What follows belongs to an exercise in optimizing a design on an open flow for small area, a short achievable clock period and few clock cycles; a production flow would make more cautious choices.
At most, simulation tests tie the RTL to the original design; equivalence was not proved.
Not every run is shown, and edits may drop behaviour that the tests do not exercise.
No functional check of the RTL was part of runs 2 to 4, 7 and 8.

File: flow/run.sh
#!/bin/bash
# synth_recipe.tcl (not shown) runs the flow's synth.tcl, then flattens the netlist and writes it again
# the make line also repeats each setting of config.mk as NAME=value (left out here)
make -C /OpenROAD-flow-scripts/flow DESIGN_CONFIG=/design/flow/config.mk WORK_HOME=/design/flow/orfs CLKGATE_MAP_FILE= SYNTH_SCRIPT=/design/flow/synth_recipe.tcl finish
File: flow/config.mk
export PLATFORM = sky130hd
export DESIGN_NAME = LASER
export DESIGN_NICKNAME = LASER
export VERILOG_FILES = /design/flow/design.v
export SDC_FILE = /design/flow/constraint.sdc
export NUM_CORES = 4
export LEC_CHECK = 0
export CAP_MARGIN = 20
export CORE_MARGIN = 2
export CORE_UTILIZATION = 40
export SLEW_MARGIN = 20
File: flow/constraint.sdc
create_clock -name core_clock -period 11.0 [get_ports {CLK}]
set_input_delay 2.2000 -clock core_clock [delete_from_list [all_inputs] [get_ports {CLK}]]
set_output_delay 2.2000 -clock core_clock [all_outputs]
set_load 0.01 [all_outputs]
File: flow/design.v
module LASER (
input CLK,
input RST,
input [3:0] X,
input [3:0] Y,
output reg [3:0] C1X,
output reg [3:0] C1Y,
output reg [3:0] C2X,
output reg [3:0] C2Y,
output reg DONE);
localparam N_POINTS = 40;
localparam HALF_N_POINTS = 20;
localparam INPUT = 0;
localparam CIC_A = 1;
localparam CIC_B = 2;
localparam OUTPUT = 3;
reg [2:0] state_r, state_w;
reg [3:0] x_r[0:N_POINTS-1], x_w[0:N_POINTS-1];
reg [3:0] y_r[0:N_POINTS-1], y_w[0:N_POINTS-1];
reg [3:0] cx_r, cx_w;
reg [3:0] cy_r, cy_w;
reg counter2_r, counter2_w;
reg prev_covered_r[0:HALF_N_POINTS-1], prev_covered_w[0:HALF_N_POINTS-1];
reg [4:0] prev_covered_count_r, prev_covered_count_w;
wire [5:0] nxt_covered_count;
reg [3:0] max_cx_r[0:1], max_cx_w[0:1];  
reg [3:0] max_cy_r[0:1], max_cy_w[0:1];
reg max_covered_by_r[0:1][0:N_POINTS-1], max_covered_by_w[0:1][0:N_POINTS-1];
reg [5:0] max_covered_count_r[0:1], max_covered_count_w[0:1];
integer i, j;
wire signed [4:0] diff_y;
reg covered[0:HALF_N_POINTS-1];
reg only_covered[0:HALF_N_POINTS-1];
wire new_best;
wire signed [4:0] cx_diff[1:4], cy_diff[1:4];
wire signed [4:0] cx_sum[1:4], cy_sum[1:4];
reg [3:0] last_cx_r, last_cx_w;
reg [3:0] last_cy_r, last_cy_w;
wire converge;
wire [5:0] count;
assign count = {cy_r[1:0], cx_r};
assign new_best = counter2_r == 1 && (nxt_covered_count >= (state_r == CIC_A ? max_covered_count_r[0] : max_covered_count_r[1]));
assign converge = (max_cx_w[(state_r == CIC_A ? 0 : 1)] == last_cx_r) && (max_cy_w[(state_r == CIC_A ? 0 : 1)] == last_cy_r);
reg [3:0] pass_r, pass_w;
wire pass_end;
assign pass_end = cx_r == 15 && cy_r == 15 && counter2_r == 1;
always @(*) begin
    pass_w = pass_r;
    if (state_r == INPUT) begin
        pass_w = 0;
    end
    else if ((state_r == CIC_A || state_r == CIC_B) && pass_end) begin
        pass_w = pass_r + 1;
    end
end
always @(posedge CLK) begin
    pass_r <= pass_w;
end
reg [3:0] diffx[0:HALF_N_POINTS-1], diffy[0:HALF_N_POINTS-1];
always @(*) begin
    for (i=0; i<HALF_N_POINTS; i=i+1) begin
        diffx[i] = x_r[{i, counter2_r}] > cx_r ? x_r[{i, counter2_r}] - cx_r : cx_r - x_r[{i, counter2_r}];
        diffy[i] = y_r[{i, counter2_r}] > cy_r ? y_r[{i, counter2_r}] - cy_r : cy_r - y_r[{i, counter2_r}];
        case(diffx[i])
        0: covered[i] = (diffy[i] == 0) || (diffy[i] == 1) || (diffy[i] == 2) || (diffy[i] == 3) || (diffy[i] == 4);
        1: covered[i] = (diffy[i] == 0) || (diffy[i] == 1) || (diffy[i] == 2) || (diffy[i] == 3);
        2: covered[i] = (diffy[i] == 0) || (diffy[i] == 1) || (diffy[i] == 2) || (diffy[i] == 3);
        3: covered[i] = (diffy[i] == 0) || (diffy[i] == 1) || (diffy[i] == 2);
        4: covered[i] = (diffy[i] == 0);
        default: covered[i] = 0;
        endcase
    end
end
always @(*) begin
    for (i=0; i<HALF_N_POINTS; i=i+1) begin
        if (state_r == CIC_A) begin
            only_covered[i] = covered[i] && !max_covered_by_r[1][{i, counter2_r}];
        end
        else begin
            only_covered[i] = covered[i] && !max_covered_by_r[0][{i, counter2_r}];
        end
    end
end
always @(*) begin
    for (i=0; i<HALF_N_POINTS; i=i+1) begin
        prev_covered_w[i] = prev_covered_r[i];
    end
    if (state_r == INPUT) begin
        for (i=0; i<HALF_N_POINTS; i=i+1) begin
            prev_covered_w[i] = 0;
        end
    end
    else if (state_r == CIC_A || state_r == CIC_B) begin
        for (i=0; i<HALF_N_POINTS; i=i+1) begin
            prev_covered_w[i] = covered[i];
        end
    end
end
always @(posedge CLK) begin
    for (i=0; i<HALF_N_POINTS; i=i+1) begin
        prev_covered_r[i] <= prev_covered_w[i];
    end
end
always @(*) begin
    DONE = state_r == OUTPUT;
end
always @(*) begin
    counter2_w = counter2_r;
    if (state_r == INPUT || state_r == OUTPUT) begin
        counter2_w = 0;
    end
    else if (state_r == CIC_A || state_r == CIC_B) begin
        counter2_w = counter2_r == 1 ? 0 : 1;
    end
end
always @(posedge CLK) begin
    counter2_r <= counter2_w;
end
always @(*) begin
    prev_covered_count_w = prev_covered_count_r;
    if (state_r == INPUT) begin
        prev_covered_count_w = 0;
    end
    else if (state_r == CIC_A || state_r == CIC_B) begin
        prev_covered_count_w = counter2_r == 1 ? 0 : nxt_covered_count;
    end
end
always @(posedge CLK) begin
    prev_covered_count_r <= prev_covered_count_w;
end
assign nxt_covered_count = (prev_covered_count_r +
    (only_covered[0] + only_covered[1] + only_covered[2] + only_covered[3])) +
    ((only_covered[4] + only_covered[5] + only_covered[6] + only_covered[7]) +
    (only_covered[8] + only_covered[9] + only_covered[10] + only_covered[11]) +
    (only_covered[12] + only_covered[13] + only_covered[14] + only_covered[15]) +
    (only_covered[16] + only_covered[17] + only_covered[18] + only_covered[19]));
always @(*) begin
    C1X = max_cx_r[0];
    C1Y = max_cy_r[0];
    C2X = max_cx_r[1];
    C2Y = max_cy_r[1];
end
always @(*) begin
    last_cx_w = last_cx_r;
    last_cy_w = last_cy_r;
    if (state_r == INPUT) begin
        last_cx_w = 0;
        last_cy_w = 0;
    end
    if (state_r == CIC_A) begin
        last_cx_w = pass_end ? max_cx_r[1] : last_cx_r;
        last_cy_w = pass_end ? max_cy_r[1] : last_cy_r;
    end
    else if (state_r == CIC_B) begin
        last_cx_w = pass_end ? max_cx_r[0] : last_cx_r;
        last_cy_w = pass_end ? max_cy_r[0] : last_cy_r;
    end
end
always @(posedge CLK) begin
    last_cx_r <= last_cx_w;
    last_cy_r <= last_cy_w;
end
always @(*) begin  
    for (i=0; i<2; i=i+1) begin
        max_covered_count_w[i] = max_covered_count_r[i];
    end
    if (state_r == INPUT) begin
        for (i=0; i<2; i=i+1) begin
            max_covered_count_w[i] = 0;
        end
    end
    else if (state_r == CIC_A) begin
        max_covered_count_w[0] = new_best ? nxt_covered_count : max_covered_count_r[0];
        max_covered_count_w[1] = cx_r == 15 && cy_r == 15 ? 0 : max_covered_count_r[1];
    end
    else if (state_r == CIC_B) begin
        max_covered_count_w[1] = new_best ? nxt_covered_count : max_covered_count_r[1];
        max_covered_count_w[0] = cx_r == 15 && cy_r == 15 ? 0 : max_covered_count_r[0];
    end
end
always @(posedge CLK) begin
    for (i=0; i<2; i=i+1) begin
        max_covered_count_r[i] <= max_covered_count_w[i];
    end
end
always @(*) begin
    for (i=0; i<2; i=i+1) begin
        max_cx_w[i] = max_cx_r[i];
        max_cy_w[i] = max_cy_r[i];
        for (j=0; j<N_POINTS; j=j+1) begin
            max_covered_by_w[i][j] = max_covered_by_r[i][j];
        end
    end
    if (state_r == INPUT) begin
        for (i=0; i<2; i=i+1) begin
            max_cx_w[i] = 0;
            max_cy_w[i] = 0;
            for (j=0; j<N_POINTS; j=j+1) begin
                max_covered_by_w[i][j] = 0;
            end
        end
    end
    else if (state_r == CIC_A) begin
        max_cx_w[0] = new_best ? cx_r : max_cx_r[0];
        max_cy_w[0] = new_best ? cy_r : max_cy_r[0];
        if (new_best) begin
            for (j=0; j<HALF_N_POINTS; j=j+1) begin
                max_covered_by_w[0][{j, 1'b1}] = covered[j];
                max_covered_by_w[0][{j, 1'b0}] = prev_covered_r[j];
            end
        end
    end
    else if (state_r == CIC_B) begin
        max_cx_w[1] = new_best ? cx_r : max_cx_r[1];
        max_cy_w[1] = new_best ? cy_r : max_cy_r[1];
        if (new_best) begin
            for (j=0; j<HALF_N_POINTS; j=j+1) begin
                max_covered_by_w[1][{j, 1'b1}] = covered[j];
                max_covered_by_w[1][{j, 1'b0}] = prev_covered_r[j];
            end
        end
    end
end
always @(posedge CLK) begin
    for (i=0; i<2; i=i+1) begin
        max_cx_r[i] <= max_cx_w[i];
        max_cy_r[i] <= max_cy_w[i];
        for (j=0; j<N_POINTS; j=j+1) begin
            max_covered_by_r[i][j] <= max_covered_by_w[i][j];
        end
    end
end
always @(*) begin
    cx_w = cx_r;
    cy_w = cy_r;
    if (state_r == INPUT) begin
        if (count == N_POINTS-1) begin
            cx_w = 0;
            cy_w = 0;
        end
        else begin
            cx_w = cx_r + 1;
            cy_w = cx_r == 4'b1111 ? cy_r+1 : cy_r;
        end
    end
    else if (state_r == CIC_A || state_r == CIC_B) begin
        if (counter2_r) begin
            cx_w = (cx_r == 15 ? 1 : cx_r + 1);
            cy_w = (cx_r == 15) ? (cy_r == 15 ? 0 : cy_r + 1) : cy_r;
        end
    end
    else if (state_r == OUTPUT) begin
        cx_w = 0;
        cy_w = 0;
    end
end
always @(posedge CLK) begin
    if (RST) begin
        cx_r <= 0;
        cy_r <= 0;
    end
    else begin
        cx_r <= cx_w;
        cy_r <= cy_w;
    end
end
always @(*) begin
    for (i=0; i<N_POINTS; i=i+1) begin
        x_w[i] = x_r[i];
        y_w[i] = y_r[i];
    end
    if (state_r == INPUT) begin
        x_w[count] = X;
        y_w[count] = Y;
    end
end
always @(posedge CLK) begin
    for (i=0; i<N_POINTS; i=i+1) begin
        x_r[i] <= x_w[i];
        y_r[i] <= y_w[i];
    end
end
always @(*) begin
    case (state_r)
    INPUT:
        state_w = count == N_POINTS-1 ? CIC_A : INPUT;
    CIC_A:
        state_w = pass_end ? (converge || pass_r == 15 ? OUTPUT : CIC_B) : CIC_A;
    CIC_B:
        state_w = pass_end ? (converge || pass_r == 15 ? OUTPUT : CIC_A) : CIC_B;
    OUTPUT:
        state_w = INPUT;
    default:
        state_w = state_r;
    endcase
end
always @(posedge CLK) begin
    if (RST) begin
        state_r <= INPUT;
    end
    else begin
        state_r <= state_w;
    end
end
endmodule
run_1/m1.png
Bar = 100 um. Supply wires on this layer in gray.
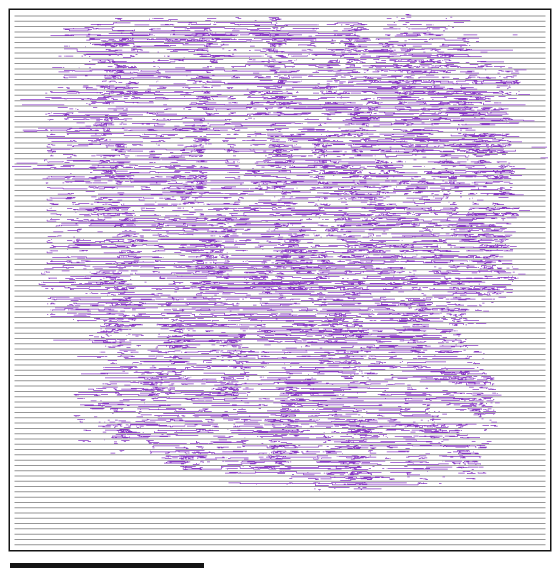
The layer holds 45% of the routed length. 2800 nets have wire on it. The layer carries 34.4 mm of wire. The wires run mostly horizontal. The longest straight run is 87.9 um.

run_1/m2.png
Cells faint in the background.
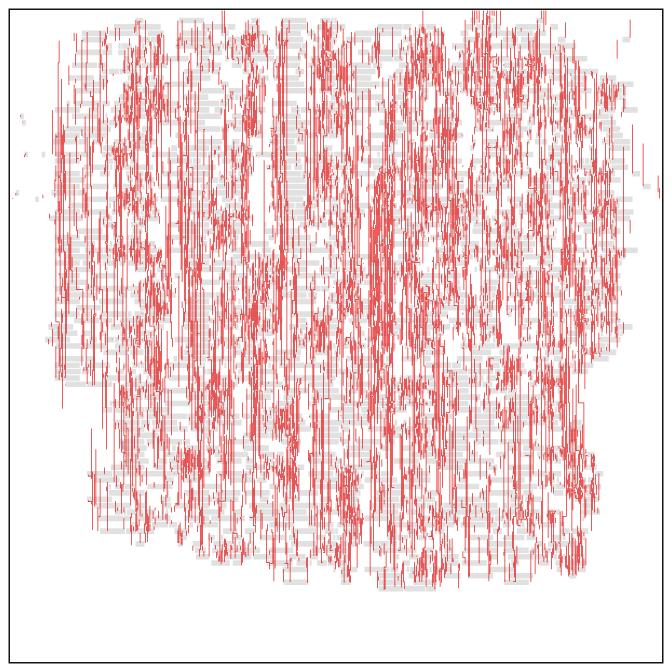
The wires run mostly vertical. The layer carries 36.7 mm of wire. The layer holds 48% of the routed length. 2431 nets have wire on it.
count of vias placed by the detailed router: 19989
wire length after detailed routing: 76500 um
met2 GRT Util: 0.339

run_1/m3.png
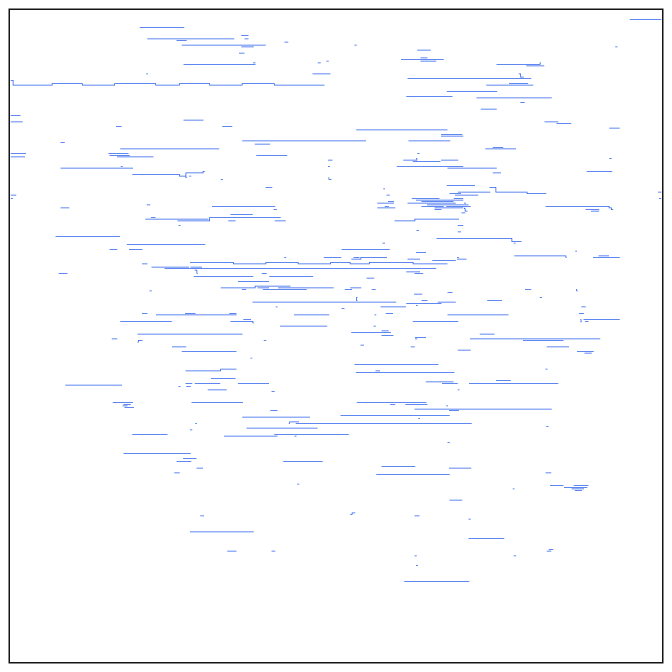
The layer carries 3390 um of wire. The longest straight run is 116 um.

run_1/m4.png
Bar = 100 um. Supply wires on this layer in gray.
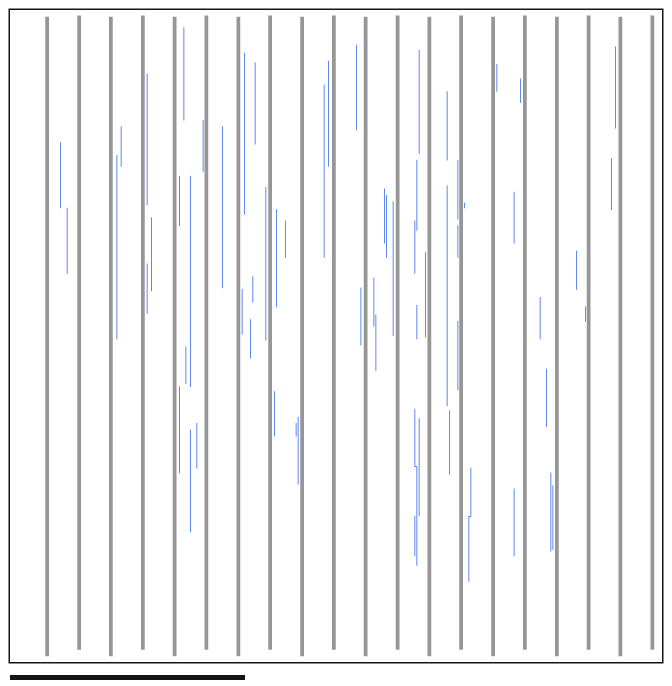
The wires run mostly vertical. 32 nets have wire on it.

==> summary.txt, run 1 <==
Place
  – Number of placed cells counting well taps: 3540
  – Placer Congestion: 0.816
  – Sum of net half-perimeters after detailed placement: about 50000 um
  – Total of buffers placed on input and output ports: 26
  – Cell area after placement: 31700 um^2
  – Worst-case setup slack after placement: 370 ps

Worst setup path
  – Peak fanout along the critical path: 12
  – WS Path Type: flip-flop to flip-flop
  – Required time at the endpoint of the critical path: 11520 ps
  – WP buf/inv: 6
  – Cells on worst reg2reg path: 37
  – Crit path max-delay family: adder cells
  – Worst path most repeated cell: fa_1
  – Standard cell with the maximum stage delay on the critical path: fa_1
  – Source of the critical timing path: counter2_r
  – Endpoint type of the worst setup path: flip-flop
  – FF-to-FF End: state_r[1]
  – Worst reg2reg path startpoint: counter2_r
  – Worst Path Arrival: around 11000 ps
  – Crit-path max cell delay: about 570 ps
  – Cell count along the critical path: 37
  – Destination of the critical timing path: state_r[1]
  – Worst R2R Setup Slack: 550 ps

Hold path
  – Worst Hold Endpoint: max_covered_by_r[48]
  – Hold Crit Class: flip-flop to flip-flop
  – Hold-critical path depth: 2
  – Hold Crit Start: max_covered_by_r[48]

Synthesis
  – Most used DFF post-synth: edfxtp_1
  – Share of cell area taken by muxes after synthesis: 0.131
  – Simple-gate share of the synthesized area: 0.0785
  – Most numerous cell in the Yosys netlist: edfxtp_1
  – Area of the mapped netlist: around 30000 um^2
  – Post-synth cell types: 58
  – Biggest area consumer among synthesized cells: edfxtp_1
  – Flops & latches, synth: 476
  – Number of nets produced by synthesis: approximately 3000
  – Top cell types by occurrence after synthesis: edfxtp_1, ha_1, mux2i_1
  – Yosys top cell area share: 0.328
  – Xor/xnor cell area share of the yosys netlist: 0.0286
  – Number of warnings issued by yosys: 19
  – Share of async-settable or async-resettable flops after synthesis: 0
  – Synth Area in Adders: 0.199
  – Share of synthesized area occupied by flip-flops and latches: 0.427
  – Number of synthesized flops with an enable pin: 328

Route
  – Detailed-route wire length per cell: 21.0 um
  – Met2 WL: 36700 um
  – Via count normalized by instance count: between 5 and 6
  – Iteration-0 DRC count of the detailed router: 1535
  – Routed wl met3: approximately 3400 um
  – TritonRoute pass-1 iters: 5
  – Top layer used by detailed routing: met4

Cells and area
  – Cell group occupying the most layout area: multi-input gates
  – Proportion of cell area occupied by multi-input gates: 0.479
  – Buffers outside the clock class: 95
  – Layout Cells excl Fill: 3644
  – Count of fill cells added during filler insertion: 6765
  – Most frequent cells in the layout: edfxtp_1, ha_1, mux2i_1, nand2_1, inv_1
  – Sequential cell area in the final layout: 12800 um^2
  – Sequential fraction of total cell area: 0.383
  – #MultiIn Comb: 1779
  – Multi-input gate area: 16000 um^2
  – Share of post-route cells with drive strength above 1: 0.129
  – # clk buffers: 66
  – Number of logic inverters in the finished layout: roughly 230
  – Fraction of the core area covered by cells at the end of the flow: 0.451
  – Area growth from synthesis to final layout: 11.7%
  – Post-Layout Inst Area: 33500 um^2

Global routing
  – All-Layer GR Usage: 0.197
  – GRT Max-Usage Layer: met2
  – Met1 Usage GRT: 0.259
  – Maximum number of pins on one net before global-route repair: 52
  – Number of global-route vias before repair: 20539
  – Total congestion overflow after global routing: 0
  – Global routing met3 resource utilization: 0.0255

CTS
  – Setup repair bufs after CTS: 0
  – Clock latency reported for the late side of the worst-skew pair: 620 ps
  – Clock slew seen by the registers of the worst setup and hold paths: 60 ps
  – Number of buffers created by CTS: 53
  – Post-CTS Hold Fix Bufs: 0
  – Clk Tree Root Cell: clkbuf_16
  – Deepest level of the CTS H-tree: 2
  – Total number of clock tree sinks: around 480

Timing
  – Hold_ws: 452 ps
  – Final count of pins violating max slew: 0
  – Max Clock Skew: approximately 26 ps
  – Final setup fails: 0
  – Least-Margin Pin Slew: 1080 ps
  – Min setup slack post-route: 552 ps

Floorplanning
  – Row count: 100
  – Die Span X: 278 um
  – Boundary pin count: 27
  – Die Span Y: 278 um
  – Tapcells inserted: 969
  – Total Die Area: 77200 um^2
  – Starting Density: 0.404
  – Core region area: between 70000 and 80000 um^2

Run status
  – Result of the run: timing/DRC/antenna clean
Testbench counts for the RTL of run 1, summed over its fixed seeds: cycles 77,904.
run_1/top_view.png
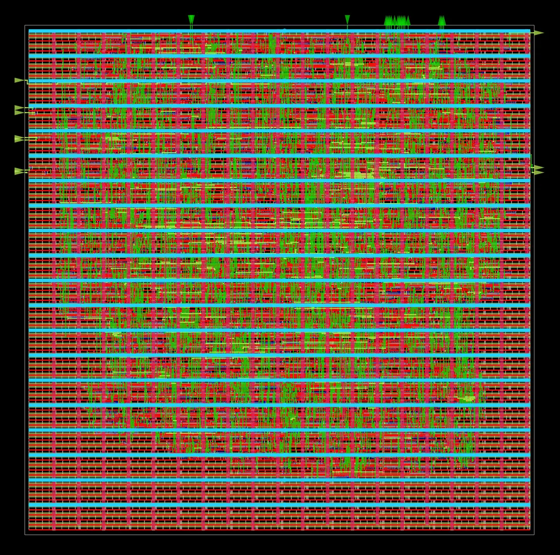

## Run 2: files that changed since run 1, shown whole
==> flow/design.v <==
module LASER_pcA(input [39:0] a, output [6:0] m);
  wire t1 = a[0] ^ a[1] ^ a[2];
  wire t2 = (a[0] & a[1]) | (a[0] & a[2]) | (a[1] & a[2]);
  wire t3 = a[3] ^ a[4] ^ a[5];
  wire t4 = (a[3] & a[4]) | (a[3] & a[5]) | (a[4] & a[5]);
  wire t5 = a[6] ^ a[7] ^ a[8];
  wire t6 = (a[6] & a[7]) | (a[6] & a[8]) | (a[7] & a[8]);
  wire t7 = a[9] ^ a[10] ^ a[11];
  wire t8 = (a[9] & a[10]) | (a[9] & a[11]) | (a[10] & a[11]);
  wire t9 = a[12] ^ a[13] ^ a[14];
  wire t10 = (a[12] & a[13]) | (a[12] & a[14]) | (a[13] & a[14]);
  wire t11 = a[15] ^ a[16] ^ a[17];
  wire t12 = (a[15] & a[16]) | (a[15] & a[17]) | (a[16] & a[17]);
  wire t13 = a[18] ^ a[19] ^ a[20];
  wire t14 = (a[18] & a[19]) | (a[18] & a[20]) | (a[19] & a[20]);
  wire t15 = a[21] ^ a[22] ^ a[23];
  wire t16 = (a[21] & a[22]) | (a[21] & a[23]) | (a[22] & a[23]);
  wire t17 = a[24] ^ a[25] ^ a[26];
  wire t18 = (a[24] & a[25]) | (a[24] & a[26]) | (a[25] & a[26]);
  wire t19 = a[27] ^ a[28] ^ a[29];
  wire t20 = (a[27] & a[28]) | (a[27] & a[29]) | (a[28] & a[29]);
  wire t21 = a[30] ^ a[31] ^ a[32];
  wire t22 = (a[30] & a[31]) | (a[30] & a[32]) | (a[31] & a[32]);
  wire t23 = a[33] ^ a[34] ^ a[35];
  wire t24 = (a[33] & a[34]) | (a[33] & a[35]) | (a[34] & a[35]);
  wire t25 = a[36] ^ a[37] ^ a[38];
  wire t26 = (a[36] & a[37]) | (a[36] & a[38]) | (a[37] & a[38]);
  wire t27 = t1 ^ t3 ^ t5;
  wire t28 = (t1 & t3) | (t1 & t5) | (t3 & t5);
  wire t29 = t7 ^ t9 ^ t11;
  wire t30 = (t7 & t9) | (t7 & t11) | (t9 & t11);
  wire t31 = t13 ^ t15 ^ t17;
  wire t32 = (t13 & t15) | (t13 & t17) | (t15 & t17);
  wire t33 = t19 ^ t21 ^ t23;
  wire t34 = (t19 & t21) | (t19 & t23) | (t21 & t23);
  wire t35 = t2 ^ t4 ^ t6;
  wire t36 = (t2 & t4) | (t2 & t6) | (t4 & t6);
  wire t37 = t8 ^ t10 ^ t12;
  wire t38 = (t8 & t10) | (t8 & t12) | (t10 & t12);
  wire t39 = t14 ^ t16 ^ t18;
  wire t40 = (t14 & t16) | (t14 & t18) | (t16 & t18);
  wire t41 = t20 ^ t22 ^ t24;
  wire t42 = (t20 & t22) | (t20 & t24) | (t22 & t24);
  wire t43 = t27 ^ t29 ^ t31;
  wire t44 = (t27 & t29) | (t27 & t31) | (t29 & t31);
  wire t45 = t33 ^ t25 ^ a[39];
  wire t46 = (t33 & t25) | (t33 & a[39]) | (t25 & a[39]);
  wire t47 = t28 ^ t30 ^ t32;
  wire t48 = (t28 & t30) | (t28 & t32) | (t30 & t32);
  wire t49 = t34 ^ t35 ^ t37;
  wire t50 = (t34 & t35) | (t34 & t37) | (t35 & t37);
  wire t51 = t39 ^ t41 ^ t26;
  wire t52 = (t39 & t41) | (t39 & t26) | (t41 & t26);
  wire t53 = t36 ^ t38 ^ t40;
  wire t54 = (t36 & t38) | (t36 & t40) | (t38 & t40);
  wire t55 = t44 ^ t46 ^ t47;
  wire t56 = (t44 & t46) | (t44 & t47) | (t46 & t47);
  wire t57 = t48 ^ t50 ^ t52;
  wire t58 = (t48 & t50) | (t48 & t52) | (t50 & t52);
  wire t59 = t55 ^ t49 ^ t51;
  wire t60 = (t55 & t49) | (t55 & t51) | (t49 & t51);
  wire t61 = t56 ^ t57 ^ t53;
  wire t62 = (t56 & t57) | (t56 & t53) | (t57 & t53);
  wire t63 = t60 ^ t61 ^ t42;
  wire t64 = (t60 & t61) | (t60 & t42) | (t61 & t42);
  wire t65 = t62 ^ t58 ^ t54;
  wire t66 = (t62 & t58) | (t62 & t54) | (t58 & t54);
  assign m[0] = t43;   
  assign m[1] = t45;   
  assign m[2] = t59;   
  assign m[3] = t63;   
  assign m[4] = t64;   
  assign m[5] = t65;   
  assign m[6] = t66;   
endmodule
module LASER_pcB(input [6:0] m, output [5:0] s);
  wire t43 = m[0];
  wire t45 = m[1];
  wire t59 = m[2];
  wire t63 = m[3];
  wire t64 = m[4];
  wire t65 = m[5];
  wire t66 = m[6];
  wire f0 = t43 ^ t45 ^ 1'b0;
  wire g0 = (t43 & t45) | (t43 & 1'b0) | (t45 & 1'b0);
  assign s[0] = f0;
  wire f1 = t59 ^ 1'b0 ^ g0;
  wire g1 = (t59 & 1'b0) | (t59 & g0) | (1'b0 & g0);
  assign s[1] = f1;
  wire f2 = t63 ^ 1'b0 ^ g1;
  wire g2 = (t63 & 1'b0) | (t63 & g1) | (1'b0 & g1);
  assign s[2] = f2;
  wire f3 = t64 ^ t65 ^ g2;
  wire g3 = (t64 & t65) | (t64 & g2) | (t65 & g2);
  assign s[3] = f3;
  wire f4 = t66 ^ 1'b0 ^ g3;
  wire g4 = (t66 & 1'b0) | (t66 & g3) | (1'b0 & g3);
  assign s[4] = f4;
  wire f5 = 1'b0 ^ 1'b0 ^ g4;
  wire g5 = (1'b0 & 1'b0) | (1'b0 & g4) | (1'b0 & g4);
  assign s[5] = f5;
endmodule
module LASER (
input CLK,
input RST,
input [3:0] X,
input [3:0] Y,
output [3:0] C1X,
output [3:0] C1Y,
output [3:0] C2X,
output [3:0] C2Y,
output reg DONE);
localparam [255:0] LE_T = {16'hffff, 16'h7fff, 16'h3fff, 16'h1fff, 16'h0fff, 16'h07ff, 16'h03ff, 16'h01ff, 16'h00ff, 16'h007f, 16'h003f, 16'h001f, 16'h000f, 16'h0007, 16'h0003, 16'h0001};
localparam [255:0] GE_T = {16'h8000, 16'hc000, 16'he000, 16'hf000, 16'hf800, 16'hfc00, 16'hfe00, 16'hff00, 16'hff80, 16'hffc0, 16'hffe0, 16'hfff0, 16'hfff8, 16'hfffc, 16'hfffe, 16'hffff};
reg [7:0] ring [0:39];           
reg [39:0] act;
reg run;                         
reg [5:0] icnt;                  
reg [3:0] x;                     
reg [1:0] mode;                  
reg first;                       
reg sfirst;                      
reg cur;                         
reg [3:0] pass;
reg [7:0] cA, cB;                
reg [6:0] part [0:15];     
reg [3:0] xs;                    
reg s2v, s2first, s2last;
reg [5:0] bcnt;                  
reg [7:0] bc;
localparam M_COL = 2'd0, M_DRAIN = 2'd1, M_ACT = 2'd2;
assign C1X = cA[3:0];
assign C1Y = cA[7:4];
assign C2X = cB[3:0];
assign C2Y = cB[7:4];
function [4:0] f_sub(input [3:0] a, input [3:0] b);
    integer i;
    reg br;
    begin
        br = 1'b0;
        for (i = 0; i < 4; i = i + 1) begin
            f_sub[i] = a[i] ^ b[i] ^ br;
            br = (~a[i] & b[i]) | (~(a[i] ^ b[i]) & br);
        end
        f_sub[4] = br;
    end
endfunction
function [4:0] f_add(input [3:0] a, input [2:0] b);
    integer i;
    reg c;
    reg [3:0] bb;
    begin
        c = 1'b0;
        bb = {1'b0, b};
        for (i = 0; i < 4; i = i + 1) begin
            f_add[i] = a[i] ^ bb[i] ^ c;
            c = (a[i] & bb[i]) | ((a[i] ^ bb[i]) & c);
        end
        f_add[4] = c;
    end
endfunction
function f_ge7(input [6:0] a, input [6:0] b);
    integer i;
    begin
        f_ge7 = 1'b1;
        for (i = 0; i < 7; i = i + 1) f_ge7 = (a[i] & ~b[i]) | (~(a[i] ^ b[i]) & f_ge7);
    end
endfunction
function f_ge10(input [9:0] a, input [9:0] b);
    integer i;
    begin
        f_ge10 = 1'b1;
        for (i = 0; i < 10; i = i + 1) f_ge10 = (a[i] & ~b[i]) | (~(a[i] ^ b[i]) & f_ge10);
    end
endfunction
function f_le4(input [3:0] a, input [3:0] b);
    integer i;
    begin
        f_le4 = 1'b1;
        for (i = 0; i < 4; i = i + 1) f_le4 = (~a[i] & b[i]) | (~(a[i] ^ b[i]) & f_le4);
    end
endfunction
integer k;
always @(posedge CLK) begin
    for (k = 0; k < 39; k = k + 1) ring[k] <= ring[k+1];
    ring[39] <= run ? ring[0] : {Y, X};
end
wire [7:0] oth = cur ? cA : cB;    
wire [3:0] xc = mode == M_ACT ? oth[3:0] : x;
wire [39:0] cv [0:15];
wire [39:0] ocv;
genvar gk, gu;
generate
for (gk = 0; gk < 40; gk = gk + 1) begin : pt
    wire [3:0] px = ring[gk][3:0];
    wire [3:0] py = ring[gk][7:4];
    wire [4:0] d = f_sub(px, xc);
    reg [2:0] g;
    reg ok;
    always @(*) begin
        ok = 1'b1;
        case (d)
        5'd0: g = 3'd4;
        5'd1, 5'd2, 5'h1f, 5'h1e: g = 3'd3;
        5'd3, 5'h1d: g = 3'd2;
        5'd4, 5'h1c: g = 3'd0;
        default: begin g = 3'd0; ok = 1'b0; end
        endcase
    end
    wire [4:0] lo = f_sub(py, {1'b0, g});    
    wire [4:0] hi = f_add(py, g);              
    wire okc = ok & (first | act[gk]);
    for (gu = 0; gu < 16; gu = gu + 1) begin : un
        localparam [15:0] LEY = LE_T[16*gu +: 16];
        localparam [15:0] GEY = GE_T[16*gu +: 16];
        assign cv[gu][gk] = okc & (lo[4] | LEY[lo[3:0]]) & (hi[4] | GEY[hi[3:0]]);
    end
    assign ocv[gk] = ok & (lo[4] | f_le4(lo[3:0], oth[7:4])) & (hi[4] | f_le4(oth[7:4], hi[3:0]));
end
endgenerate
wire [6:0] pa [0:15];
wire [5:0] cnt [0:15];
generate
for (gu = 0; gu < 16; gu = gu + 1) begin : pcs
    LASER_pcA ua (.a(cv[gu]), .m(pa[gu]));
    LASER_pcB ub (.m(part[gu]), .s(cnt[gu]));
end
endgenerate
wire [6:0] k0 = {1'b1, cnt[0]};
wire [6:0] k1 = {xs != 0, cnt[1]};
wire [6:0] k2 = {xs != 0, cnt[2]};
wire [6:0] k3 = {xs != 0, cnt[3]};
wire [6:0] k4 = {xs != 0, cnt[4]};
wire [6:0] k5 = {xs != 0, cnt[5]};
wire [6:0] k6 = {xs != 0, cnt[6]};
wire [6:0] k7 = {xs != 0, cnt[7]};
wire [6:0] k8 = {xs != 0, cnt[8]};
wire [6:0] k9 = {xs != 0, cnt[9]};
wire [6:0] k10 = {xs != 0, cnt[10]};
wire [6:0] k11 = {xs != 0, cnt[11]};
wire [6:0] k12 = {xs != 0, cnt[12]};
wire [6:0] k13 = {xs != 0, cnt[13]};
wire [6:0] k14 = {xs != 0, cnt[14]};
wire [6:0] k15 = {xs != 0, cnt[15]};
wire ge1 = f_ge7(k1, k0);
wire [6:0] mk1 = ge1 ? k1 : k0;
wire [3:0] mi1 = ge1 ? 4'd1 : 4'd0;
wire ge2 = f_ge7(k3, k2);
wire [6:0] mk2 = ge2 ? k3 : k2;
wire [3:0] mi2 = ge2 ? 4'd3 : 4'd2;
wire ge3 = f_ge7(k5, k4);
wire [6:0] mk3 = ge3 ? k5 : k4;
wire [3:0] mi3 = ge3 ? 4'd5 : 4'd4;
wire ge4 = f_ge7(k7, k6);
wire [6:0] mk4 = ge4 ? k7 : k6;
wire [3:0] mi4 = ge4 ? 4'd7 : 4'd6;
wire ge5 = f_ge7(k9, k8);
wire [6:0] mk5 = ge5 ? k9 : k8;
wire [3:0] mi5 = ge5 ? 4'd9 : 4'd8;
wire ge6 = f_ge7(k11, k10);
wire [6:0] mk6 = ge6 ? k11 : k10;
wire [3:0] mi6 = ge6 ? 4'd11 : 4'd10;
wire ge7 = f_ge7(k13, k12);
wire [6:0] mk7 = ge7 ? k13 : k12;
wire [3:0] mi7 = ge7 ? 4'd13 : 4'd12;
wire ge8 = f_ge7(k15, k14);
wire [6:0] mk8 = ge8 ? k15 : k14;
wire [3:0] mi8 = ge8 ? 4'd15 : 4'd14;
wire ge9 = f_ge7(mk2, mk1);
wire [6:0] mk9 = ge9 ? mk2 : mk1;
wire [3:0] mi9 = ge9 ? mi2 : mi1;
wire ge10 = f_ge7(mk4, mk3);
wire [6:0] mk10 = ge10 ? mk4 : mk3;
wire [3:0] mi10 = ge10 ? mi4 : mi3;
wire ge11 = f_ge7(mk6, mk5);
wire [6:0] mk11 = ge11 ? mk6 : mk5;
wire [3:0] mi11 = ge11 ? mi6 : mi5;
wire ge12 = f_ge7(mk8, mk7);
wire [6:0] mk12 = ge12 ? mk8 : mk7;
wire [3:0] mi12 = ge12 ? mi8 : mi7;
wire ge13 = f_ge7(mk10, mk9);
wire [6:0] mk13 = ge13 ? mk10 : mk9;
wire [3:0] mi13 = ge13 ? mi10 : mi9;
wire ge14 = f_ge7(mk12, mk11);
wire [6:0] mk14 = ge14 ? mk12 : mk11;
wire [3:0] mi14 = ge14 ? mi12 : mi11;
wire ge15 = f_ge7(mk14, mk13);
wire [6:0] mk15 = ge15 ? mk14 : mk13;
wire [3:0] mi15 = ge15 ? mi14 : mi13;
wire [5:0] ccnt = mk15[5:0];
wire [3:0] cy = mi15;
wire take = s2first || f_ge10({ccnt, cy}, {bcnt, bc[7:4]});
wire [7:0] win = take ? {cy, xs} : bc;
wire [7:0] mine = cur ? cB : cA;
integer u;
always @(posedge CLK) begin
    for (u = 0; u < 16; u = u + 1) part[u] <= pa[u];
    xs <= x;
    s2v <= run && mode == M_COL && !DONE;
    s2first <= sfirst;
    s2last <= x == 15;
    if (s2v) begin
        bcnt <= take ? ccnt : bcnt;
        bc <= win;
    end
    if (run && mode == M_ACT) begin
        for (k = 0; k < 39; k = k + 1) act[k] <= ~ocv[k+1];
        act[39] <= ~ocv[0];
    end else begin
        for (k = 0; k < 39; k = k + 1) act[k] <= act[k+1];
        act[39] <= act[0];
    end
    DONE <= 1'b0;
    if (RST) begin
        run <= 1'b0;
        icnt <= 0;
        s2v <= 1'b0;
    end else if (!run) begin
        icnt <= icnt + 1;
        if (icnt == 39) begin
            run <= 1'b1;
            x <= 0;
            mode <= M_COL;
            first <= 1'b1;
            sfirst <= 1'b1;
            cur <= 1'b0;
            pass <= 0;
            cA <= 0;
            cB <= 0;
        end
    end else if (DONE) begin
        run <= 1'b0;
        icnt <= 0;
        s2v <= 1'b0;
    end else begin
        sfirst <= 1'b0;
        case (mode)
        M_COL: begin
            if (x == 15) mode <= M_DRAIN;
            else x <= x + 1;
        end
        M_DRAIN: begin
            mode <= M_ACT;
            first <= 1'b0;
        end
        default: begin
            mode <= M_COL;
            x <= 1;
            sfirst <= 1'b1;
        end
        endcase
        if (s2v && s2last) begin
            if (cur) cB <= win; else cA <= win;
            cur <= ~cur;
            pass <= pass + 1;
            DONE <= win == mine || pass == 15;
        end
    end
end
endmodule
run_2/top_view.png
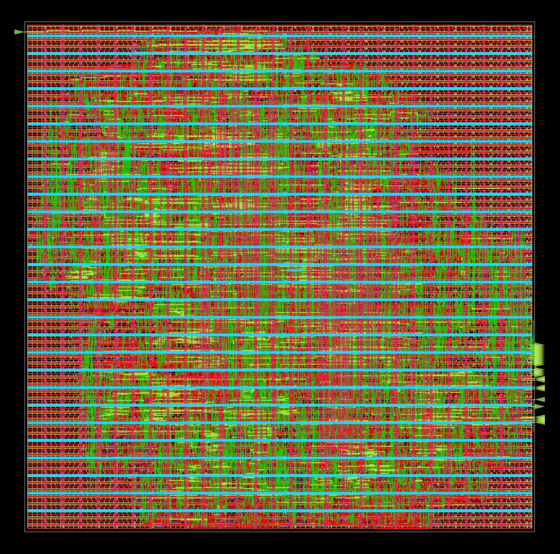
boundary pin count: 27
row count: 143
fraction of the core area covered by cells at the end of the flow: 0.435
Layout Cells excl Fill: 8884
Post-Layout Inst Area: 66000 um^2

run_2/congestion_map.png
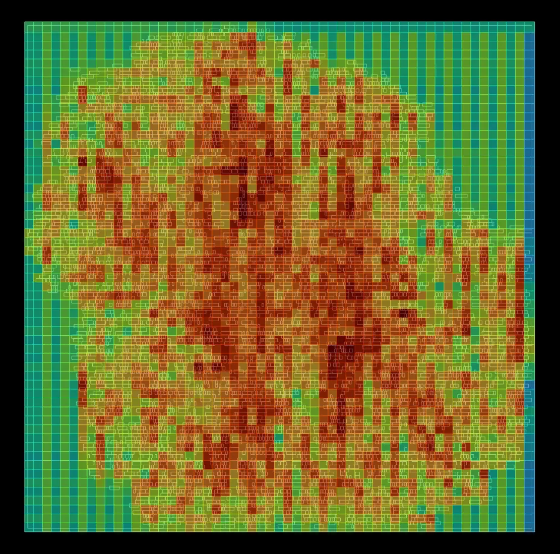
met1 Usage GRT: 0.377
global routing met3 resource utilization: 0.0430
detailed-route wire length per cell: 25.0 um

==> summary.txt, run 2 <==
Run status
  – Result of the run: timing/DRC/antenna clean (unchanged)

CTS
  – Deepest level of the CTS H-tree: 3 (was 2)
  – Number of buffers created by CTS: 71 (was 53)
  – Clk Tree Root Cell: clkbuf_16 (unchanged)
  – Clock latency reported for the late side of the worst-skew pair: 720 ps (was 620 ps)
  – Clock slew seen by the registers of the worst setup and hold paths: 60 ps (about the same)
  – Total number of clock tree sinks: 530 (was 476)
  – Setup repair bufs after CTS: 0 (unchanged)

Cells and area
  – Multi-input gate area: 44300 um^2 (was 16000 um^2)
  – Proportion of cell area occupied by multi-input gates: 0.671 (was 0.479)
  – Buffers outside the clock class: 83 (was 95)
  – Area growth from synthesis to final layout: 8.31% (was 11.7%)
  – Cell group occupying the most layout area: multi-input gates (unchanged)
  – # clk buffers: 85 (was 66)
  – Number of logic inverters in the finished layout: 1312 (was 226)
  – Sequential fraction of total cell area: 0.167 (was 0.383)
  – Most frequent cells in the layout: inv_1, fa_1, ha_1, dfxtp_1, nor2_1 (was edfxtp_1, ha_1, mux2i_1, nand2_1, inv_1)
  – Top reg by flops: ring
  – #MultiIn Comb: 4796 (was 1779)

Route
  – Wire length after detailed routing: 222000 um (was 76500 um)
  – Routed wl met3: 17000 um (was 3390 um)
  – Met2 WL: 96800 um (was 36700 um)
  – Top layer used by detailed routing: met5 (was met4)
  – TritonRoute pass-1 iters: 8 (was 5)

Synthesis
  – Flops & latches, synth: 530 (was 476)
  – Biggest area consumer among synthesized cells: fa_1 (was edfxtp_1)
  – Number of synthesized flops with an enable pin: 43 (was 328)
  – Simple-gate share of the synthesized area: 0.139 (was 0.0785)
  – Share of synthesized area occupied by flip-flops and latches: 0.181 (was 0.427)
  – Yosys top cell area share: 0.271 (was 0.328)
  – Top cell types by occurrence after synthesis: inv_1, fa_1, ha_1 (was edfxtp_1, ha_1, mux2i_1)
  – Area of the mapped netlist: 61000 um^2 (was 30000 um^2)
  – Share of cell area taken by muxes after synthesis: 0.00979 (was 0.131)
  – Share of async-settable or async-resettable flops after synthesis: 0 (unchanged)
  – Most used DFF post-synth: dfxtp_1 (was edfxtp_1)
  – Number of warnings issued by yosys: 5 (was 19)
  – Most numerous cell in the Yosys netlist: inv_1 (was edfxtp_1)

Timing
  – Max Clock Freq: 0.0969 GHz (was 0.0957 GHz)
  – Final count of pins violating max slew: 0 (unchanged)
  – Min setup slack post-route: 676 ps (was 552 ps)
  – Final setup fails: 0 (unchanged)
  – Max Clock Skew: 53.3 ps (was 25.9 ps)
  – Least-Margin Pin Slew: 1130 ps (was 1080 ps)
  – Hold_ws: 347 ps (was 452 ps)

Worst setup path
  – Crit path max-delay family: compound AO/OA/AOI/OAI gates (was adder cells)
  – Cells on worst reg2reg path: 52 (was 37)
  – Worst R2R Setup Slack: 680 ps (was 550 ps)
  – Destination of the critical timing path: DONE (was state_r[1])
  – Worst path most repeated cell: ha_1 (was fa_1)
  – Peak fanout along the critical path: 8 (was 12)
  – Worst Path Arrival: 10940 ps (was 10970 ps)
  – Endpoint type of the worst setup path: flip-flop (unchanged)
  – WS Path Type: flip-flop to flip-flop (unchanged)
  – Source of the critical timing path: part[0][0] (was counter2_r)
  – Worst reg2reg path startpoint: part[0][0] (was counter2_r)
  – FF-to-FF End: DONE (was state_r[1])
  – Crit-path max cell delay: 440 ps (was 570 ps)
  – WP buf/inv: 5 (was 6)

Floorplanning
  – Starting Density: 0.402 (was 0.404)
  – Die Span X: 394 um (was 278 um)
  – Tapcells inserted: 2030 (was 969)
  – Core region area: 152000 um^2 (was 74300 um^2)
  – Total Die Area: 156000 um^2 (was 77200 um^2)
  – Die Span Y: 394 um (was 278 um)

Hold path
  – Hold-critical path depth: 0 (was 2)
  – Hold Crit Class: flip-flop to flip-flop (unchanged)
  – Worst Hold Endpoint: ring[0][1] (was max_covered_by_r[48])

Place
  – Number of placed cells counting well taps: 8749 (was 3540)
  – Placer Congestion: 1.06 (was 0.816)
  – Cell area after placement: 63500 um^2 (was 31700 um^2)
  – Total of buffers placed on input and output ports: 26 (unchanged)
  – Sum of net half-perimeters after detailed placement: 182000 um (was 51100 um)

Global routing
  – Maximum number of pins on one net before global-route repair: 50 (was 52)
  – All-Layer GR Usage: 0.286 (was 0.197)
  – Number of global-route vias before repair: 49184 (was 20539)
  – Met2 GRT Util: 0.438 (was 0.339)
  – Total congestion overflow after global routing: 0 (unchanged)
  – GRT Max-Usage Layer: met2 (unchanged)
==> inputs of run 3 (changes only) <==
--- a/flow/design.v
+++ b/flow/design.v
@@ -1,3 +1,3 @@
-module LASER_pcA(input [39:0] a, output [6:0] m);
+module LASER_pcA(input [39:0] a, output [10:0] m);
   wire t1 = a[0] ^ a[1] ^ a[2];
   wire t2 = (a[0] & a[1]) | (a[0] & a[2]) | (a[1] & a[2]);
@@ -58,4 +58,28 @@
   wire t57 = t48 ^ t50 ^ t52;
   wire t58 = (t48 & t50) | (t48 & t52) | (t50 & t52);
+  assign m[0] = t43;   
+  assign m[1] = t45;   
+  assign m[2] = t55;   
+  assign m[3] = t49;   
+  assign m[4] = t51;   
+  assign m[5] = t56;   
+  assign m[6] = t57;   
+  assign m[7] = t53;   
+  assign m[8] = t42;   
+  assign m[9] = t58;   
+  assign m[10] = t54;   
+endmodule
+module LASER_pcB(input [10:0] m, output [5:0] s);
+  wire t43 = m[0];
+  wire t45 = m[1];
+  wire t55 = m[2];
+  wire t49 = m[3];
+  wire t51 = m[4];
+  wire t56 = m[5];
+  wire t57 = m[6];
+  wire t53 = m[7];
+  wire t42 = m[8];
+  wire t58 = m[9];
+  wire t54 = m[10];
   wire t59 = t55 ^ t49 ^ t51;
   wire t60 = (t55 & t49) | (t55 & t51) | (t49 & t51);
@@ -66,20 +90,4 @@
   wire t65 = t62 ^ t58 ^ t54;
   wire t66 = (t62 & t58) | (t62 & t54) | (t58 & t54);
-  assign m[0] = t43;   
-  assign m[1] = t45;   
-  assign m[2] = t59;   
-  assign m[3] = t63;   
-  assign m[4] = t64;   
-  assign m[5] = t65;   
-  assign m[6] = t66;   
-endmodule
-module LASER_pcB(input [6:0] m, output [5:0] s);
-  wire t43 = m[0];
-  wire t45 = m[1];
-  wire t59 = m[2];
-  wire t63 = m[3];
-  wire t64 = m[4];
-  wire t65 = m[5];
-  wire t66 = m[6];
   wire f0 = t43 ^ t45 ^ 1'b0;
   wire g0 = (t43 & t45) | (t43 & 1'b0) | (t45 & 1'b0);
@@ -124,10 +132,12 @@
 reg [3:0] pass;
 reg [7:0] cA, cB;                
-reg [6:0] part [0:15];     
+reg [10:0] part [0:15];     
 reg [3:0] xs;                    
 reg s2v, s2first, s2last;
+reg [3:0] xs3;                   
+reg s3v, s3first, s3last;
 reg [5:0] bcnt;                  
 reg [7:0] bc;
-localparam M_COL = 2'd0, M_DRAIN = 2'd1, M_ACT = 2'd2;
+localparam M_COL = 2'd0, M_DRAIN = 2'd1, M_ACT = 2'd2, M_DRAIN2 = 2'd3;
 assign C1X = cA[3:0];
 assign C1Y = cA[7:4];
@@ -219,5 +229,5 @@
 end
 endgenerate
-wire [6:0] pa [0:15];
+wire [10:0] pa [0:15];
 wire [5:0] cnt [0:15];
 generate
@@ -249,40 +259,52 @@
 wire [6:0] mk2 = ge2 ? k3 : k2;
 wire [3:0] mi2 = ge2 ? 4'd3 : 4'd2;
-wire ge3 = f_ge7(k5, k4);
-wire [6:0] mk3 = ge3 ? k5 : k4;
-wire [3:0] mi3 = ge3 ? 4'd5 : 4'd4;
-wire ge4 = f_ge7(k7, k6);
-wire [6:0] mk4 = ge4 ? k7 : k6;
-wire [3:0] mi4 = ge4 ? 4'd7 : 4'd6;
-wire ge5 = f_ge7(k9, k8);
-wire [6:0] mk5 = ge5 ? k9 : k8;
-wire [3:0] mi5 = ge5 ? 4'd9 : 4'd8;
-wire ge6 = f_ge7(k11, k10);
-wire [6:0] mk6 = ge6 ? k11 : k10;
-wire [3:0] mi6 = ge6 ? 4'd11 : 4'd10;
-wire ge7 = f_ge7(k13, k12);
-wire [6:0] mk7 = ge7 ? k13 : k12;
-wire [3:0] mi7 = ge7 ? 4'd13 : 4'd12;
-wire ge8 = f_ge7(k15, k14);
-wire [6:0] mk8 = ge8 ? k15 : k14;
-wire [3:0] mi8 = ge8 ? 4'd15 : 4'd14;
-wire ge9 = f_ge7(mk2, mk1);
-wire [6:0] mk9 = ge9 ? mk2 : mk1;
-wire [3:0] mi9 = ge9 ? mi2 : mi1;
-wire ge10 = f_ge7(mk4, mk3);
-wire [6:0] mk10 = ge10 ? mk4 : mk3;
-wire [3:0] mi10 = ge10 ? mi4 : mi3;
-wire ge11 = f_ge7(mk6, mk5);
-wire [6:0] mk11 = ge11 ? mk6 : mk5;
-wire [3:0] mi11 = ge11 ? mi6 : mi5;
-wire ge12 = f_ge7(mk8, mk7);
-wire [6:0] mk12 = ge12 ? mk8 : mk7;
-wire [3:0] mi12 = ge12 ? mi8 : mi7;
-wire ge13 = f_ge7(mk10, mk9);
-wire [6:0] mk13 = ge13 ? mk10 : mk9;
-wire [3:0] mi13 = ge13 ? mi10 : mi9;
-wire ge14 = f_ge7(mk12, mk11);
-wire [6:0] mk14 = ge14 ? mk12 : mk11;
-wire [3:0] mi14 = ge14 ? mi12 : mi11;
+wire ge3 = f_ge7(mk2, mk1);
+wire [6:0] mk3 = ge3 ? mk2 : mk1;
+wire [3:0] mi3 = ge3 ? mi2 : mi1;
+wire ge4 = f_ge7(k5, k4);
+wire [6:0] mk4 = ge4 ? k5 : k4;
+wire [3:0] mi4 = ge4 ? 4'd5 : 4'd4;
+wire ge5 = f_ge7(k7, k6);
+wire [6:0] mk5 = ge5 ? k7 : k6;
+wire [3:0] mi5 = ge5 ? 4'd7 : 4'd6;
+wire ge6 = f_ge7(mk5, mk4);
+wire [6:0] mk6 = ge6 ? mk5 : mk4;
+wire [3:0] mi6 = ge6 ? mi5 : mi4;
+wire ge7 = f_ge7(k9, k8);
+wire [6:0] mk7 = ge7 ? k9 : k8;
+wire [3:0] mi7 = ge7 ? 4'd9 : 4'd8;
+wire ge8 = f_ge7(k11, k10);
+wire [6:0] mk8 = ge8 ? k11 : k10;
+wire [3:0] mi8 = ge8 ? 4'd11 : 4'd10;
+wire ge9 = f_ge7(mk8, mk7);
+wire [6:0] mk9 = ge9 ? mk8 : mk7;
+wire [3:0] mi9 = ge9 ? mi8 : mi7;
+wire ge10 = f_ge7(k13, k12);
+wire [6:0] mk10 = ge10 ? k13 : k12;
+wire [3:0] mi10 = ge10 ? 4'd13 : 4'd12;
+wire ge11 = f_ge7(k15, k14);
+wire [6:0] mk11 = ge11 ? k15 : k14;
+wire [3:0] mi11 = ge11 ? 4'd15 : 4'd14;
+wire ge12 = f_ge7(mk11, mk10);
+wire [6:0] mk12 = ge12 ? mk11 : mk10;
+wire [3:0] mi12 = ge12 ? mi11 : mi10;
+reg [6:0] gk3 [0:3];
+reg [3:0] gi3 [0:3];
+always @(posedge CLK) begin
+    gk3[0] <= mk3;
+    gi3[0] <= mi3;
+    gk3[1] <= mk6;
+    gi3[1] <= mi6;
+    gk3[2] <= mk9;
+    gi3[2] <= mi9;
+    gk3[3] <= mk12;
+    gi3[3] <= mi12;
+end
+wire ge13 = f_ge7(gk3[1], gk3[0]);
+wire [6:0] mk13 = ge13 ? gk3[1] : gk3[0];
+wire [3:0] mi13 = ge13 ? gi3[1] : gi3[0];
+wire ge14 = f_ge7(gk3[3], gk3[2]);
+wire [6:0] mk14 = ge14 ? gk3[3] : gk3[2];
+wire [3:0] mi14 = ge14 ? gi3[3] : gi3[2];
 wire ge15 = f_ge7(mk14, mk13);
 wire [6:0] mk15 = ge15 ? mk14 : mk13;
@@ -290,6 +312,6 @@
 wire [5:0] ccnt = mk15[5:0];
 wire [3:0] cy = mi15;
-wire take = s2first || f_ge10({ccnt, cy}, {bcnt, bc[7:4]});
-wire [7:0] win = take ? {cy, xs} : bc;
+wire take = s3first || f_ge10({ccnt, cy}, {bcnt, bc[7:4]});
+wire [7:0] win = take ? {cy, xs3} : bc;
 wire [7:0] mine = cur ? cB : cA;
 integer u;
@@ -300,5 +322,9 @@
     s2first <= sfirst;
     s2last <= x == 15;
-    if (s2v) begin
+    xs3 <= xs;
+    s3v <= s2v && !DONE;
+    s3first <= s2first;
+    s3last <= s2last;
+    if (s3v) begin
         bcnt <= take ? ccnt : bcnt;
         bc <= win;
@@ -316,4 +342,5 @@
         icnt <= 0;
         s2v <= 1'b0;
+        s3v <= 1'b0;
     end else if (!run) begin
         icnt <= icnt + 1;
@@ -333,4 +360,5 @@
         icnt <= 0;
         s2v <= 1'b0;
+        s3v <= 1'b0;
     end else begin
         sfirst <= 1'b0;
@@ -341,7 +369,10 @@
         end
         M_DRAIN: begin
-            mode <= M_ACT;
+            mode <= M_DRAIN2;
             first <= 1'b0;
         end
+        M_DRAIN2: begin
+            mode <= M_ACT;
+        end
         default: begin
             mode <= M_COL;
@@ -350,5 +381,5 @@
         end
         endcase
-        if (s2v && s2last) begin
+        if (s3v && s3last) begin
             if (cur) cB <= win; else cA <= win;
             cur <= ~cur;
--- a/flow/config.mk
+++ b/flow/config.mk
@@ -6,6 +6,7 @@
 export NUM_CORES = 4
 export LEC_CHECK = 0
+export ABC_CLOCK_PERIOD_IN_PS = 4500
 export CAP_MARGIN = 20
 export CORE_MARGIN = 2
-export CORE_UTILIZATION = 40
+export CORE_UTILIZATION = 50
 export SLEW_MARGIN = 20
run_3/m3.png
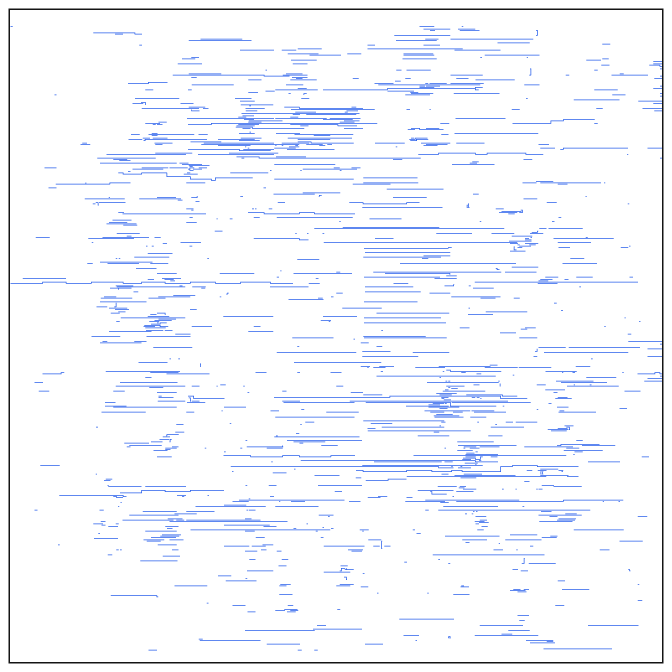
The layer holds 6.3% of the routed length. The longest straight run is 114 um. The layer carries 12900 um of wire. 708 nets have wire on it. The wires run mostly horizontal.

run_3/congestion_map.png
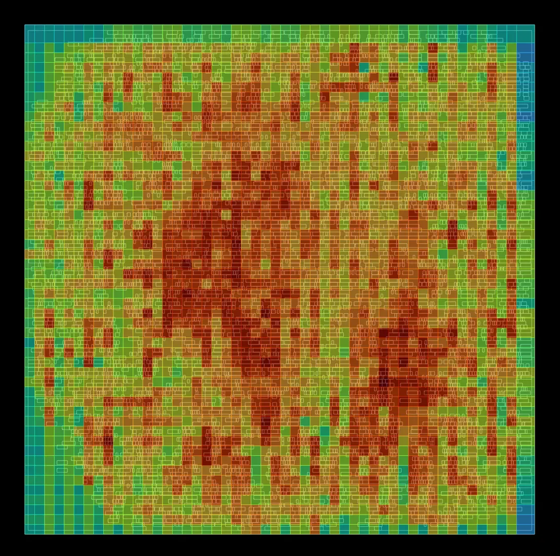
met1 Usage GRT: 0.453
global routing met3 resource utilization: 0.0446
GRT Max-Usage Layer: met2
met2 GRT Util: 0.512
detailed-route wire length per cell: 24.4 um

==> summary.txt, run 3 <==
Place
  – Cell area after placement: 64400 um^2 (was 63500 um^2)
  – Placer Congestion: 1.01 (was 1.06)
  – Worst-case setup slack after placement: 2550 ps (was 135 ps)
  – Number of placed cells counting well taps: 8300 (was 8749)

Hold path
  – Hold Crit Class: flip-flop to flip-flop (unchanged)
  – Hold Crit Start: s2last (was ring[1][1])
  – Worst Hold Endpoint: s3last (was ring[0][1])
  – Hold-critical path depth: 0 (unchanged)

Synthesis
  – Synth Area in Adders: 0.409 (was 0.418)
  – Top cell types by occurrence after synthesis: inv_1, fa_1, ha_1 (unchanged)
  – Number of nets produced by synthesis: 8368 (was 8405)
  – Area of the mapped netlist: 62500 um^2 (was 61000 um^2)
  – Biggest area consumer among synthesized cells: fa_1 (unchanged)
  – Most numerous cell in the Yosys netlist: inv_1 (unchanged)
  – Share of synthesized area occupied by flip-flops and latches: 0.210 (was 0.181)
  – Share of async-settable or async-resettable flops after synthesis: 0 (unchanged)
  – Flops & latches, synth: 635 (was 530)
  – Xor/xnor cell area share of the yosys netlist: 0.00182 (was 0.00224)
  – Yosys top cell area share: 0.264 (was 0.271)

Cells and area
  – # clk buffers: 102 (was 85)
  – Number of logic inverters in the finished layout: 1262 (was 1312)
  – Cell group occupying the most layout area: multi-input gates (unchanged)
  – Top reg by flops: ring (unchanged)
  – Sequential fraction of total cell area: 0.196 (was 0.167)
  – Post-Layout Inst Area: 67200 um^2 (was 66000 um^2)
  – Count of fill cells added during filler insertion: 11315 (was 14959)
  – Share of post-route cells with drive strength above 1: 0.0355 (was 0.0418)
  – Layout Cells excl Fill: 8449 (was 8884)
  – Multi-input gate area: 44000 um^2 (was 44300 um^2)
  – Proportion of cell area occupied by multi-input gates: 0.654 (was 0.671)
  – Sequential cell area in the final layout: 13100 um^2 (was 11000 um^2)
  – Fraction of the core area covered by cells at the end of the flow: 0.542 (was 0.435)

Route
  – Iteration-0 DRC count of the detailed router: 4776 (was 5296)
  – TritonRoute pass-1 iters: 6 (was 8)
  – Top layer used by detailed routing: met5 (unchanged)
  – Routed wl met3: 12900 um (was 17000 um)
  – Count of vias placed by the detailed router: 48544 (was 49748)

Worst setup path
  – Peak fanout along the critical path: 18 (was 8)
  – WP buf/inv: 5 (unchanged)
  – Cells on worst reg2reg path: 23 (was 52)
  – Standard cell with the maximum stage delay on the critical path: edfxtp_1 (was fa_1)
  – Worst R2R Setup Slack: 2430 ps (was 680 ps)
  – Cell count along the critical path: 23 (was 52)
  – WS Path Type: flip-flop to flip-flop (unchanged)
  – Endpoint type of the worst setup path: flip-flop (unchanged)
  – Worst path most repeated cell: fa_1 (was ha_1)
  – Worst Path Arrival: 9140 ps (was 10940 ps)
  – Source of the critical timing path: cur (was part[0][0])
  – Worst reg2reg path startpoint: cur (was part[0][0])
  – FF-to-FF End: part[10][2] (was DONE)
  – Destination of the critical timing path: part[10][2] (was DONE)
  – Crit path max-delay family: adder cells (was compound AO/OA/AOI/OAI gates)

Global routing
  – Maximum number of pins on one net before global-route repair: 42 (was 50)
  – All-Layer GR Usage: 0.325 (was 0.286)
  – Total congestion overflow after global routing: 0 (unchanged)

CTS
  – Deepest level of the CTS H-tree: 3 (unchanged)
  – Clock latency reported for the late side of the worst-skew pair: 700 ps (was 720 ps)
  – Clock slew seen by the registers of the worst setup and hold paths: 60 ps (about the same)
  – Number of buffers created by CTS: 78 (was 71)
  – Clk Tree Root Cell: clkbuf_16 (unchanged)

Floorplanning
  – Die Span X: 358 um (was 394 um)
  – Total Die Area: 128000 um^2 (was 156000 um^2)
  – Row count: 129 (was 143)
  – Core region area: 124000 um^2 (was 152000 um^2)
  – Boundary pin count: 27 (unchanged)
  – Starting Density: 0.504 (was 0.402)

Timing
  – Min setup slack post-route: 2430 ps (was 676 ps)
  – Hold_ws: 329 ps (was 347 ps)
  – Least-Margin Pin Slew: 1170 ps (was 1130 ps)
  – Max Clock Freq: 0.117 GHz (was 0.0969 GHz)
  – Final setup fails: 0 (unchanged)
  – Final count of pins violating max slew: 0 (unchanged)

Run status
  – Result of the run: timing/DRC/antenna clean (unchanged)
==> inputs of run 4 (changes only) <==
--- a/flow/config.mk
+++ b/flow/config.mk
@@ -10,3 +10,4 @@
 export CORE_MARGIN = 2
 export CORE_UTILIZATION = 50
+export SETUP_SLACK_MARGIN = 5
 export SLEW_MARGIN = 20
run_4/top_view.png
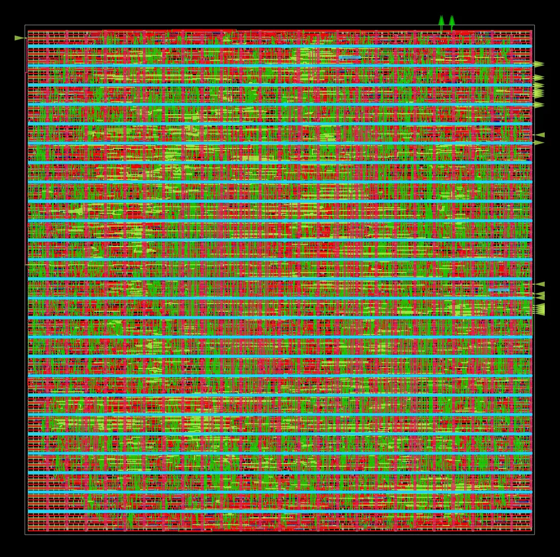
Post-Layout Inst Area: 79400 um^2
row count: 129

run_4/m4.png
Bar = 100 um. Supply wires on this layer in gray.
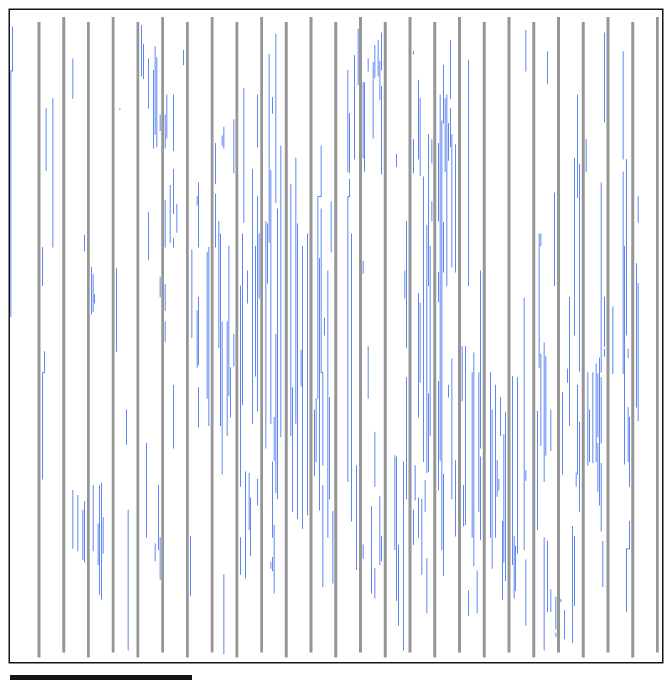
The longest straight run is 235 um. 198 nets have wire on it.
count of vias placed by the detailed router: 51714
wire length after detailed routing: 228000 um

==> summary.txt, run 4 <==
Cells and area
  – Share of post-route cells with drive strength above 1: 0.323 (was 0.0355)
  – # clk buffers: 101 (was 102)
  – Number of logic inverters in the finished layout: 1262 (unchanged)
  – Multi-input gate area: 51900 um^2 (was 44000 um^2)
  – Count of fill cells added during filler insertion: 10032 (was 11315)
  – Most frequent cells in the layout: inv_1, dfxtp_1, ha_1, fa_2, nand2_1 (was inv_1, fa_1, ha_1, dfxtp_1, nor2_1)
  – Fraction of the core area covered by cells at the end of the flow: 0.640 (was 0.542)
  – Area growth from synthesis to final layout: 26.9% (was 7.47%)
  – #MultiIn Comb: 4711 (was 4710)
  – Buffers outside the clock class: 494 (was 56)

Worst setup path
  – Source of the critical timing path: cur (unchanged)
  – Endpoint type of the worst setup path: flip-flop (unchanged)
  – Worst reg2reg path startpoint: cur (unchanged)
  – Standard cell with the maximum stage delay on the critical path: fa_2 (was edfxtp_1)
  – Worst Path Arrival: 7740 ps (was 9140 ps)
  – WS Path Type: flip-flop to flip-flop (unchanged)
  – Crit path max-delay family: adder cells (unchanged)
  – Peak fanout along the critical path: 6 (was 18)
  – WP buf/inv: 9 (was 5)

Synthesis
  – Share of synthesized area occupied by flip-flops and latches: 0.210 (unchanged)
  – Synth Area in Adders: 0.409 (unchanged)
  – Simple-gate share of the synthesized area: 0.128 (unchanged)
  – Yosys top cell area share: 0.264 (unchanged)
  – Post-synth cell types: 75 (unchanged)
  – Biggest area consumer among synthesized cells: fa_1 (unchanged)
  – Share of async-settable or async-resettable flops after synthesis: 0 (unchanged)
  – Number of nets produced by synthesis: 8368 (unchanged)

Hold path
  – Hold-critical path depth: 0 (unchanged)
  – Worst Hold Endpoint: s3last (unchanged)
  – Hold Crit Class: flip-flop to flip-flop (unchanged)

Timing
  – Max Clock Skew: 39.2 ps (was 30.0 ps)
  – Least-Margin Pin Slew: 1380 ps (was 1170 ps)

Floorplanning
  – Die Span Y: 358 um (unchanged)
  – Die Span X: 358 um (unchanged)
  – Core region area: 124000 um^2 (unchanged)
  – Tapcells inserted: 1637 (unchanged)

Route
  – Via count normalized by instance count: 5.82 (was 5.75)
  – Met2 WL: 104000 um (was 92500 um)

CTS
  – Total number of clock tree sinks: 635 (unchanged)
  – Setup repair bufs after CTS: 91 (was 0)
  – Clock latency reported for the late side of the worst-skew pair: 720 ps (was 700 ps)
  – Deepest level of the CTS H-tree: 3 (unchanged)

Global routing
  – Global routing met3 resource utilization: 0.0516 (was 0.0446)
  – GRT Max-Usage Layer: met2 (unchanged)
  – Number of global-route vias before repair: 49669 (was 47728)
  – Met2 GRT Util: 0.554 (was 0.512)

Place
  – Sum of net half-perimeters after detailed placement: 174000 um (was 171000 um)
  – Placer Congestion: 1.03 (was 1.01)
  – Cell area after placement: 64900 um^2 (was 64400 um^2)
  – Total of buffers placed on input and output ports: 26 (unchanged)

Run status
  – Result of the run: timing/DRC/antenna clean (unchanged)
==> inputs of run 5 (changes only) <==
--- a/flow/design.v
+++ b/flow/design.v
@@ -1,3 +1,3 @@
-module LASER_pcA(input [39:0] a, output [10:0] m);
+module LASER_pcA(input [39:0] a, output [6:0] m);
   wire t1 = a[0] ^ a[1] ^ a[2];
   wire t2 = (a[0] & a[1]) | (a[0] & a[2]) | (a[1] & a[2]);
@@ -58,28 +58,4 @@
   wire t57 = t48 ^ t50 ^ t52;
   wire t58 = (t48 & t50) | (t48 & t52) | (t50 & t52);
-  assign m[0] = t43;   
-  assign m[1] = t45;   
-  assign m[2] = t55;   
-  assign m[3] = t49;   
-  assign m[4] = t51;   
-  assign m[5] = t56;   
-  assign m[6] = t57;   
-  assign m[7] = t53;   
-  assign m[8] = t42;   
-  assign m[9] = t58;   
-  assign m[10] = t54;   
-endmodule
-module LASER_pcB(input [10:0] m, output [5:0] s);
-  wire t43 = m[0];
-  wire t45 = m[1];
-  wire t55 = m[2];
-  wire t49 = m[3];
-  wire t51 = m[4];
-  wire t56 = m[5];
-  wire t57 = m[6];
-  wire t53 = m[7];
-  wire t42 = m[8];
-  wire t58 = m[9];
-  wire t54 = m[10];
   wire t59 = t55 ^ t49 ^ t51;
   wire t60 = (t55 & t49) | (t55 & t51) | (t49 & t51);
@@ -90,18 +66,27 @@
   wire t65 = t62 ^ t58 ^ t54;
   wire t66 = (t62 & t58) | (t62 & t54) | (t58 & t54);
-  wire f0 = t43 ^ t45 ^ 1'b0;
-  wire g0 = (t43 & t45) | (t43 & 1'b0) | (t45 & 1'b0);
+  assign m[0] = t43;   
+  assign m[1] = t45;   
+  assign m[2] = t59;   
+  assign m[3] = t63;   
+  assign m[4] = t64;   
+  assign m[5] = t65;   
+  assign m[6] = t66;   
+endmodule
+module LASER_pcB(input [6:0] m, output [5:0] s);
+  wire f0 = m[0] ^ m[1] ^ 1'b0;
+  wire g0 = (m[0] & m[1]) | (m[0] & 1'b0) | (m[1] & 1'b0);
   assign s[0] = f0;
-  wire f1 = t59 ^ 1'b0 ^ g0;
-  wire g1 = (t59 & 1'b0) | (t59 & g0) | (1'b0 & g0);
+  wire f1 = m[2] ^ 1'b0 ^ g0;
+  wire g1 = (m[2] & 1'b0) | (m[2] & g0) | (1'b0 & g0);
   assign s[1] = f1;
-  wire f2 = t63 ^ 1'b0 ^ g1;
-  wire g2 = (t63 & 1'b0) | (t63 & g1) | (1'b0 & g1);
+  wire f2 = m[3] ^ 1'b0 ^ g1;
+  wire g2 = (m[3] & 1'b0) | (m[3] & g1) | (1'b0 & g1);
   assign s[2] = f2;
-  wire f3 = t64 ^ t65 ^ g2;
-  wire g3 = (t64 & t65) | (t64 & g2) | (t65 & g2);
+  wire f3 = m[4] ^ m[5] ^ g2;
+  wire g3 = (m[4] & m[5]) | (m[4] & g2) | (m[5] & g2);
   assign s[3] = f3;
-  wire f4 = t66 ^ 1'b0 ^ g3;
-  wire g4 = (t66 & 1'b0) | (t66 & g3) | (1'b0 & g3);
+  wire f4 = m[6] ^ 1'b0 ^ g3;
+  wire g4 = (m[6] & 1'b0) | (m[6] & g3) | (1'b0 & g3);
   assign s[4] = f4;
   wire f5 = 1'b0 ^ 1'b0 ^ g4;
@@ -121,10 +106,13 @@
 localparam [255:0] LE_T = {16'hffff, 16'h7fff, 16'h3fff, 16'h1fff, 16'h0fff, 16'h07ff, 16'h03ff, 16'h01ff, 16'h00ff, 16'h007f, 16'h003f, 16'h001f, 16'h000f, 16'h0007, 16'h0003, 16'h0001};
 localparam [255:0] GE_T = {16'h8000, 16'hc000, 16'he000, 16'hf000, 16'hf800, 16'hfc00, 16'hfe00, 16'hff00, 16'hff80, 16'hffc0, 16'hffe0, 16'hfff0, 16'hfff8, 16'hfffc, 16'hfffe, 16'hffff};
+localparam M_PRE = 3'd0, M_COL = 3'd1, M_D1 = 3'd2, M_D2 = 3'd3, M_ACT0 = 3'd4, M_ACT = 3'd5;
 reg [7:0] ring [0:39];           
+reg [7:0] lohi [0:39];           
 reg [39:0] act;
 reg run;                         
 reg [5:0] icnt;                  
+reg [2:0] mode;
+reg [3:0] xn;                    
 reg [3:0] x;                     
-reg [1:0] mode;                  
 reg first;                       
 reg sfirst;                      
@@ -132,5 +120,5 @@
 reg [3:0] pass;
 reg [7:0] cA, cB;                
-reg [10:0] part [0:15];     
+reg [6:0] part [0:15];       
 reg [3:0] xs;                    
 reg s2v, s2first, s2last;
@@ -139,5 +127,4 @@
 reg [5:0] bcnt;                  
 reg [7:0] bc;
-localparam M_COL = 2'd0, M_DRAIN = 2'd1, M_ACT = 2'd2, M_DRAIN2 = 2'd3;
 assign C1X = cA[3:0];
 assign C1Y = cA[7:4];
@@ -197,5 +184,4 @@
 end
 wire [7:0] oth = cur ? cA : cB;    
-wire [3:0] xc = mode == M_ACT ? oth[3:0] : x;
 wire [39:0] cv [0:15];
 wire [39:0] ocv;
@@ -203,7 +189,6 @@
 generate
 for (gk = 0; gk < 40; gk = gk + 1) begin : pt
-    wire [3:0] px = ring[gk][3:0];
-    wire [3:0] py = ring[gk][7:4];
-    wire [4:0] d = f_sub(px, xc);
+    wire [7:0] nx = ring[(gk + 1) % 40];
+    wire [4:0] d = f_sub(nx[3:0], xn);
     reg [2:0] g;
     reg ok;
@@ -218,16 +203,21 @@
         endcase
     end
-    wire [4:0] lo = f_sub(py, {1'b0, g});    
-    wire [4:0] hi = f_add(py, g);              
-    wire okc = ok & (first | act[gk]);
+    wire [4:0] lo = f_sub(nx[7:4], {1'b0, g});    
+    wire [4:0] hi = f_add(nx[7:4], g);              
+    wire [3:0] loc = !ok ? 4'd15 : lo[4] ? 4'd0 : lo[3:0];
+    wire [3:0] hic = !ok ? 4'd0 : hi[4] ? 4'd15 : hi[3:0];
+    always @(posedge CLK) lohi[gk] <= {hic, loc};
+    wire [3:0] l = lohi[gk][3:0];
+    wire [3:0] h = lohi[gk][7:4];
+    wire en = first | act[gk];
     for (gu = 0; gu < 16; gu = gu + 1) begin : un
         localparam [15:0] LEY = LE_T[16*gu +: 16];
         localparam [15:0] GEY = GE_T[16*gu +: 16];
-        assign cv[gu][gk] = okc & (lo[4] | LEY[lo[3:0]]) & (hi[4] | GEY[hi[3:0]]);
+        assign cv[gu][gk] = en & LEY[l] & GEY[h];
     end
-    assign ocv[gk] = ok & (lo[4] | f_le4(lo[3:0], oth[7:4])) & (hi[4] | f_le4(oth[7:4], hi[3:0]));
+    assign ocv[gk] = f_le4(l, oth[7:4]) & f_le4(oth[7:4], h);
 end
 endgenerate
-wire [10:0] pa [0:15];
+wire [6:0] pa [0:15];
 wire [5:0] cnt [0:15];
 generate
@@ -347,8 +337,7 @@
         if (icnt == 39) begin
             run <= 1'b1;
-            x <= 0;
-            mode <= M_COL;
+            mode <= M_PRE;
+            xn <= 0;
             first <= 1'b1;
-            sfirst <= 1'b1;
             cur <= 1'b0;
             pass <= 0;
@@ -364,19 +353,26 @@
         sfirst <= 1'b0;
         case (mode)
+        M_PRE, M_ACT: begin
+            mode <= M_COL;
+            x <= xn;
+            xn <= xn + 1;
+            sfirst <= 1'b1;
+        end
         M_COL: begin
-            if (x == 15) mode <= M_DRAIN;
-            else x <= x + 1;
+            x <= xn;
+            xn <= xn + 1;
+            if (x == 15) mode <= M_D1;
         end
-        M_DRAIN: begin
-            mode <= M_DRAIN2;
+        M_D1: begin
+            mode <= M_D2;
             first <= 1'b0;
         end
-        M_DRAIN2: begin
-            mode <= M_ACT;
+        M_D2: begin
+            mode <= M_ACT0;
+            xn <= win[3:0];
         end
-        default: begin
-            mode <= M_COL;
-            x <= 1;
-            sfirst <= 1'b1;
+        default: begin   
+            mode <= M_ACT;
+            xn <= 1;
         end
         endcase
--- a/flow/config.mk
+++ b/flow/config.mk
@@ -6,8 +6,7 @@
 export NUM_CORES = 4
 export LEC_CHECK = 0
-export ABC_CLOCK_PERIOD_IN_PS = 4500
+export ABC_CLOCK_PERIOD_IN_PS = 4000
 export CAP_MARGIN = 20
 export CORE_MARGIN = 2
 export CORE_UTILIZATION = 50
-export SETUP_SLACK_MARGIN = 5
 export SLEW_MARGIN = 20
run_5/m1.png
Bar = 100 um. Supply wires on this layer in gray.
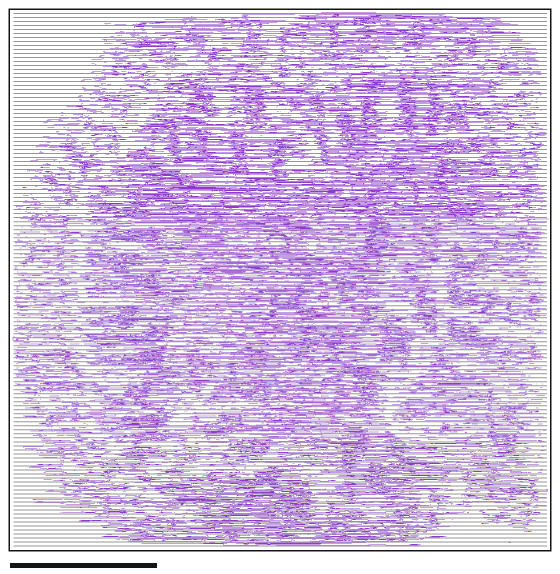
The layer carries 87.1 mm of wire. The wires run mostly horizontal. The layer holds 44% of the routed length.

==> summary.txt, run 5 <==
Run status
  – Result of the run: timing/DRC/antenna clean (unchanged)

CTS
  – Clock slew seen by the registers of the worst setup and hold paths: 60 ps (about the same)
  – Post-CTS Hold Fix Bufs: 0 (unchanged)
  – Clock latency reported for the late side of the worst-skew pair: 740 ps (was 720 ps)
  – Clk Tree Root Cell: clkbuf_16 (unchanged)
  – Deepest level of the CTS H-tree: 3 (unchanged)

Synthesis
  – Xor/xnor cell area share of the yosys netlist: 0.000932 (was 0.00182)
  – Number of nets produced by synthesis: 8470 (was 8368)
  – Post-synth cell types: 71 (was 75)
  – Synth Area in Adders: 0.363 (was 0.409)
  – Most numerous cell in the Yosys netlist: inv_1 (unchanged)
  – Yosys top cell area share: 0.258 (was 0.264)
  – Biggest area consumer among synthesized cells: dfxtp_1 (was fa_1)
  – Share of synthesized area occupied by flip-flops and latches: 0.280 (was 0.210)
  – Simple-gate share of the synthesized area: 0.115 (was 0.128)

Place
  – Worst-case setup slack after placement: 4130 ps (was 2100 ps)
  – Number of placed cells counting well taps: 8603 (was 8302)
  – Sum of net half-perimeters after detailed placement: 163000 um (was 174000 um)
  – Cell area after placement: 67600 um^2 (was 64900 um^2)
  – Total of buffers placed on input and output ports: 26 (unchanged)

Worst setup path
  – Peak fanout along the critical path: 18 (was 6)
  – Cells on worst reg2reg path: 24 (was 26)
  – Destination of the critical timing path: DONE (was part[9][2])
  – Crit-path max cell delay: 740 ps (was 580 ps)
  – Crit path max-delay family: compound AO/OA/AOI/OAI gates (was adder cells)
  – Cell count along the critical path: 24 (was 26)
  – WP buf/inv: 1 (was 9)

Timing
  – Max Clock Skew: 50.2 ps (was 39.2 ps)
  – Least-Margin Pin Slew: 1100 ps (was 1380 ps)
  – Min setup slack post-route: 4120 ps (was 3910 ps)
  – Hold_ws: 325 ps (was 326 ps)
  – Final setup fails: 0 (unchanged)

Cells and area
  – Post-Layout Inst Area: 71300 um^2 (was 79400 um^2)
  – Sequential cell area in the final layout: 18400 um^2 (was 13200 um^2)
  – Area growth from synthesis to final layout: 8.32% (was 26.9%)
  – Buffers outside the clock class: 48 (was 494)
  – Count of fill cells added during filler insertion: 11941 (was 10032)
  – Multi-input gate area: 42000 um^2 (was 51900 um^2)
  – Most frequent cells in the layout: inv_1, dfxtp_1, fa_1, ha_1, nor2_1 (was inv_1, dfxtp_1, ha_1, fa_2, nand2_1)

Global routing
  – All-Layer GR Usage: 0.298 (was 0.341)
  – Maximum number of pins on one net before global-route repair: 46 (was 48)

Hold path
  – Hold-critical path depth: 0 (unchanged)
  – Hold Crit Class: flip-flop to flip-flop (unchanged)

Floorplanning
  – Die Span X: 367 um (was 358 um)
  – Starting Density: 0.502 (was 0.504)

Route
  – Top layer used by detailed routing: met5 (unchanged)
Testbench counts for the RTL of run 5, summed over its fixed seeds: cycles 4,970.
run_5/m4.png
Bar = 100 um. Supply wires on this layer in gray.
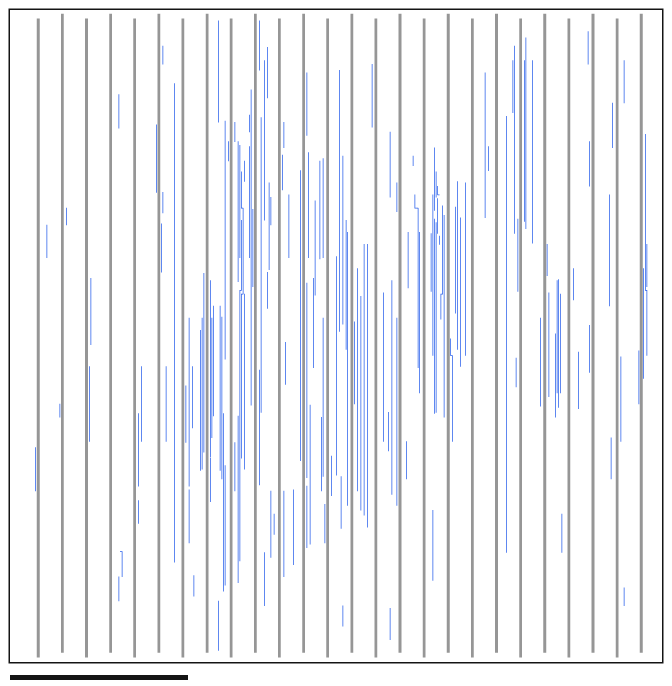
114 nets have wire on it. The wires run mostly vertical. The layer holds 4.7% of the routed length.
wire length after detailed routing: 198000 um
count of vias placed by the detailed router: 48956

--- run 6 (changed files replaced; the others as in run 5) ---
==> flow/design.v <==
module LASER_pcA(input [39:0] a, output [10:0] m);
  wire t1 = a[0] ^ a[1] ^ a[2];
  wire t2 = (a[0] & a[1]) | (a[0] & a[2]) | (a[1] & a[2]);
  wire t3 = a[3] ^ a[4] ^ a[5];
  wire t4 = (a[3] & a[4]) | (a[3] & a[5]) | (a[4] & a[5]);
  wire t5 = a[6] ^ a[7] ^ a[8];
  wire t6 = (a[6] & a[7]) | (a[6] & a[8]) | (a[7] & a[8]);
  wire t7 = a[9] ^ a[10] ^ a[11];
  wire t8 = (a[9] & a[10]) | (a[9] & a[11]) | (a[10] & a[11]);
  wire t9 = a[12] ^ a[13] ^ a[14];
  wire t10 = (a[12] & a[13]) | (a[12] & a[14]) | (a[13] & a[14]);
  wire t11 = a[15] ^ a[16] ^ a[17];
  wire t12 = (a[15] & a[16]) | (a[15] & a[17]) | (a[16] & a[17]);
  wire t13 = a[18] ^ a[19] ^ a[20];
  wire t14 = (a[18] & a[19]) | (a[18] & a[20]) | (a[19] & a[20]);
  wire t15 = a[21] ^ a[22] ^ a[23];
  wire t16 = (a[21] & a[22]) | (a[21] & a[23]) | (a[22] & a[23]);
  wire t17 = a[24] ^ a[25] ^ a[26];
  wire t18 = (a[24] & a[25]) | (a[24] & a[26]) | (a[25] & a[26]);
  wire t19 = a[27] ^ a[28] ^ a[29];
  wire t20 = (a[27] & a[28]) | (a[27] & a[29]) | (a[28] & a[29]);
  wire t21 = a[30] ^ a[31] ^ a[32];
  wire t22 = (a[30] & a[31]) | (a[30] & a[32]) | (a[31] & a[32]);
  wire t23 = a[33] ^ a[34] ^ a[35];
  wire t24 = (a[33] & a[34]) | (a[33] & a[35]) | (a[34] & a[35]);
  wire t25 = a[36] ^ a[37] ^ a[38];
  wire t26 = (a[36] & a[37]) | (a[36] & a[38]) | (a[37] & a[38]);
  wire t27 = t1 ^ t3 ^ t5;
  wire t28 = (t1 & t3) | (t1 & t5) | (t3 & t5);
  wire t29 = t7 ^ t9 ^ t11;
  wire t30 = (t7 & t9) | (t7 & t11) | (t9 & t11);
  wire t31 = t13 ^ t15 ^ t17;
  wire t32 = (t13 & t15) | (t13 & t17) | (t15 & t17);
  wire t33 = t19 ^ t21 ^ t23;
  wire t34 = (t19 & t21) | (t19 & t23) | (t21 & t23);
  wire t35 = t2 ^ t4 ^ t6;
  wire t36 = (t2 & t4) | (t2 & t6) | (t4 & t6);
  wire t37 = t8 ^ t10 ^ t12;
  wire t38 = (t8 & t10) | (t8 & t12) | (t10 & t12);
  wire t39 = t14 ^ t16 ^ t18;
  wire t40 = (t14 & t16) | (t14 & t18) | (t16 & t18);
  wire t41 = t20 ^ t22 ^ t24;
  wire t42 = (t20 & t22) | (t20 & t24) | (t22 & t24);
  wire t43 = t27 ^ t29 ^ t31;
  wire t44 = (t27 & t29) | (t27 & t31) | (t29 & t31);
  wire t45 = t33 ^ t25 ^ a[39];
  wire t46 = (t33 & t25) | (t33 & a[39]) | (t25 & a[39]);
  wire t47 = t28 ^ t30 ^ t32;
  wire t48 = (t28 & t30) | (t28 & t32) | (t30 & t32);
  wire t49 = t34 ^ t35 ^ t37;
  wire t50 = (t34 & t35) | (t34 & t37) | (t35 & t37);
  wire t51 = t39 ^ t41 ^ t26;
  wire t52 = (t39 & t41) | (t39 & t26) | (t41 & t26);
  wire t53 = t36 ^ t38 ^ t40;
  wire t54 = (t36 & t38) | (t36 & t40) | (t38 & t40);
  wire t55 = t44 ^ t46 ^ t47;
  wire t56 = (t44 & t46) | (t44 & t47) | (t46 & t47);
  wire t57 = t48 ^ t50 ^ t52;
  wire t58 = (t48 & t50) | (t48 & t52) | (t50 & t52);
  assign m[0] = t43;   
  assign m[1] = t45;   
  assign m[2] = t55;   
  assign m[3] = t49;   
  assign m[4] = t51;   
  assign m[5] = t56;   
  assign m[6] = t57;   
  assign m[7] = t53;   
  assign m[8] = t42;   
  assign m[9] = t58;   
  assign m[10] = t54;   
endmodule
module LASER_pcB(input [10:0] m, output [5:0] s);
  wire u1 = m[2] ^ m[3] ^ m[4];
  wire u2 = (m[2] & m[3]) | (m[2] & m[4]) | (m[3] & m[4]);
  wire u3 = m[5] ^ m[6] ^ m[7];
  wire u4 = (m[5] & m[6]) | (m[5] & m[7]) | (m[6] & m[7]);
  wire u5 = u2 ^ u3 ^ m[8];
  wire u6 = (u2 & u3) | (u2 & m[8]) | (u3 & m[8]);
  wire u7 = u4 ^ m[9] ^ m[10];
  wire u8 = (u4 & m[9]) | (u4 & m[10]) | (m[9] & m[10]);
  wire f0 = m[0] ^ m[1] ^ 1'b0;
  wire g0 = (m[0] & m[1]) | (m[0] & 1'b0) | (m[1] & 1'b0);
  assign s[0] = f0;
  wire f1 = u1 ^ 1'b0 ^ g0;
  wire g1 = (u1 & 1'b0) | (u1 & g0) | (1'b0 & g0);
  assign s[1] = f1;
  wire f2 = u5 ^ 1'b0 ^ g1;
  wire g2 = (u5 & 1'b0) | (u5 & g1) | (1'b0 & g1);
  assign s[2] = f2;
  wire f3 = u6 ^ u7 ^ g2;
  wire g3 = (u6 & u7) | (u6 & g2) | (u7 & g2);
  assign s[3] = f3;
  wire f4 = u8 ^ 1'b0 ^ g3;
  wire g4 = (u8 & 1'b0) | (u8 & g3) | (1'b0 & g3);
  assign s[4] = f4;
  wire f5 = 1'b0 ^ 1'b0 ^ g4;
  wire g5 = (1'b0 & 1'b0) | (1'b0 & g4) | (1'b0 & g4);
  assign s[5] = f5;
endmodule
module LASER (
input CLK,
input RST,
input [3:0] X,
input [3:0] Y,
output [3:0] C1X,
output [3:0] C1Y,
output [3:0] C2X,
output [3:0] C2Y,
output reg DONE);
localparam [255:0] LE_T = {16'hffff, 16'h7fff, 16'h3fff, 16'h1fff, 16'h0fff, 16'h07ff, 16'h03ff, 16'h01ff, 16'h00ff, 16'h007f, 16'h003f, 16'h001f, 16'h000f, 16'h0007, 16'h0003, 16'h0001};
localparam [255:0] GE_T = {16'h8000, 16'hc000, 16'he000, 16'hf000, 16'hf800, 16'hfc00, 16'hfe00, 16'hff00, 16'hff80, 16'hffc0, 16'hffe0, 16'hfff0, 16'hfff8, 16'hfffc, 16'hfffe, 16'hffff};
localparam M_PRE = 3'd0, M_COL = 3'd1, M_D1 = 3'd2, M_D2 = 3'd3, M_ACT0 = 3'd4, M_ACT = 3'd5;
reg [7:0] ring [0:39];           
reg [7:0] lohi [0:39];           
reg [39:0] act;
reg run;                         
reg [5:0] icnt;                  
reg [2:0] mode;
reg [3:0] xn;                    
reg [3:0] x;                     
reg first;                       
reg sfirst;                      
reg cur;                         
reg [3:0] pass;
reg [7:0] cA, cB;                
reg [10:0] part [0:15];       
reg [3:0] xs;                    
reg s2v, s2first, s2last;
reg [3:0] xs3;                   
reg s3v, s3first, s3last;
reg [5:0] bcnt;                  
reg [7:0] bc;
assign C1X = cA[3:0];
assign C1Y = cA[7:4];
assign C2X = cB[3:0];
assign C2Y = cB[7:4];
function [4:0] f_sub(input [3:0] a, input [3:0] b);
    integer i;
    reg br;
    begin
        br = 1'b0;
        for (i = 0; i < 4; i = i + 1) begin
            f_sub[i] = a[i] ^ b[i] ^ br;
            br = (~a[i] & b[i]) | (~(a[i] ^ b[i]) & br);
        end
        f_sub[4] = br;
    end
endfunction
function [4:0] f_add(input [3:0] a, input [2:0] b);
    integer i;
    reg c;
    reg [3:0] bb;
    begin
        c = 1'b0;
        bb = {1'b0, b};
        for (i = 0; i < 4; i = i + 1) begin
            f_add[i] = a[i] ^ bb[i] ^ c;
            c = (a[i] & bb[i]) | ((a[i] ^ bb[i]) & c);
        end
        f_add[4] = c;
    end
endfunction
function f_ge7(input [6:0] a, input [6:0] b);
    integer i;
    begin
        f_ge7 = 1'b1;
        for (i = 0; i < 7; i = i + 1) f_ge7 = (a[i] & ~b[i]) | (~(a[i] ^ b[i]) & f_ge7);
    end
endfunction
function f_ge10(input [9:0] a, input [9:0] b);
    integer i;
    begin
        f_ge10 = 1'b1;
        for (i = 0; i < 10; i = i + 1) f_ge10 = (a[i] & ~b[i]) | (~(a[i] ^ b[i]) & f_ge10);
    end
endfunction
function f_le4(input [3:0] a, input [3:0] b);
    integer i;
    begin
        f_le4 = 1'b1;
        for (i = 0; i < 4; i = i + 1) f_le4 = (~a[i] & b[i]) | (~(a[i] ^ b[i]) & f_le4);
    end
endfunction
integer k;
always @(posedge CLK) begin
    for (k = 0; k < 39; k = k + 1) ring[k] <= ring[k+1];
    ring[39] <= run ? ring[0] : {Y, X};
end
wire [7:0] oth = cur ? cA : cB;    
wire [39:0] cv [0:15];
wire [39:0] ocv;
genvar gk, gu;
generate
for (gk = 0; gk < 40; gk = gk + 1) begin : pt
    wire [7:0] nx = ring[(gk + 1) % 40];
    wire [4:0] d = f_sub(nx[3:0], xn);
    reg [2:0] g;
    reg ok;
    always @(*) begin
        ok = 1'b1;
        case (d)
        5'd0: g = 3'd4;
        5'd1, 5'd2, 5'h1f, 5'h1e: g = 3'd3;
        5'd3, 5'h1d: g = 3'd2;
        5'd4, 5'h1c: g = 3'd0;
        default: begin g = 3'd0; ok = 1'b0; end
        endcase
    end
    wire [4:0] lo = f_sub(nx[7:4], {1'b0, g});    
    wire [4:0] hi = f_add(nx[7:4], g);              
    wire [3:0] loc = !ok ? 4'd15 : lo[4] ? 4'd0 : lo[3:0];
    wire [3:0] hic = !ok ? 4'd0 : hi[4] ? 4'd15 : hi[3:0];
    always @(posedge CLK) lohi[gk] <= {hic, loc};
    wire [3:0] l = lohi[gk][3:0];
    wire [3:0] h = lohi[gk][7:4];
    wire en = first | act[gk];
    for (gu = 0; gu < 16; gu = gu + 1) begin : un
        localparam [15:0] LEY = LE_T[16*gu +: 16];
        localparam [15:0] GEY = GE_T[16*gu +: 16];
        assign cv[gu][gk] = en & LEY[l] & GEY[h];
    end
    assign ocv[gk] = f_le4(l, oth[7:4]) & f_le4(oth[7:4], h);
end
endgenerate
wire [10:0] pa [0:15];
wire [5:0] cnt [0:15];
generate
for (gu = 0; gu < 16; gu = gu + 1) begin : pcs
    LASER_pcA ua (.a(cv[gu]), .m(pa[gu]));
    LASER_pcB ub (.m(part[gu]), .s(cnt[gu]));
end
endgenerate
wire [6:0] k0 = {1'b1, cnt[0]};
wire [6:0] k1 = {xs != 0, cnt[1]};
wire [6:0] k2 = {xs != 0, cnt[2]};
wire [6:0] k3 = {xs != 0, cnt[3]};
wire [6:0] k4 = {xs != 0, cnt[4]};
wire [6:0] k5 = {xs != 0, cnt[5]};
wire [6:0] k6 = {xs != 0, cnt[6]};
wire [6:0] k7 = {xs != 0, cnt[7]};
wire [6:0] k8 = {xs != 0, cnt[8]};
wire [6:0] k9 = {xs != 0, cnt[9]};
wire [6:0] k10 = {xs != 0, cnt[10]};
wire [6:0] k11 = {xs != 0, cnt[11]};
wire [6:0] k12 = {xs != 0, cnt[12]};
wire [6:0] k13 = {xs != 0, cnt[13]};
wire [6:0] k14 = {xs != 0, cnt[14]};
wire [6:0] k15 = {xs != 0, cnt[15]};
wire c0_1 = f_ge7(k1, k0);
wire c0_2 = f_ge7(k2, k0);
wire c0_3 = f_ge7(k3, k0);
wire c1_2 = f_ge7(k2, k1);
wire c1_3 = f_ge7(k3, k1);
wire c2_3 = f_ge7(k3, k2);
wire w0 = ~c0_1 & ~c0_2 & ~c0_3;
wire w1 = c0_1 & ~c1_2 & ~c1_3;
wire w2 = c0_2 & c1_2 & ~c2_3;
wire w3 = c0_3 & c1_3 & c2_3;
wire [6:0] grk0 = ({7{w0}} & k0) | ({7{w1}} & k1) | ({7{w2}} & k2) | ({7{w3}} & k3);
wire [1:0] grl0 = ({2{w1}} & 2'd1) | ({2{w2}} & 2'd2) | ({2{w3}} & 2'd3);
wire c4_5 = f_ge7(k5, k4);
wire c4_6 = f_ge7(k6, k4);
wire c4_7 = f_ge7(k7, k4);
wire c5_6 = f_ge7(k6, k5);
wire c5_7 = f_ge7(k7, k5);
wire c6_7 = f_ge7(k7, k6);
wire w4 = ~c4_5 & ~c4_6 & ~c4_7;
wire w5 = c4_5 & ~c5_6 & ~c5_7;
wire w6 = c4_6 & c5_6 & ~c6_7;
wire w7 = c4_7 & c5_7 & c6_7;
wire [6:0] grk1 = ({7{w4}} & k4) | ({7{w5}} & k5) | ({7{w6}} & k6) | ({7{w7}} & k7);
wire [1:0] grl1 = ({2{w5}} & 2'd1) | ({2{w6}} & 2'd2) | ({2{w7}} & 2'd3);
wire c8_9 = f_ge7(k9, k8);
wire c8_10 = f_ge7(k10, k8);
wire c8_11 = f_ge7(k11, k8);
wire c9_10 = f_ge7(k10, k9);
wire c9_11 = f_ge7(k11, k9);
wire c10_11 = f_ge7(k11, k10);
wire w8 = ~c8_9 & ~c8_10 & ~c8_11;
wire w9 = c8_9 & ~c9_10 & ~c9_11;
wire w10 = c8_10 & c9_10 & ~c10_11;
wire w11 = c8_11 & c9_11 & c10_11;
wire [6:0] grk2 = ({7{w8}} & k8) | ({7{w9}} & k9) | ({7{w10}} & k10) | ({7{w11}} & k11);
wire [1:0] grl2 = ({2{w9}} & 2'd1) | ({2{w10}} & 2'd2) | ({2{w11}} & 2'd3);
wire c12_13 = f_ge7(k13, k12);
wire c12_14 = f_ge7(k14, k12);
wire c12_15 = f_ge7(k15, k12);
wire c13_14 = f_ge7(k14, k13);
wire c13_15 = f_ge7(k15, k13);
wire c14_15 = f_ge7(k15, k14);
wire w12 = ~c12_13 & ~c12_14 & ~c12_15;
wire w13 = c12_13 & ~c13_14 & ~c13_15;
wire w14 = c12_14 & c13_14 & ~c14_15;
wire w15 = c12_15 & c13_15 & c14_15;
wire [6:0] grk3 = ({7{w12}} & k12) | ({7{w13}} & k13) | ({7{w14}} & k14) | ({7{w15}} & k15);
wire [1:0] grl3 = ({2{w13}} & 2'd1) | ({2{w14}} & 2'd2) | ({2{w15}} & 2'd3);
reg [6:0] gk3 [0:3];
reg [3:0] gi3 [0:3];
always @(posedge CLK) begin
    gk3[0] <= grk0;
    gi3[0] <= {2'd0, grl0};
    gk3[1] <= grk1;
    gi3[1] <= {2'd1, grl1};
    gk3[2] <= grk2;
    gi3[2] <= {2'd2, grl2};
    gk3[3] <= grk3;
    gi3[3] <= {2'd3, grl3};
end
wire [7:0] mine = cur ? cB : cA;
wire d0_1 = f_ge7(gk3[1], gk3[0]);
wire d0_2 = f_ge7(gk3[2], gk3[0]);
wire d0_3 = f_ge7(gk3[3], gk3[0]);
wire d1_2 = f_ge7(gk3[2], gk3[1]);
wire d1_3 = f_ge7(gk3[3], gk3[1]);
wire d2_3 = f_ge7(gk3[3], gk3[2]);
wire v0 = ~d0_1 & ~d0_2 & ~d0_3;
wire tb0 = f_ge10({gk3[0][5:0], gi3[0]}, {bcnt, bc[7:4]});
wire eq0 = {gi3[0], xs3} == mine;
wire v1 = d0_1 & ~d1_2 & ~d1_3;
wire tb1 = f_ge10({gk3[1][5:0], gi3[1]}, {bcnt, bc[7:4]});
wire eq1 = {gi3[1], xs3} == mine;
wire v2 = d0_2 & d1_2 & ~d2_3;
wire tb2 = f_ge10({gk3[2][5:0], gi3[2]}, {bcnt, bc[7:4]});
wire eq2 = {gi3[2], xs3} == mine;
wire v3 = d0_3 & d1_3 & d2_3;
wire tb3 = f_ge10({gk3[3][5:0], gi3[3]}, {bcnt, bc[7:4]});
wire eq3 = {gi3[3], xs3} == mine;
wire take = s3first | (v0 & tb0) | (v1 & tb1) | (v2 & tb2) | (v3 & tb3);
wire [5:0] ccnt = ({6{v0}} & gk3[0][5:0]) | ({6{v1}} & gk3[1][5:0]) | ({6{v2}} & gk3[2][5:0]) | ({6{v3}} & gk3[3][5:0]);
wire [3:0] cy = ({4{v0}} & gi3[0]) | ({4{v1}} & gi3[1]) | ({4{v2}} & gi3[2]) | ({4{v3}} & gi3[3]);
wire ceq = take ? ((v0 & eq0) | (v1 & eq1) | (v2 & eq2) | (v3 & eq3)) : bc == mine;
wire [7:0] win = take ? {cy, xs3} : bc;
integer u;
always @(posedge CLK) begin
    for (u = 0; u < 16; u = u + 1) part[u] <= pa[u];
    xs <= x;
    s2v <= run && mode == M_COL && !DONE;
    s2first <= sfirst;
    s2last <= x == 15;
    xs3 <= xs;
    s3v <= s2v && !DONE;
    s3first <= s2first;
    s3last <= s2last;
    if (s3v) begin
        bcnt <= take ? ccnt : bcnt;
        bc <= win;
    end
    if (run && mode == M_ACT) begin
        for (k = 0; k < 39; k = k + 1) act[k] <= ~ocv[k+1];
        act[39] <= ~ocv[0];
    end else begin
        for (k = 0; k < 39; k = k + 1) act[k] <= act[k+1];
        act[39] <= act[0];
    end
    DONE <= 1'b0;
    if (RST) begin
        run <= 1'b0;
        icnt <= 0;
        s2v <= 1'b0;
        s3v <= 1'b0;
    end else if (!run) begin
        icnt <= icnt + 1;
        if (icnt == 39) begin
            run <= 1'b1;
            mode <= M_PRE;
            xn <= 0;
            first <= 1'b1;
            cur <= 1'b0;
            pass <= 0;
            cA <= 0;
            cB <= 0;
        end
    end else if (DONE) begin
        run <= 1'b0;
        icnt <= 0;
        s2v <= 1'b0;
        s3v <= 1'b0;
    end else begin
        sfirst <= 1'b0;
        case (mode)
        M_PRE, M_ACT: begin
            mode <= M_COL;
            x <= xn;
            xn <= xn + 1;
            sfirst <= 1'b1;
        end
        M_COL: begin
            x <= xn;
            xn <= xn + 1;
            if (x == 15) mode <= M_D1;
        end
        M_D1: begin
            mode <= M_D2;
            first <= 1'b0;
        end
        M_D2: begin
            mode <= M_ACT0;
            xn <= win[3:0];
        end
        default: begin   
            mode <= M_ACT;
            xn <= 1;
        end
        endcase
        if (s3v && s3last) begin
            if (cur) cB <= win; else cA <= win;
            cur <= ~cur;
            pass <= pass + 1;
            DONE <= ceq || pass == 15;
        end
    end
end
endmodule
==> flow/config.mk <==
export PLATFORM = sky130hd
export DESIGN_NAME = LASER
export DESIGN_NICKNAME = LASER
export VERILOG_FILES = /design/flow/design.v
export SDC_FILE = /design/flow/constraint.sdc
export NUM_CORES = 4
export LEC_CHECK = 0
export ABC_CLOCK_PERIOD_IN_PS = 3500
export CAP_MARGIN = 20
export CORE_MARGIN = 2
export CORE_UTILIZATION = 65
export SLEW_MARGIN = 20
==> summary.txt, run 6 <==
Worst setup path
  – Cell count along the critical path: 16 (was 24)
  – Worst path most repeated cell: fa_1 (was ha_1)
  – Endpoint type of the worst setup path: flip-flop (unchanged)
  – Required time at the endpoint of the critical path: 11550 ps (was 11640 ps)
  – Crit path max-delay family: adder cells (was compound AO/OA/AOI/OAI gates)
  – WP buf/inv: 4 (was 1)
  – Destination of the critical timing path: lohi[19][2] (was DONE)
  – Cells on worst reg2reg path: 16 (was 24)
  – Crit-path max cell delay: 680 ps (was 740 ps)

Floorplanning
  – Tapcells inserted: 1380 (was 1755)
  – Boundary pin count: 27 (unchanged)
  – Row count: 118 (was 133)

CTS
  – Clock slew seen by the registers of the worst setup and hold paths: 60 ps (about the same)
  – Number of buffers created by CTS: 102 (was 103)

Cells and area
  – Sequential cell area in the final layout: 19700 um^2 (was 18400 um^2)
  – #MultiIn Comb: 4780 (was 4705)
  – Share of post-route cells with drive strength above 1: 0.0364 (was 0.0399)
  – Cell group occupying the most layout area: multi-input gates (unchanged)
  – Most frequent cells in the layout: inv_1, dfxtp_1, fa_1, ha_1, nand2_1 (was inv_1, dfxtp_1, fa_1, ha_1, nor2_1)
  – Count of fill cells added during filler insertion: 7949 (was 11941)

Timing
  – Final setup fails: 0 (unchanged)
  – Least-Margin Pin Slew: 956 ps (was 1100 ps)
  – Max Clock Skew: 34.4 ps (was 50.2 ps)
  – Hold_ws: 327 ps (was 325 ps)

Place
  – Worst-case setup slack after placement: 6220 ps (was 4130 ps)
  – Cell area after placement: 69500 um^2 (was 67600 um^2)

Run status
  – Result of the run: timing/DRC/antenna clean (unchanged)

Synthesis
  – Top cell types by occurrence after synthesis: inv_1, dfxtp_1, fa_1 (unchanged)
  – Biggest area consumer among synthesized cells: dfxtp_1 (unchanged)
  – Simple-gate share of the synthesized area: 0.111 (was 0.115)
  – Xor/xnor cell area share of the yosys netlist: 0.00348 (was 0.000932)
  – Number of warnings issued by yosys: 11 (unchanged)

Hold path
  – Worst Hold Endpoint: s3first (unchanged)
  – Hold Crit Start: s2first (unchanged)
  – Hold Crit Class: flip-flop to flip-flop (unchanged)

Route
  – Routed wl met3: 21700 um (was 13400 um)
  – Wire length after detailed routing: 203000 um (was 198000 um)
  – TritonRoute pass-1 iters: 8 (was 6)
Testbench counts for the RTL of run 6, summed over its fixed seeds: cycles 4,970.
run_6/m1.png
Bar = 100 um. Supply wires on this layer in gray.
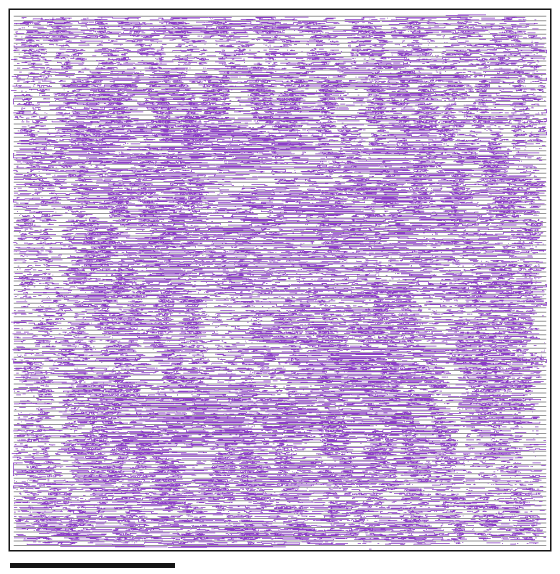
The wires run mostly horizontal. The longest straight run is 77.7 um. The layer holds 41% of the routed length. The layer carries 84.3 mm of wire.

run_6/top_view.png
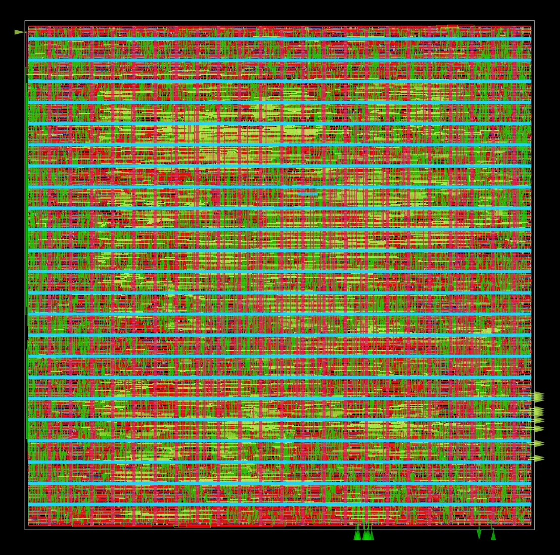
Die Span Y: 327 um
Layout Cells excl Fill: 8516
Die Span X: 327 um
Total Die Area: 107000 um^2
fraction of the core area covered by cells at the end of the flow: 0.705

==> inputs of run 7 (changes only) <==
--- a/flow/design.v
+++ b/flow/design.v
@@ -393,8 +393,9 @@
             mode <= M_D2;
             first <= 1'b0;
+            xn <= win[3:0];
         end
         M_D2: begin
-            mode <= M_ACT0;
-            xn <= win[3:0];
+            mode <= take ? M_ACT0 : M_ACT;
+            xn <= take ? 4'd15 : 4'd1;
         end
         default: begin   
run_7/m2.png
Cells faint in the background.
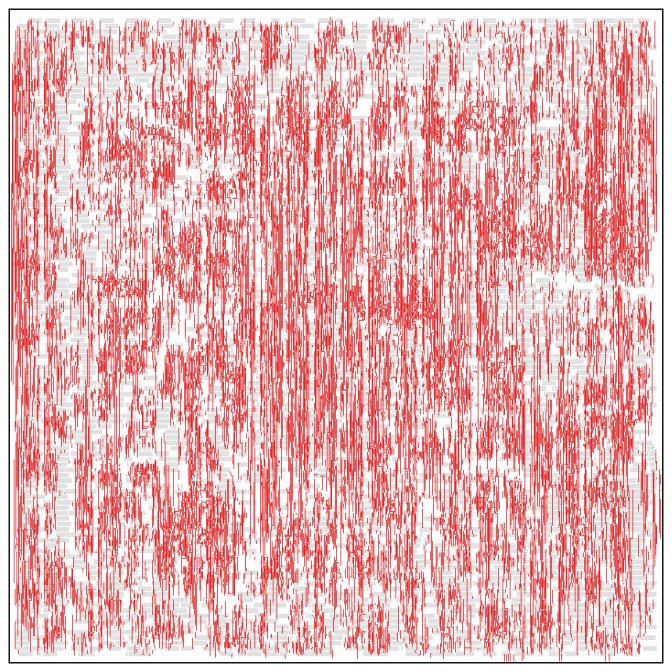
The layer carries 84.5 mm of wire. 7197 nets have wire on it. The wires run mostly vertical.
count of vias placed by the detailed router: 51983
met2 GRT Util: 0.555
wire length after detailed routing: 201000 um

==> summary.txt, run 7 <==
Cells and area
  – #MultiIn Comb: 4810 (was 4780)
  – Sequential cell area in the final layout: 19700 um^2 (unchanged)
  – Share of post-route cells with drive strength above 1: 0.0339 (was 0.0364)
  – Buffers outside the clock class: 54 (was 53)
  – # clk buffers: 143 (was 142)
  – Most frequent cells in the layout: inv_1, dfxtp_1, fa_1, ha_1, nand2_1 (unchanged)
  – Number of logic inverters in the finished layout: 1131 (was 1147)
  – Sequential fraction of total cell area: 0.270 (about the same)
  – Multi-input gate area: 43400 um^2 (was 43200 um^2)
  – Count of fill cells added during filler insertion: 7933 (was 7949)
  – Cell group occupying the most layout area: multi-input gates (unchanged)
  – Fraction of the core area covered by cells at the end of the flow: 0.704 (was 0.705)
  – Post-Layout Inst Area: 73000 um^2 (was 73100 um^2)
  – Layout Cells excl Fill: 8519 (was 8516)

Route
  – Via count normalized by instance count: 6.10 (was 6.07)
  – Routed wl met3: 20700 um (was 21700 um)
  – TritonRoute pass-1 iters: 9 (was 8)
  – Met2 WL: 84500 um (was 86800 um)
  – Detailed-route wire length per cell: 23.6 um (was 23.9 um)
  – Top layer used by detailed routing: met4 (was met5)
  – Iteration-0 DRC count of the detailed router: 5993 (was 6474)

Global routing
  – Number of global-route vias before repair: 50986 (was 50961)
  – Total congestion overflow after global routing: 0 (unchanged)
  – Global routing met3 resource utilization: 0.0915 (was 0.0959)
  – Met1 Usage GRT: 0.538 (was 0.532)
  – GRT Max-Usage Layer: met2 (unchanged)

Floorplanning
  – Die Span X: 328 um (was 327 um)
  – Boundary pin count: 27 (unchanged)
  – Starting Density: 0.657 (was 0.656)

Worst setup path
  – Crit path max-delay family: adder cells (unchanged)
  – Worst path most repeated cell: fa_1 (unchanged)
  – Peak fanout along the critical path: 28 (was 23)
  – WP buf/inv: 4 (unchanged)
  – Destination of the critical timing path: lohi[0][4] (was lohi[19][2])
  – Cell count along the critical path: 16 (unchanged)
  – Worst reg2reg path startpoint: xn[0] (was xn[1])
  – Cells on worst reg2reg path: 16 (unchanged)
  – WS Path Type: flip-flop to flip-flop (unchanged)
  – Required time at the endpoint of the critical path: 11620 ps (was 11550 ps)
  – Worst Path Arrival: 5570 ps (was 5360 ps)

Timing
  – Hold_ws: 327 ps (about the same)
  – Max Clock Freq: 0.202 GHz (was 0.208 GHz)
  – Max Clock Skew: 19.3 ps (was 34.4 ps)
  – Least-Margin Pin Slew: 1200 ps (was 956 ps)
  – Min setup slack post-route: 6060 ps (was 6200 ps)
  – Final count of pins violating max slew: 0 (unchanged)

Synthesis
  – Xor/xnor cell area share of the yosys netlist: 0.00322 (was 0.00348)
  – Number of nets produced by synthesis: 8634 (was 8612)
  – Flops & latches, synth: 962 (unchanged)
  – Post-synth cell types: 65 (was 67)
  – Simple-gate share of the synthesized area: 0.111 (about the same)
  – Most numerous cell in the Yosys netlist: inv_1 (unchanged)
  – Most used DFF post-synth: dfxtp_1 (unchanged)
  – Yosys top cell area share: 0.269 (about the same)
  – Share of cell area taken by muxes after synthesis: 0.00327 (was 0.00447)
  – Share of synthesized area occupied by flip-flops and latches: 0.290 (about the same)

CTS
  – Number of buffers created by CTS: 102 (unchanged)
  – Deepest level of the CTS H-tree: 3 (unchanged)
  – Post-CTS Hold Fix Bufs: 0 (unchanged)
  – Clock latency reported for the late side of the worst-skew pair: 720 ps (was 710 ps)
  – Clock slew seen by the registers of the worst setup and hold paths: 60 ps (about the same)

Hold path
  – Worst Hold Endpoint: s3last (was s3first)
  – Hold Crit Start: s2last (was s2first)
  – Hold-critical path depth: 0 (unchanged)
  – Hold Crit Class: flip-flop to flip-flop (unchanged)

Run status
  – Result of the run: timing/DRC/antenna clean (unchanged)

Place
  – Sum of net half-perimeters after detailed placement: 164000 um (was 166000 um)
  – Total of buffers placed on input and output ports: 26 (unchanged)
  – Number of placed cells counting well taps: 8337 (was 8322)
run_7/m4.png
Bar = 100 um. Supply wires on this layer in gray.
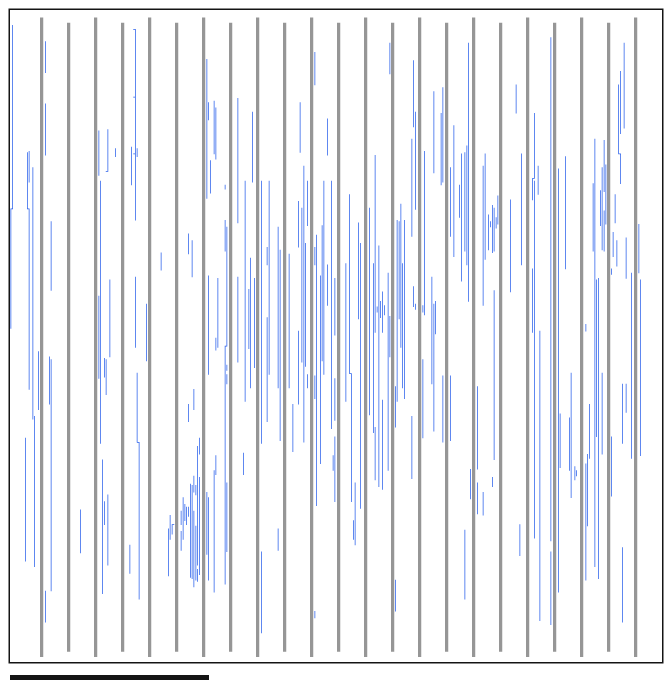
The wires run mostly vertical. 178 nets have wire on it. The layer holds 5.1% of the routed length. The longest straight run is 253 um. The layer carries 10200 um of wire.

==> inputs of run 8 (changes only) <==
--- a/flow/config.mk
+++ b/flow/config.mk
@@ -6,5 +6,6 @@
 export NUM_CORES = 4
 export LEC_CHECK = 0
-export ABC_CLOCK_PERIOD_IN_PS = 3500
+export ABC_AREA = 1
+export ABC_CLOCK_PERIOD_IN_PS = 4500
 export CAP_MARGIN = 20
 export CORE_MARGIN = 2
run_8/m2.png
Cells faint in the background.
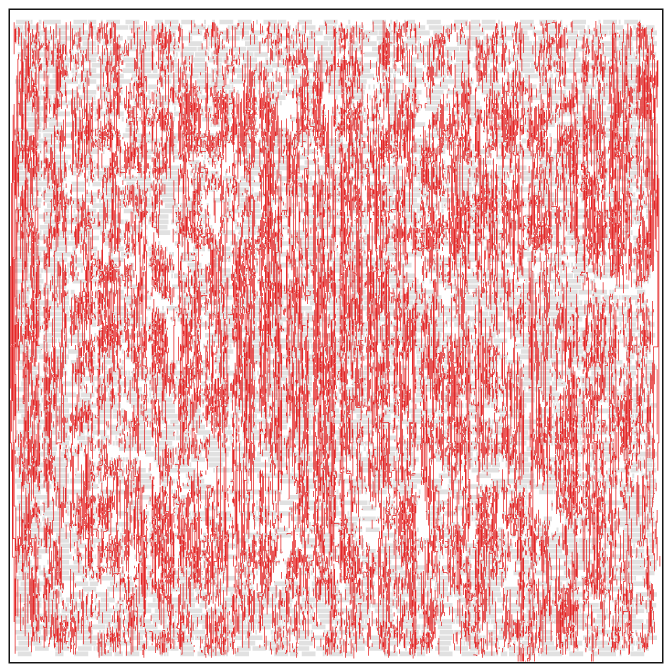
7883 nets have wire on it. The layer holds 43% of the routed length. The layer carries 89.4 mm of wire. The longest straight run is 162 um. The wires run mostly vertical.

run_8/congestion_map.png
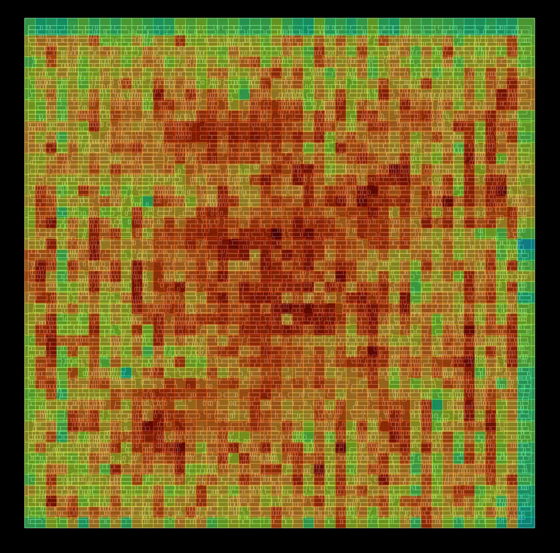
All-Layer GR Usage: 0.390
detailed-route wire length per cell: 22.5 um
met1 Usage GRT: 0.532

==> summary.txt, run 8 <==
Run status
  – Result of the run: timing/DRC/antenna clean (unchanged)

Place
  – Sum of net half-perimeters after detailed placement: 169000 um (was 164000 um)
  – Number of placed cells counting well taps: 9023 (was 8337)
  – Placer Congestion: 1.08 (was 1.14)

Timing
  – Final setup fails: 0 (unchanged)
  – Least-Margin Pin Slew: 956 ps (was 1200 ps)
  – Max Clock Freq: 0.201 GHz (was 0.202 GHz)

Floorplanning
  – Total Die Area: 108000 um^2 (was 107000 um^2)
  – Core region area: 104000 um^2 (about the same)
  – Die Span X: 328 um (about the same)
  – Die Span Y: 328 um (about the same)

Cells and area
  – Multi-input gate area: 41500 um^2 (was 43400 um^2)
  – Number of logic inverters in the finished layout: 1863 (was 1131)
  – Fraction of the core area covered by cells at the end of the flow: 0.714 (was 0.704)
  – #MultiIn Comb: 4768 (was 4810)
  – Buffers outside the clock class: 51 (was 54)
  – Layout Cells excl Fill: 9218 (was 8519)
  – Sequential cell area in the final layout: 19700 um^2 (unchanged)
  – Share of post-route cells with drive strength above 1: 0.0379 (was 0.0339)
  – Count of fill cells added during filler insertion: 8027 (was 7933)
  – Area growth from synthesis to final layout: 8.49% (was 7.19%)

Hold path
  – Worst Hold Endpoint: s3first (was s3last)
  – Hold Crit Class: flip-flop to flip-flop (unchanged)

Synthesis
  – Most used DFF post-synth: dfxtp_1 (unchanged)
  – Most numerous cell in the Yosys netlist: inv_1 (unchanged)
  – Share of async-settable or async-resettable flops after synthesis: 0 (unchanged)
  – Synth Area in Adders: 0.366 (was 0.367)
  – Share of synthesized area occupied by flip-flops and latches: 0.289 (was 0.290)

CTS
  – Setup repair bufs after CTS: 0 (unchanged)
  – Number of buffers created by CTS: 102 (unchanged)
  – Total number of clock tree sinks: 962 (unchanged)

Worst setup path
  – Endpoint type of the worst setup path: flip-flop (unchanged)
  – Worst reg2reg path startpoint: xn[1] (was xn[0])
  – Crit path max-delay family: adder cells (unchanged)
  – WP buf/inv: 5 (was 4)
  – Standard cell with the maximum stage delay on the critical path: buf_4 (unchanged)
  – Required time at the endpoint of the critical path: 11620 ps (about the same)
  – Worst path most repeated cell: fa_1 (unchanged)
  – Cell count along the critical path: 14 (was 16)
  – Worst Path Arrival: 5590 ps (was 5570 ps)

Global routing
  – Number of global-route vias before repair: 52951 (was 50986)
  – Total congestion overflow after global routing: 0 (unchanged)
  – GRT Max-Usage Layer: met2 (unchanged)

Route
  – Routed wl met3: 23300 um (was 20700 um)
  – Wire length after detailed routing: 208000 um (was 201000 um)
  – Via count normalized by instance count: 5.79 (was 6.10)
  – Met2 WL: 89400 um (was 84500 um)
  – Top layer used by detailed routing: met5 (was met4)
==> inputs of run 9 (changes only) <==
--- a/flow/design.v
+++ b/flow/design.v
@@ -393,9 +393,8 @@
             mode <= M_D2;
             first <= 1'b0;
-            xn <= win[3:0];
         end
         M_D2: begin
-            mode <= take ? M_ACT0 : M_ACT;
-            xn <= take ? 4'd15 : 4'd1;
+            mode <= M_ACT0;
+            xn <= win[3:0];
         end
         default: begin   
--- a/flow/config.mk
+++ b/flow/config.mk
@@ -6,8 +6,7 @@
 export NUM_CORES = 4
 export LEC_CHECK = 0
-export ABC_AREA = 1
-export ABC_CLOCK_PERIOD_IN_PS = 4500
+export ABC_CLOCK_PERIOD_IN_PS = 4000
 export CAP_MARGIN = 20
 export CORE_MARGIN = 2
-export CORE_UTILIZATION = 65
+export CORE_UTILIZATION = 50
 export SLEW_MARGIN = 20
==> summary.txt, run 9 <==
Route
  – Iteration-0 DRC count of the detailed router: 5561 (was 6060)
  – Met2 WL: 89000 um (was 89400 um)
  – Via count normalized by instance count: 5.71 (was 5.79)
  – TritonRoute pass-1 iters: 8 (was 9)
  – Routed wl met3: 19600 um (was 23300 um)
  – Top layer used by detailed routing: met5 (unchanged)
  – Detailed-route wire length per cell: 23.7 um (was 22.5 um)

Worst setup path
  – Destination of the critical timing path: part[5][2] (was lohi[25][6])
  – Crit-path max cell delay: 710 ps (about the same)
  – FF-to-FF End: part[5][2] (was lohi[25][6])
  – WP buf/inv: 2 (was 5)
  – Peak fanout along the critical path: 61 (was 23)
  – Worst reg2reg path startpoint: first (was xn[1])
  – Cell count along the critical path: 8 (was 14)
  – Required time at the endpoint of the critical path: 11700 ps (was 11620 ps)
  – Standard cell with the maximum stage delay on the critical path: buf_4 (unchanged)
  – Worst path most repeated cell: fa_1 (unchanged)
  – Source of the critical timing path: first (was xn[1])
  – Crit path max-delay family: adder cells (unchanged)
  – Worst R2R Setup Slack: 6130 ps (was 6030 ps)
  – Cells on worst reg2reg path: 8 (was 14)
  – Endpoint type of the worst setup path: flip-flop (unchanged)
  – Worst Path Arrival: 5570 ps (was 5590 ps)

Floorplanning
  – Tapcells inserted: 1781 (was 1380)
  – Die Span Y: 373 um (was 328 um)
  – Die Span X: 373 um (was 328 um)
  – Total Die Area: 139000 um^2 (was 108000 um^2)
  – Core region area: 135000 um^2 (was 104000 um^2)
  – Starting Density: 0.503 (was 0.658)
  – Boundary pin count: 27 (unchanged)
  – Row count: 135 (was 118)

Place
  – Number of placed cells counting well taps: 8723 (was 9023)
  – Worst-case setup slack after placement: 6200 ps (was 6090 ps)
  – Placer Congestion: 1.08 (about the same)
  – Total of buffers placed on input and output ports: 26 (unchanged)
  – Sum of net half-perimeters after detailed placement: 173000 um (was 169000 um)

Synthesis
  – Area of the mapped netlist: 68000 um^2 (was 68400 um^2)
  – Most used DFF post-synth: dfxtp_1 (unchanged)
  – Yosys top cell area share: 0.269 (was 0.268)
  – Share of synthesized area occupied by flip-flops and latches: 0.290 (was 0.289)
  – Number of synthesized flops with an enable pin: 48 (unchanged)
  – Share of async-settable or async-resettable flops after synthesis: 0 (unchanged)
  – Top cell types by occurrence after synthesis: inv_1, dfxtp_1, fa_1 (was inv_1, nand2_1, dfxtp_1)
  – Biggest area consumer among synthesized cells: dfxtp_1 (unchanged)
  – Synth Area in Adders: 0.367 (was 0.366)
  – Number of warnings issued by yosys: 11 (unchanged)
  – Most numerous cell in the Yosys netlist: inv_1 (unchanged)
  – Share of cell area taken by muxes after synthesis: 0.00447 (was 0.000146)
  – Number of nets produced by synthesis: 8612 (was 9154)
  – Xor/xnor cell area share of the yosys netlist: 0.00348 (was 0.00179)
  – Flops & latches, synth: 962 (unchanged)
  – Simple-gate share of the synthesized area: 0.111 (was 0.106)

Cells and area
  – Most frequent cells in the layout: inv_1, dfxtp_1, fa_1, ha_1, nand2_1 (was inv_1, nand2_1, dfxtp_1, fa_1, ha_1)
  – Area growth from synthesis to final layout: 8.29% (was 8.49%)
  – Number of logic inverters in the finished layout: 1147 (was 1863)
  – Sequential cell area in the final layout: 19700 um^2 (unchanged)
  – Proportion of cell area occupied by multi-input gates: 0.587 (was 0.560)
  – Count of fill cells added during filler insertion: 12047 (was 8027)
  – Sequential fraction of total cell area: 0.268 (was 0.266)
  – Layout Cells excl Fill: 8921 (was 9218)
  – # clk buffers: 150 (was 139)
  – Cell group occupying the most layout area: multi-input gates (unchanged)
  – Fraction of the core area covered by cells at the end of the flow: 0.544 (was 0.714)
  – Post-Layout Inst Area: 73700 um^2 (was 74200 um^2)
  – Multi-input gate area: 43200 um^2 (was 41500 um^2)
  – Share of post-route cells with drive strength above 1: 0.0367 (was 0.0379)

CTS
  – Number of buffers created by CTS: 106 (was 102)
  – Post-CTS Hold Fix Bufs: 0 (unchanged)
  – Total number of clock tree sinks: 962 (unchanged)
  – Setup repair bufs after CTS: 0 (unchanged)
  – Deepest level of the CTS H-tree: 3 (unchanged)

Global routing
  – All-Layer GR Usage: 0.305 (was 0.390)
  – GRT Max-Usage Layer: met2 (unchanged)
  – Number of global-route vias before repair: 50373 (was 52951)
  – Global routing met3 resource utilization: 0.0697 (was 0.112)
  – Total congestion overflow after global routing: 0 (unchanged)
  – Maximum number of pins on one net before global-route repair: 62 (was 52)

Timing
  – Final setup fails: 0 (unchanged)
  – Min setup slack post-route: 6130 ps (was 6030 ps)
  – Least-Margin Pin Slew: 1010 ps (was 956 ps)
  – Max Clock Freq: 0.205 GHz (was 0.201 GHz)
  – Hold_ws: 326 ps (was 330 ps)
  – Max Clock Skew: 35.1 ps (was 35.8 ps)
  – Final count of pins violating max slew: 0 (unchanged)

Hold path
  – Hold-critical path depth: 0 (unchanged)
  – Hold Crit Start: s2first (unchanged)
  – Hold Crit Class: flip-flop to flip-flop (unchanged)

Run status
  – Result of the run: timing/DRC/antenna clean (unchanged)
Testbench counts for the RTL of run 9, summed over its fixed seeds: cycles 4,970.
run_9/m2.png
Cells faint in the background.
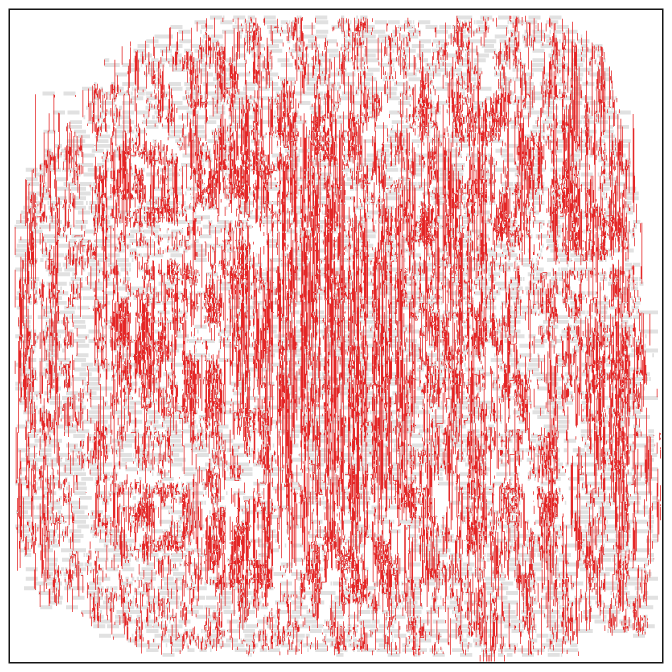
The layer holds 42% of the routed length. The wires run mostly vertical. The layer carries 89.0 mm of wire. The longest straight run is 115 um.
wire length after detailed routing: 211000 um
count of vias placed by the detailed router: 50957
met2 GRT Util: 0.448

run_9/m4.png
Bar = 100 um. Supply wires on this layer in gray.
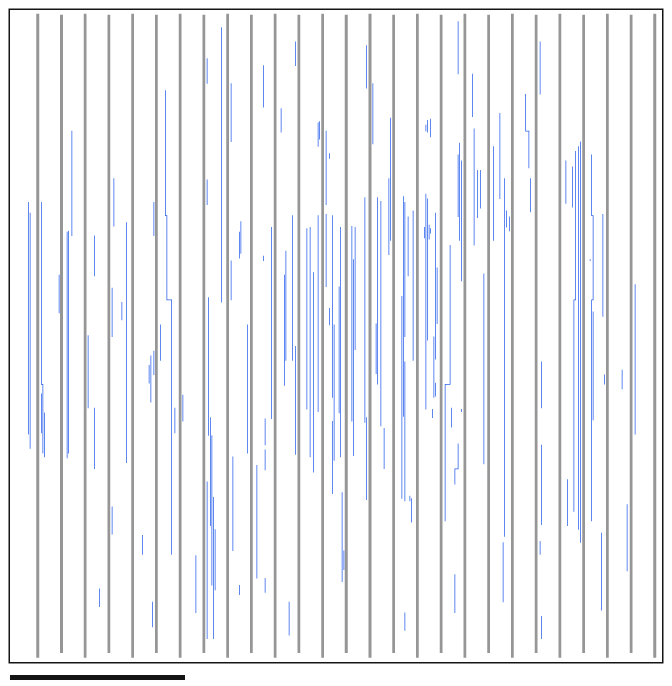
The longest straight run is 229 um. The wires run mostly vertical. The layer holds 4.0% of the routed length. The layer carries 8360 um of wire.

-- static timing again, ports no longer ideal --
The flow's constraints put no driver on any port. The routed layouts listed below were extracted and timed again, unchanged, in two steps. Step 1 assumes that a clkbuf_16 drives the clock port and a buf_2 every other input. Step 2 also shifts input and output timing later by t, the mid clock arrival at the registers, as if the neighbouring blocks saw the same clock. a / b / c = ideal ports / drivers / drivers and shift; a / b = the first two.
run	shift t [ns]	setup WS [ns]	worst setup path after step 2	clock arrival spread, ns
run 1	0.669	0.552 / 0.552 / 0.552	register to register	0.025 / 0.026
run 2	0.780	0.676 / 0.676 / 0.676	register to register	0.054 / 0.054
run 3	0.760	2.427 / 2.427 / 2.427	register to register	0.032 / 0.032
run 4	0.774	3.909 / 3.909 / 3.909	register to register	0.040 / 0.039
run 5	0.799	4.122 / 4.122 / 4.122	register to register	0.053 / 0.053
run 6	0.778	6.195 / 6.195 / 6.195	register to register	0.035 / 0.035
run 7	0.790	6.058 / 6.058 / 6.058	register to register	0.020 / 0.019
run 8	0.782	6.031 / 6.031 / 6.031	register to register	0.036 / 0.035
run 9	0.816	6.129 / 6.129 / 6.129	register to register	0.035 / 0.035
After both steps setup and hold are still met in every run listed.
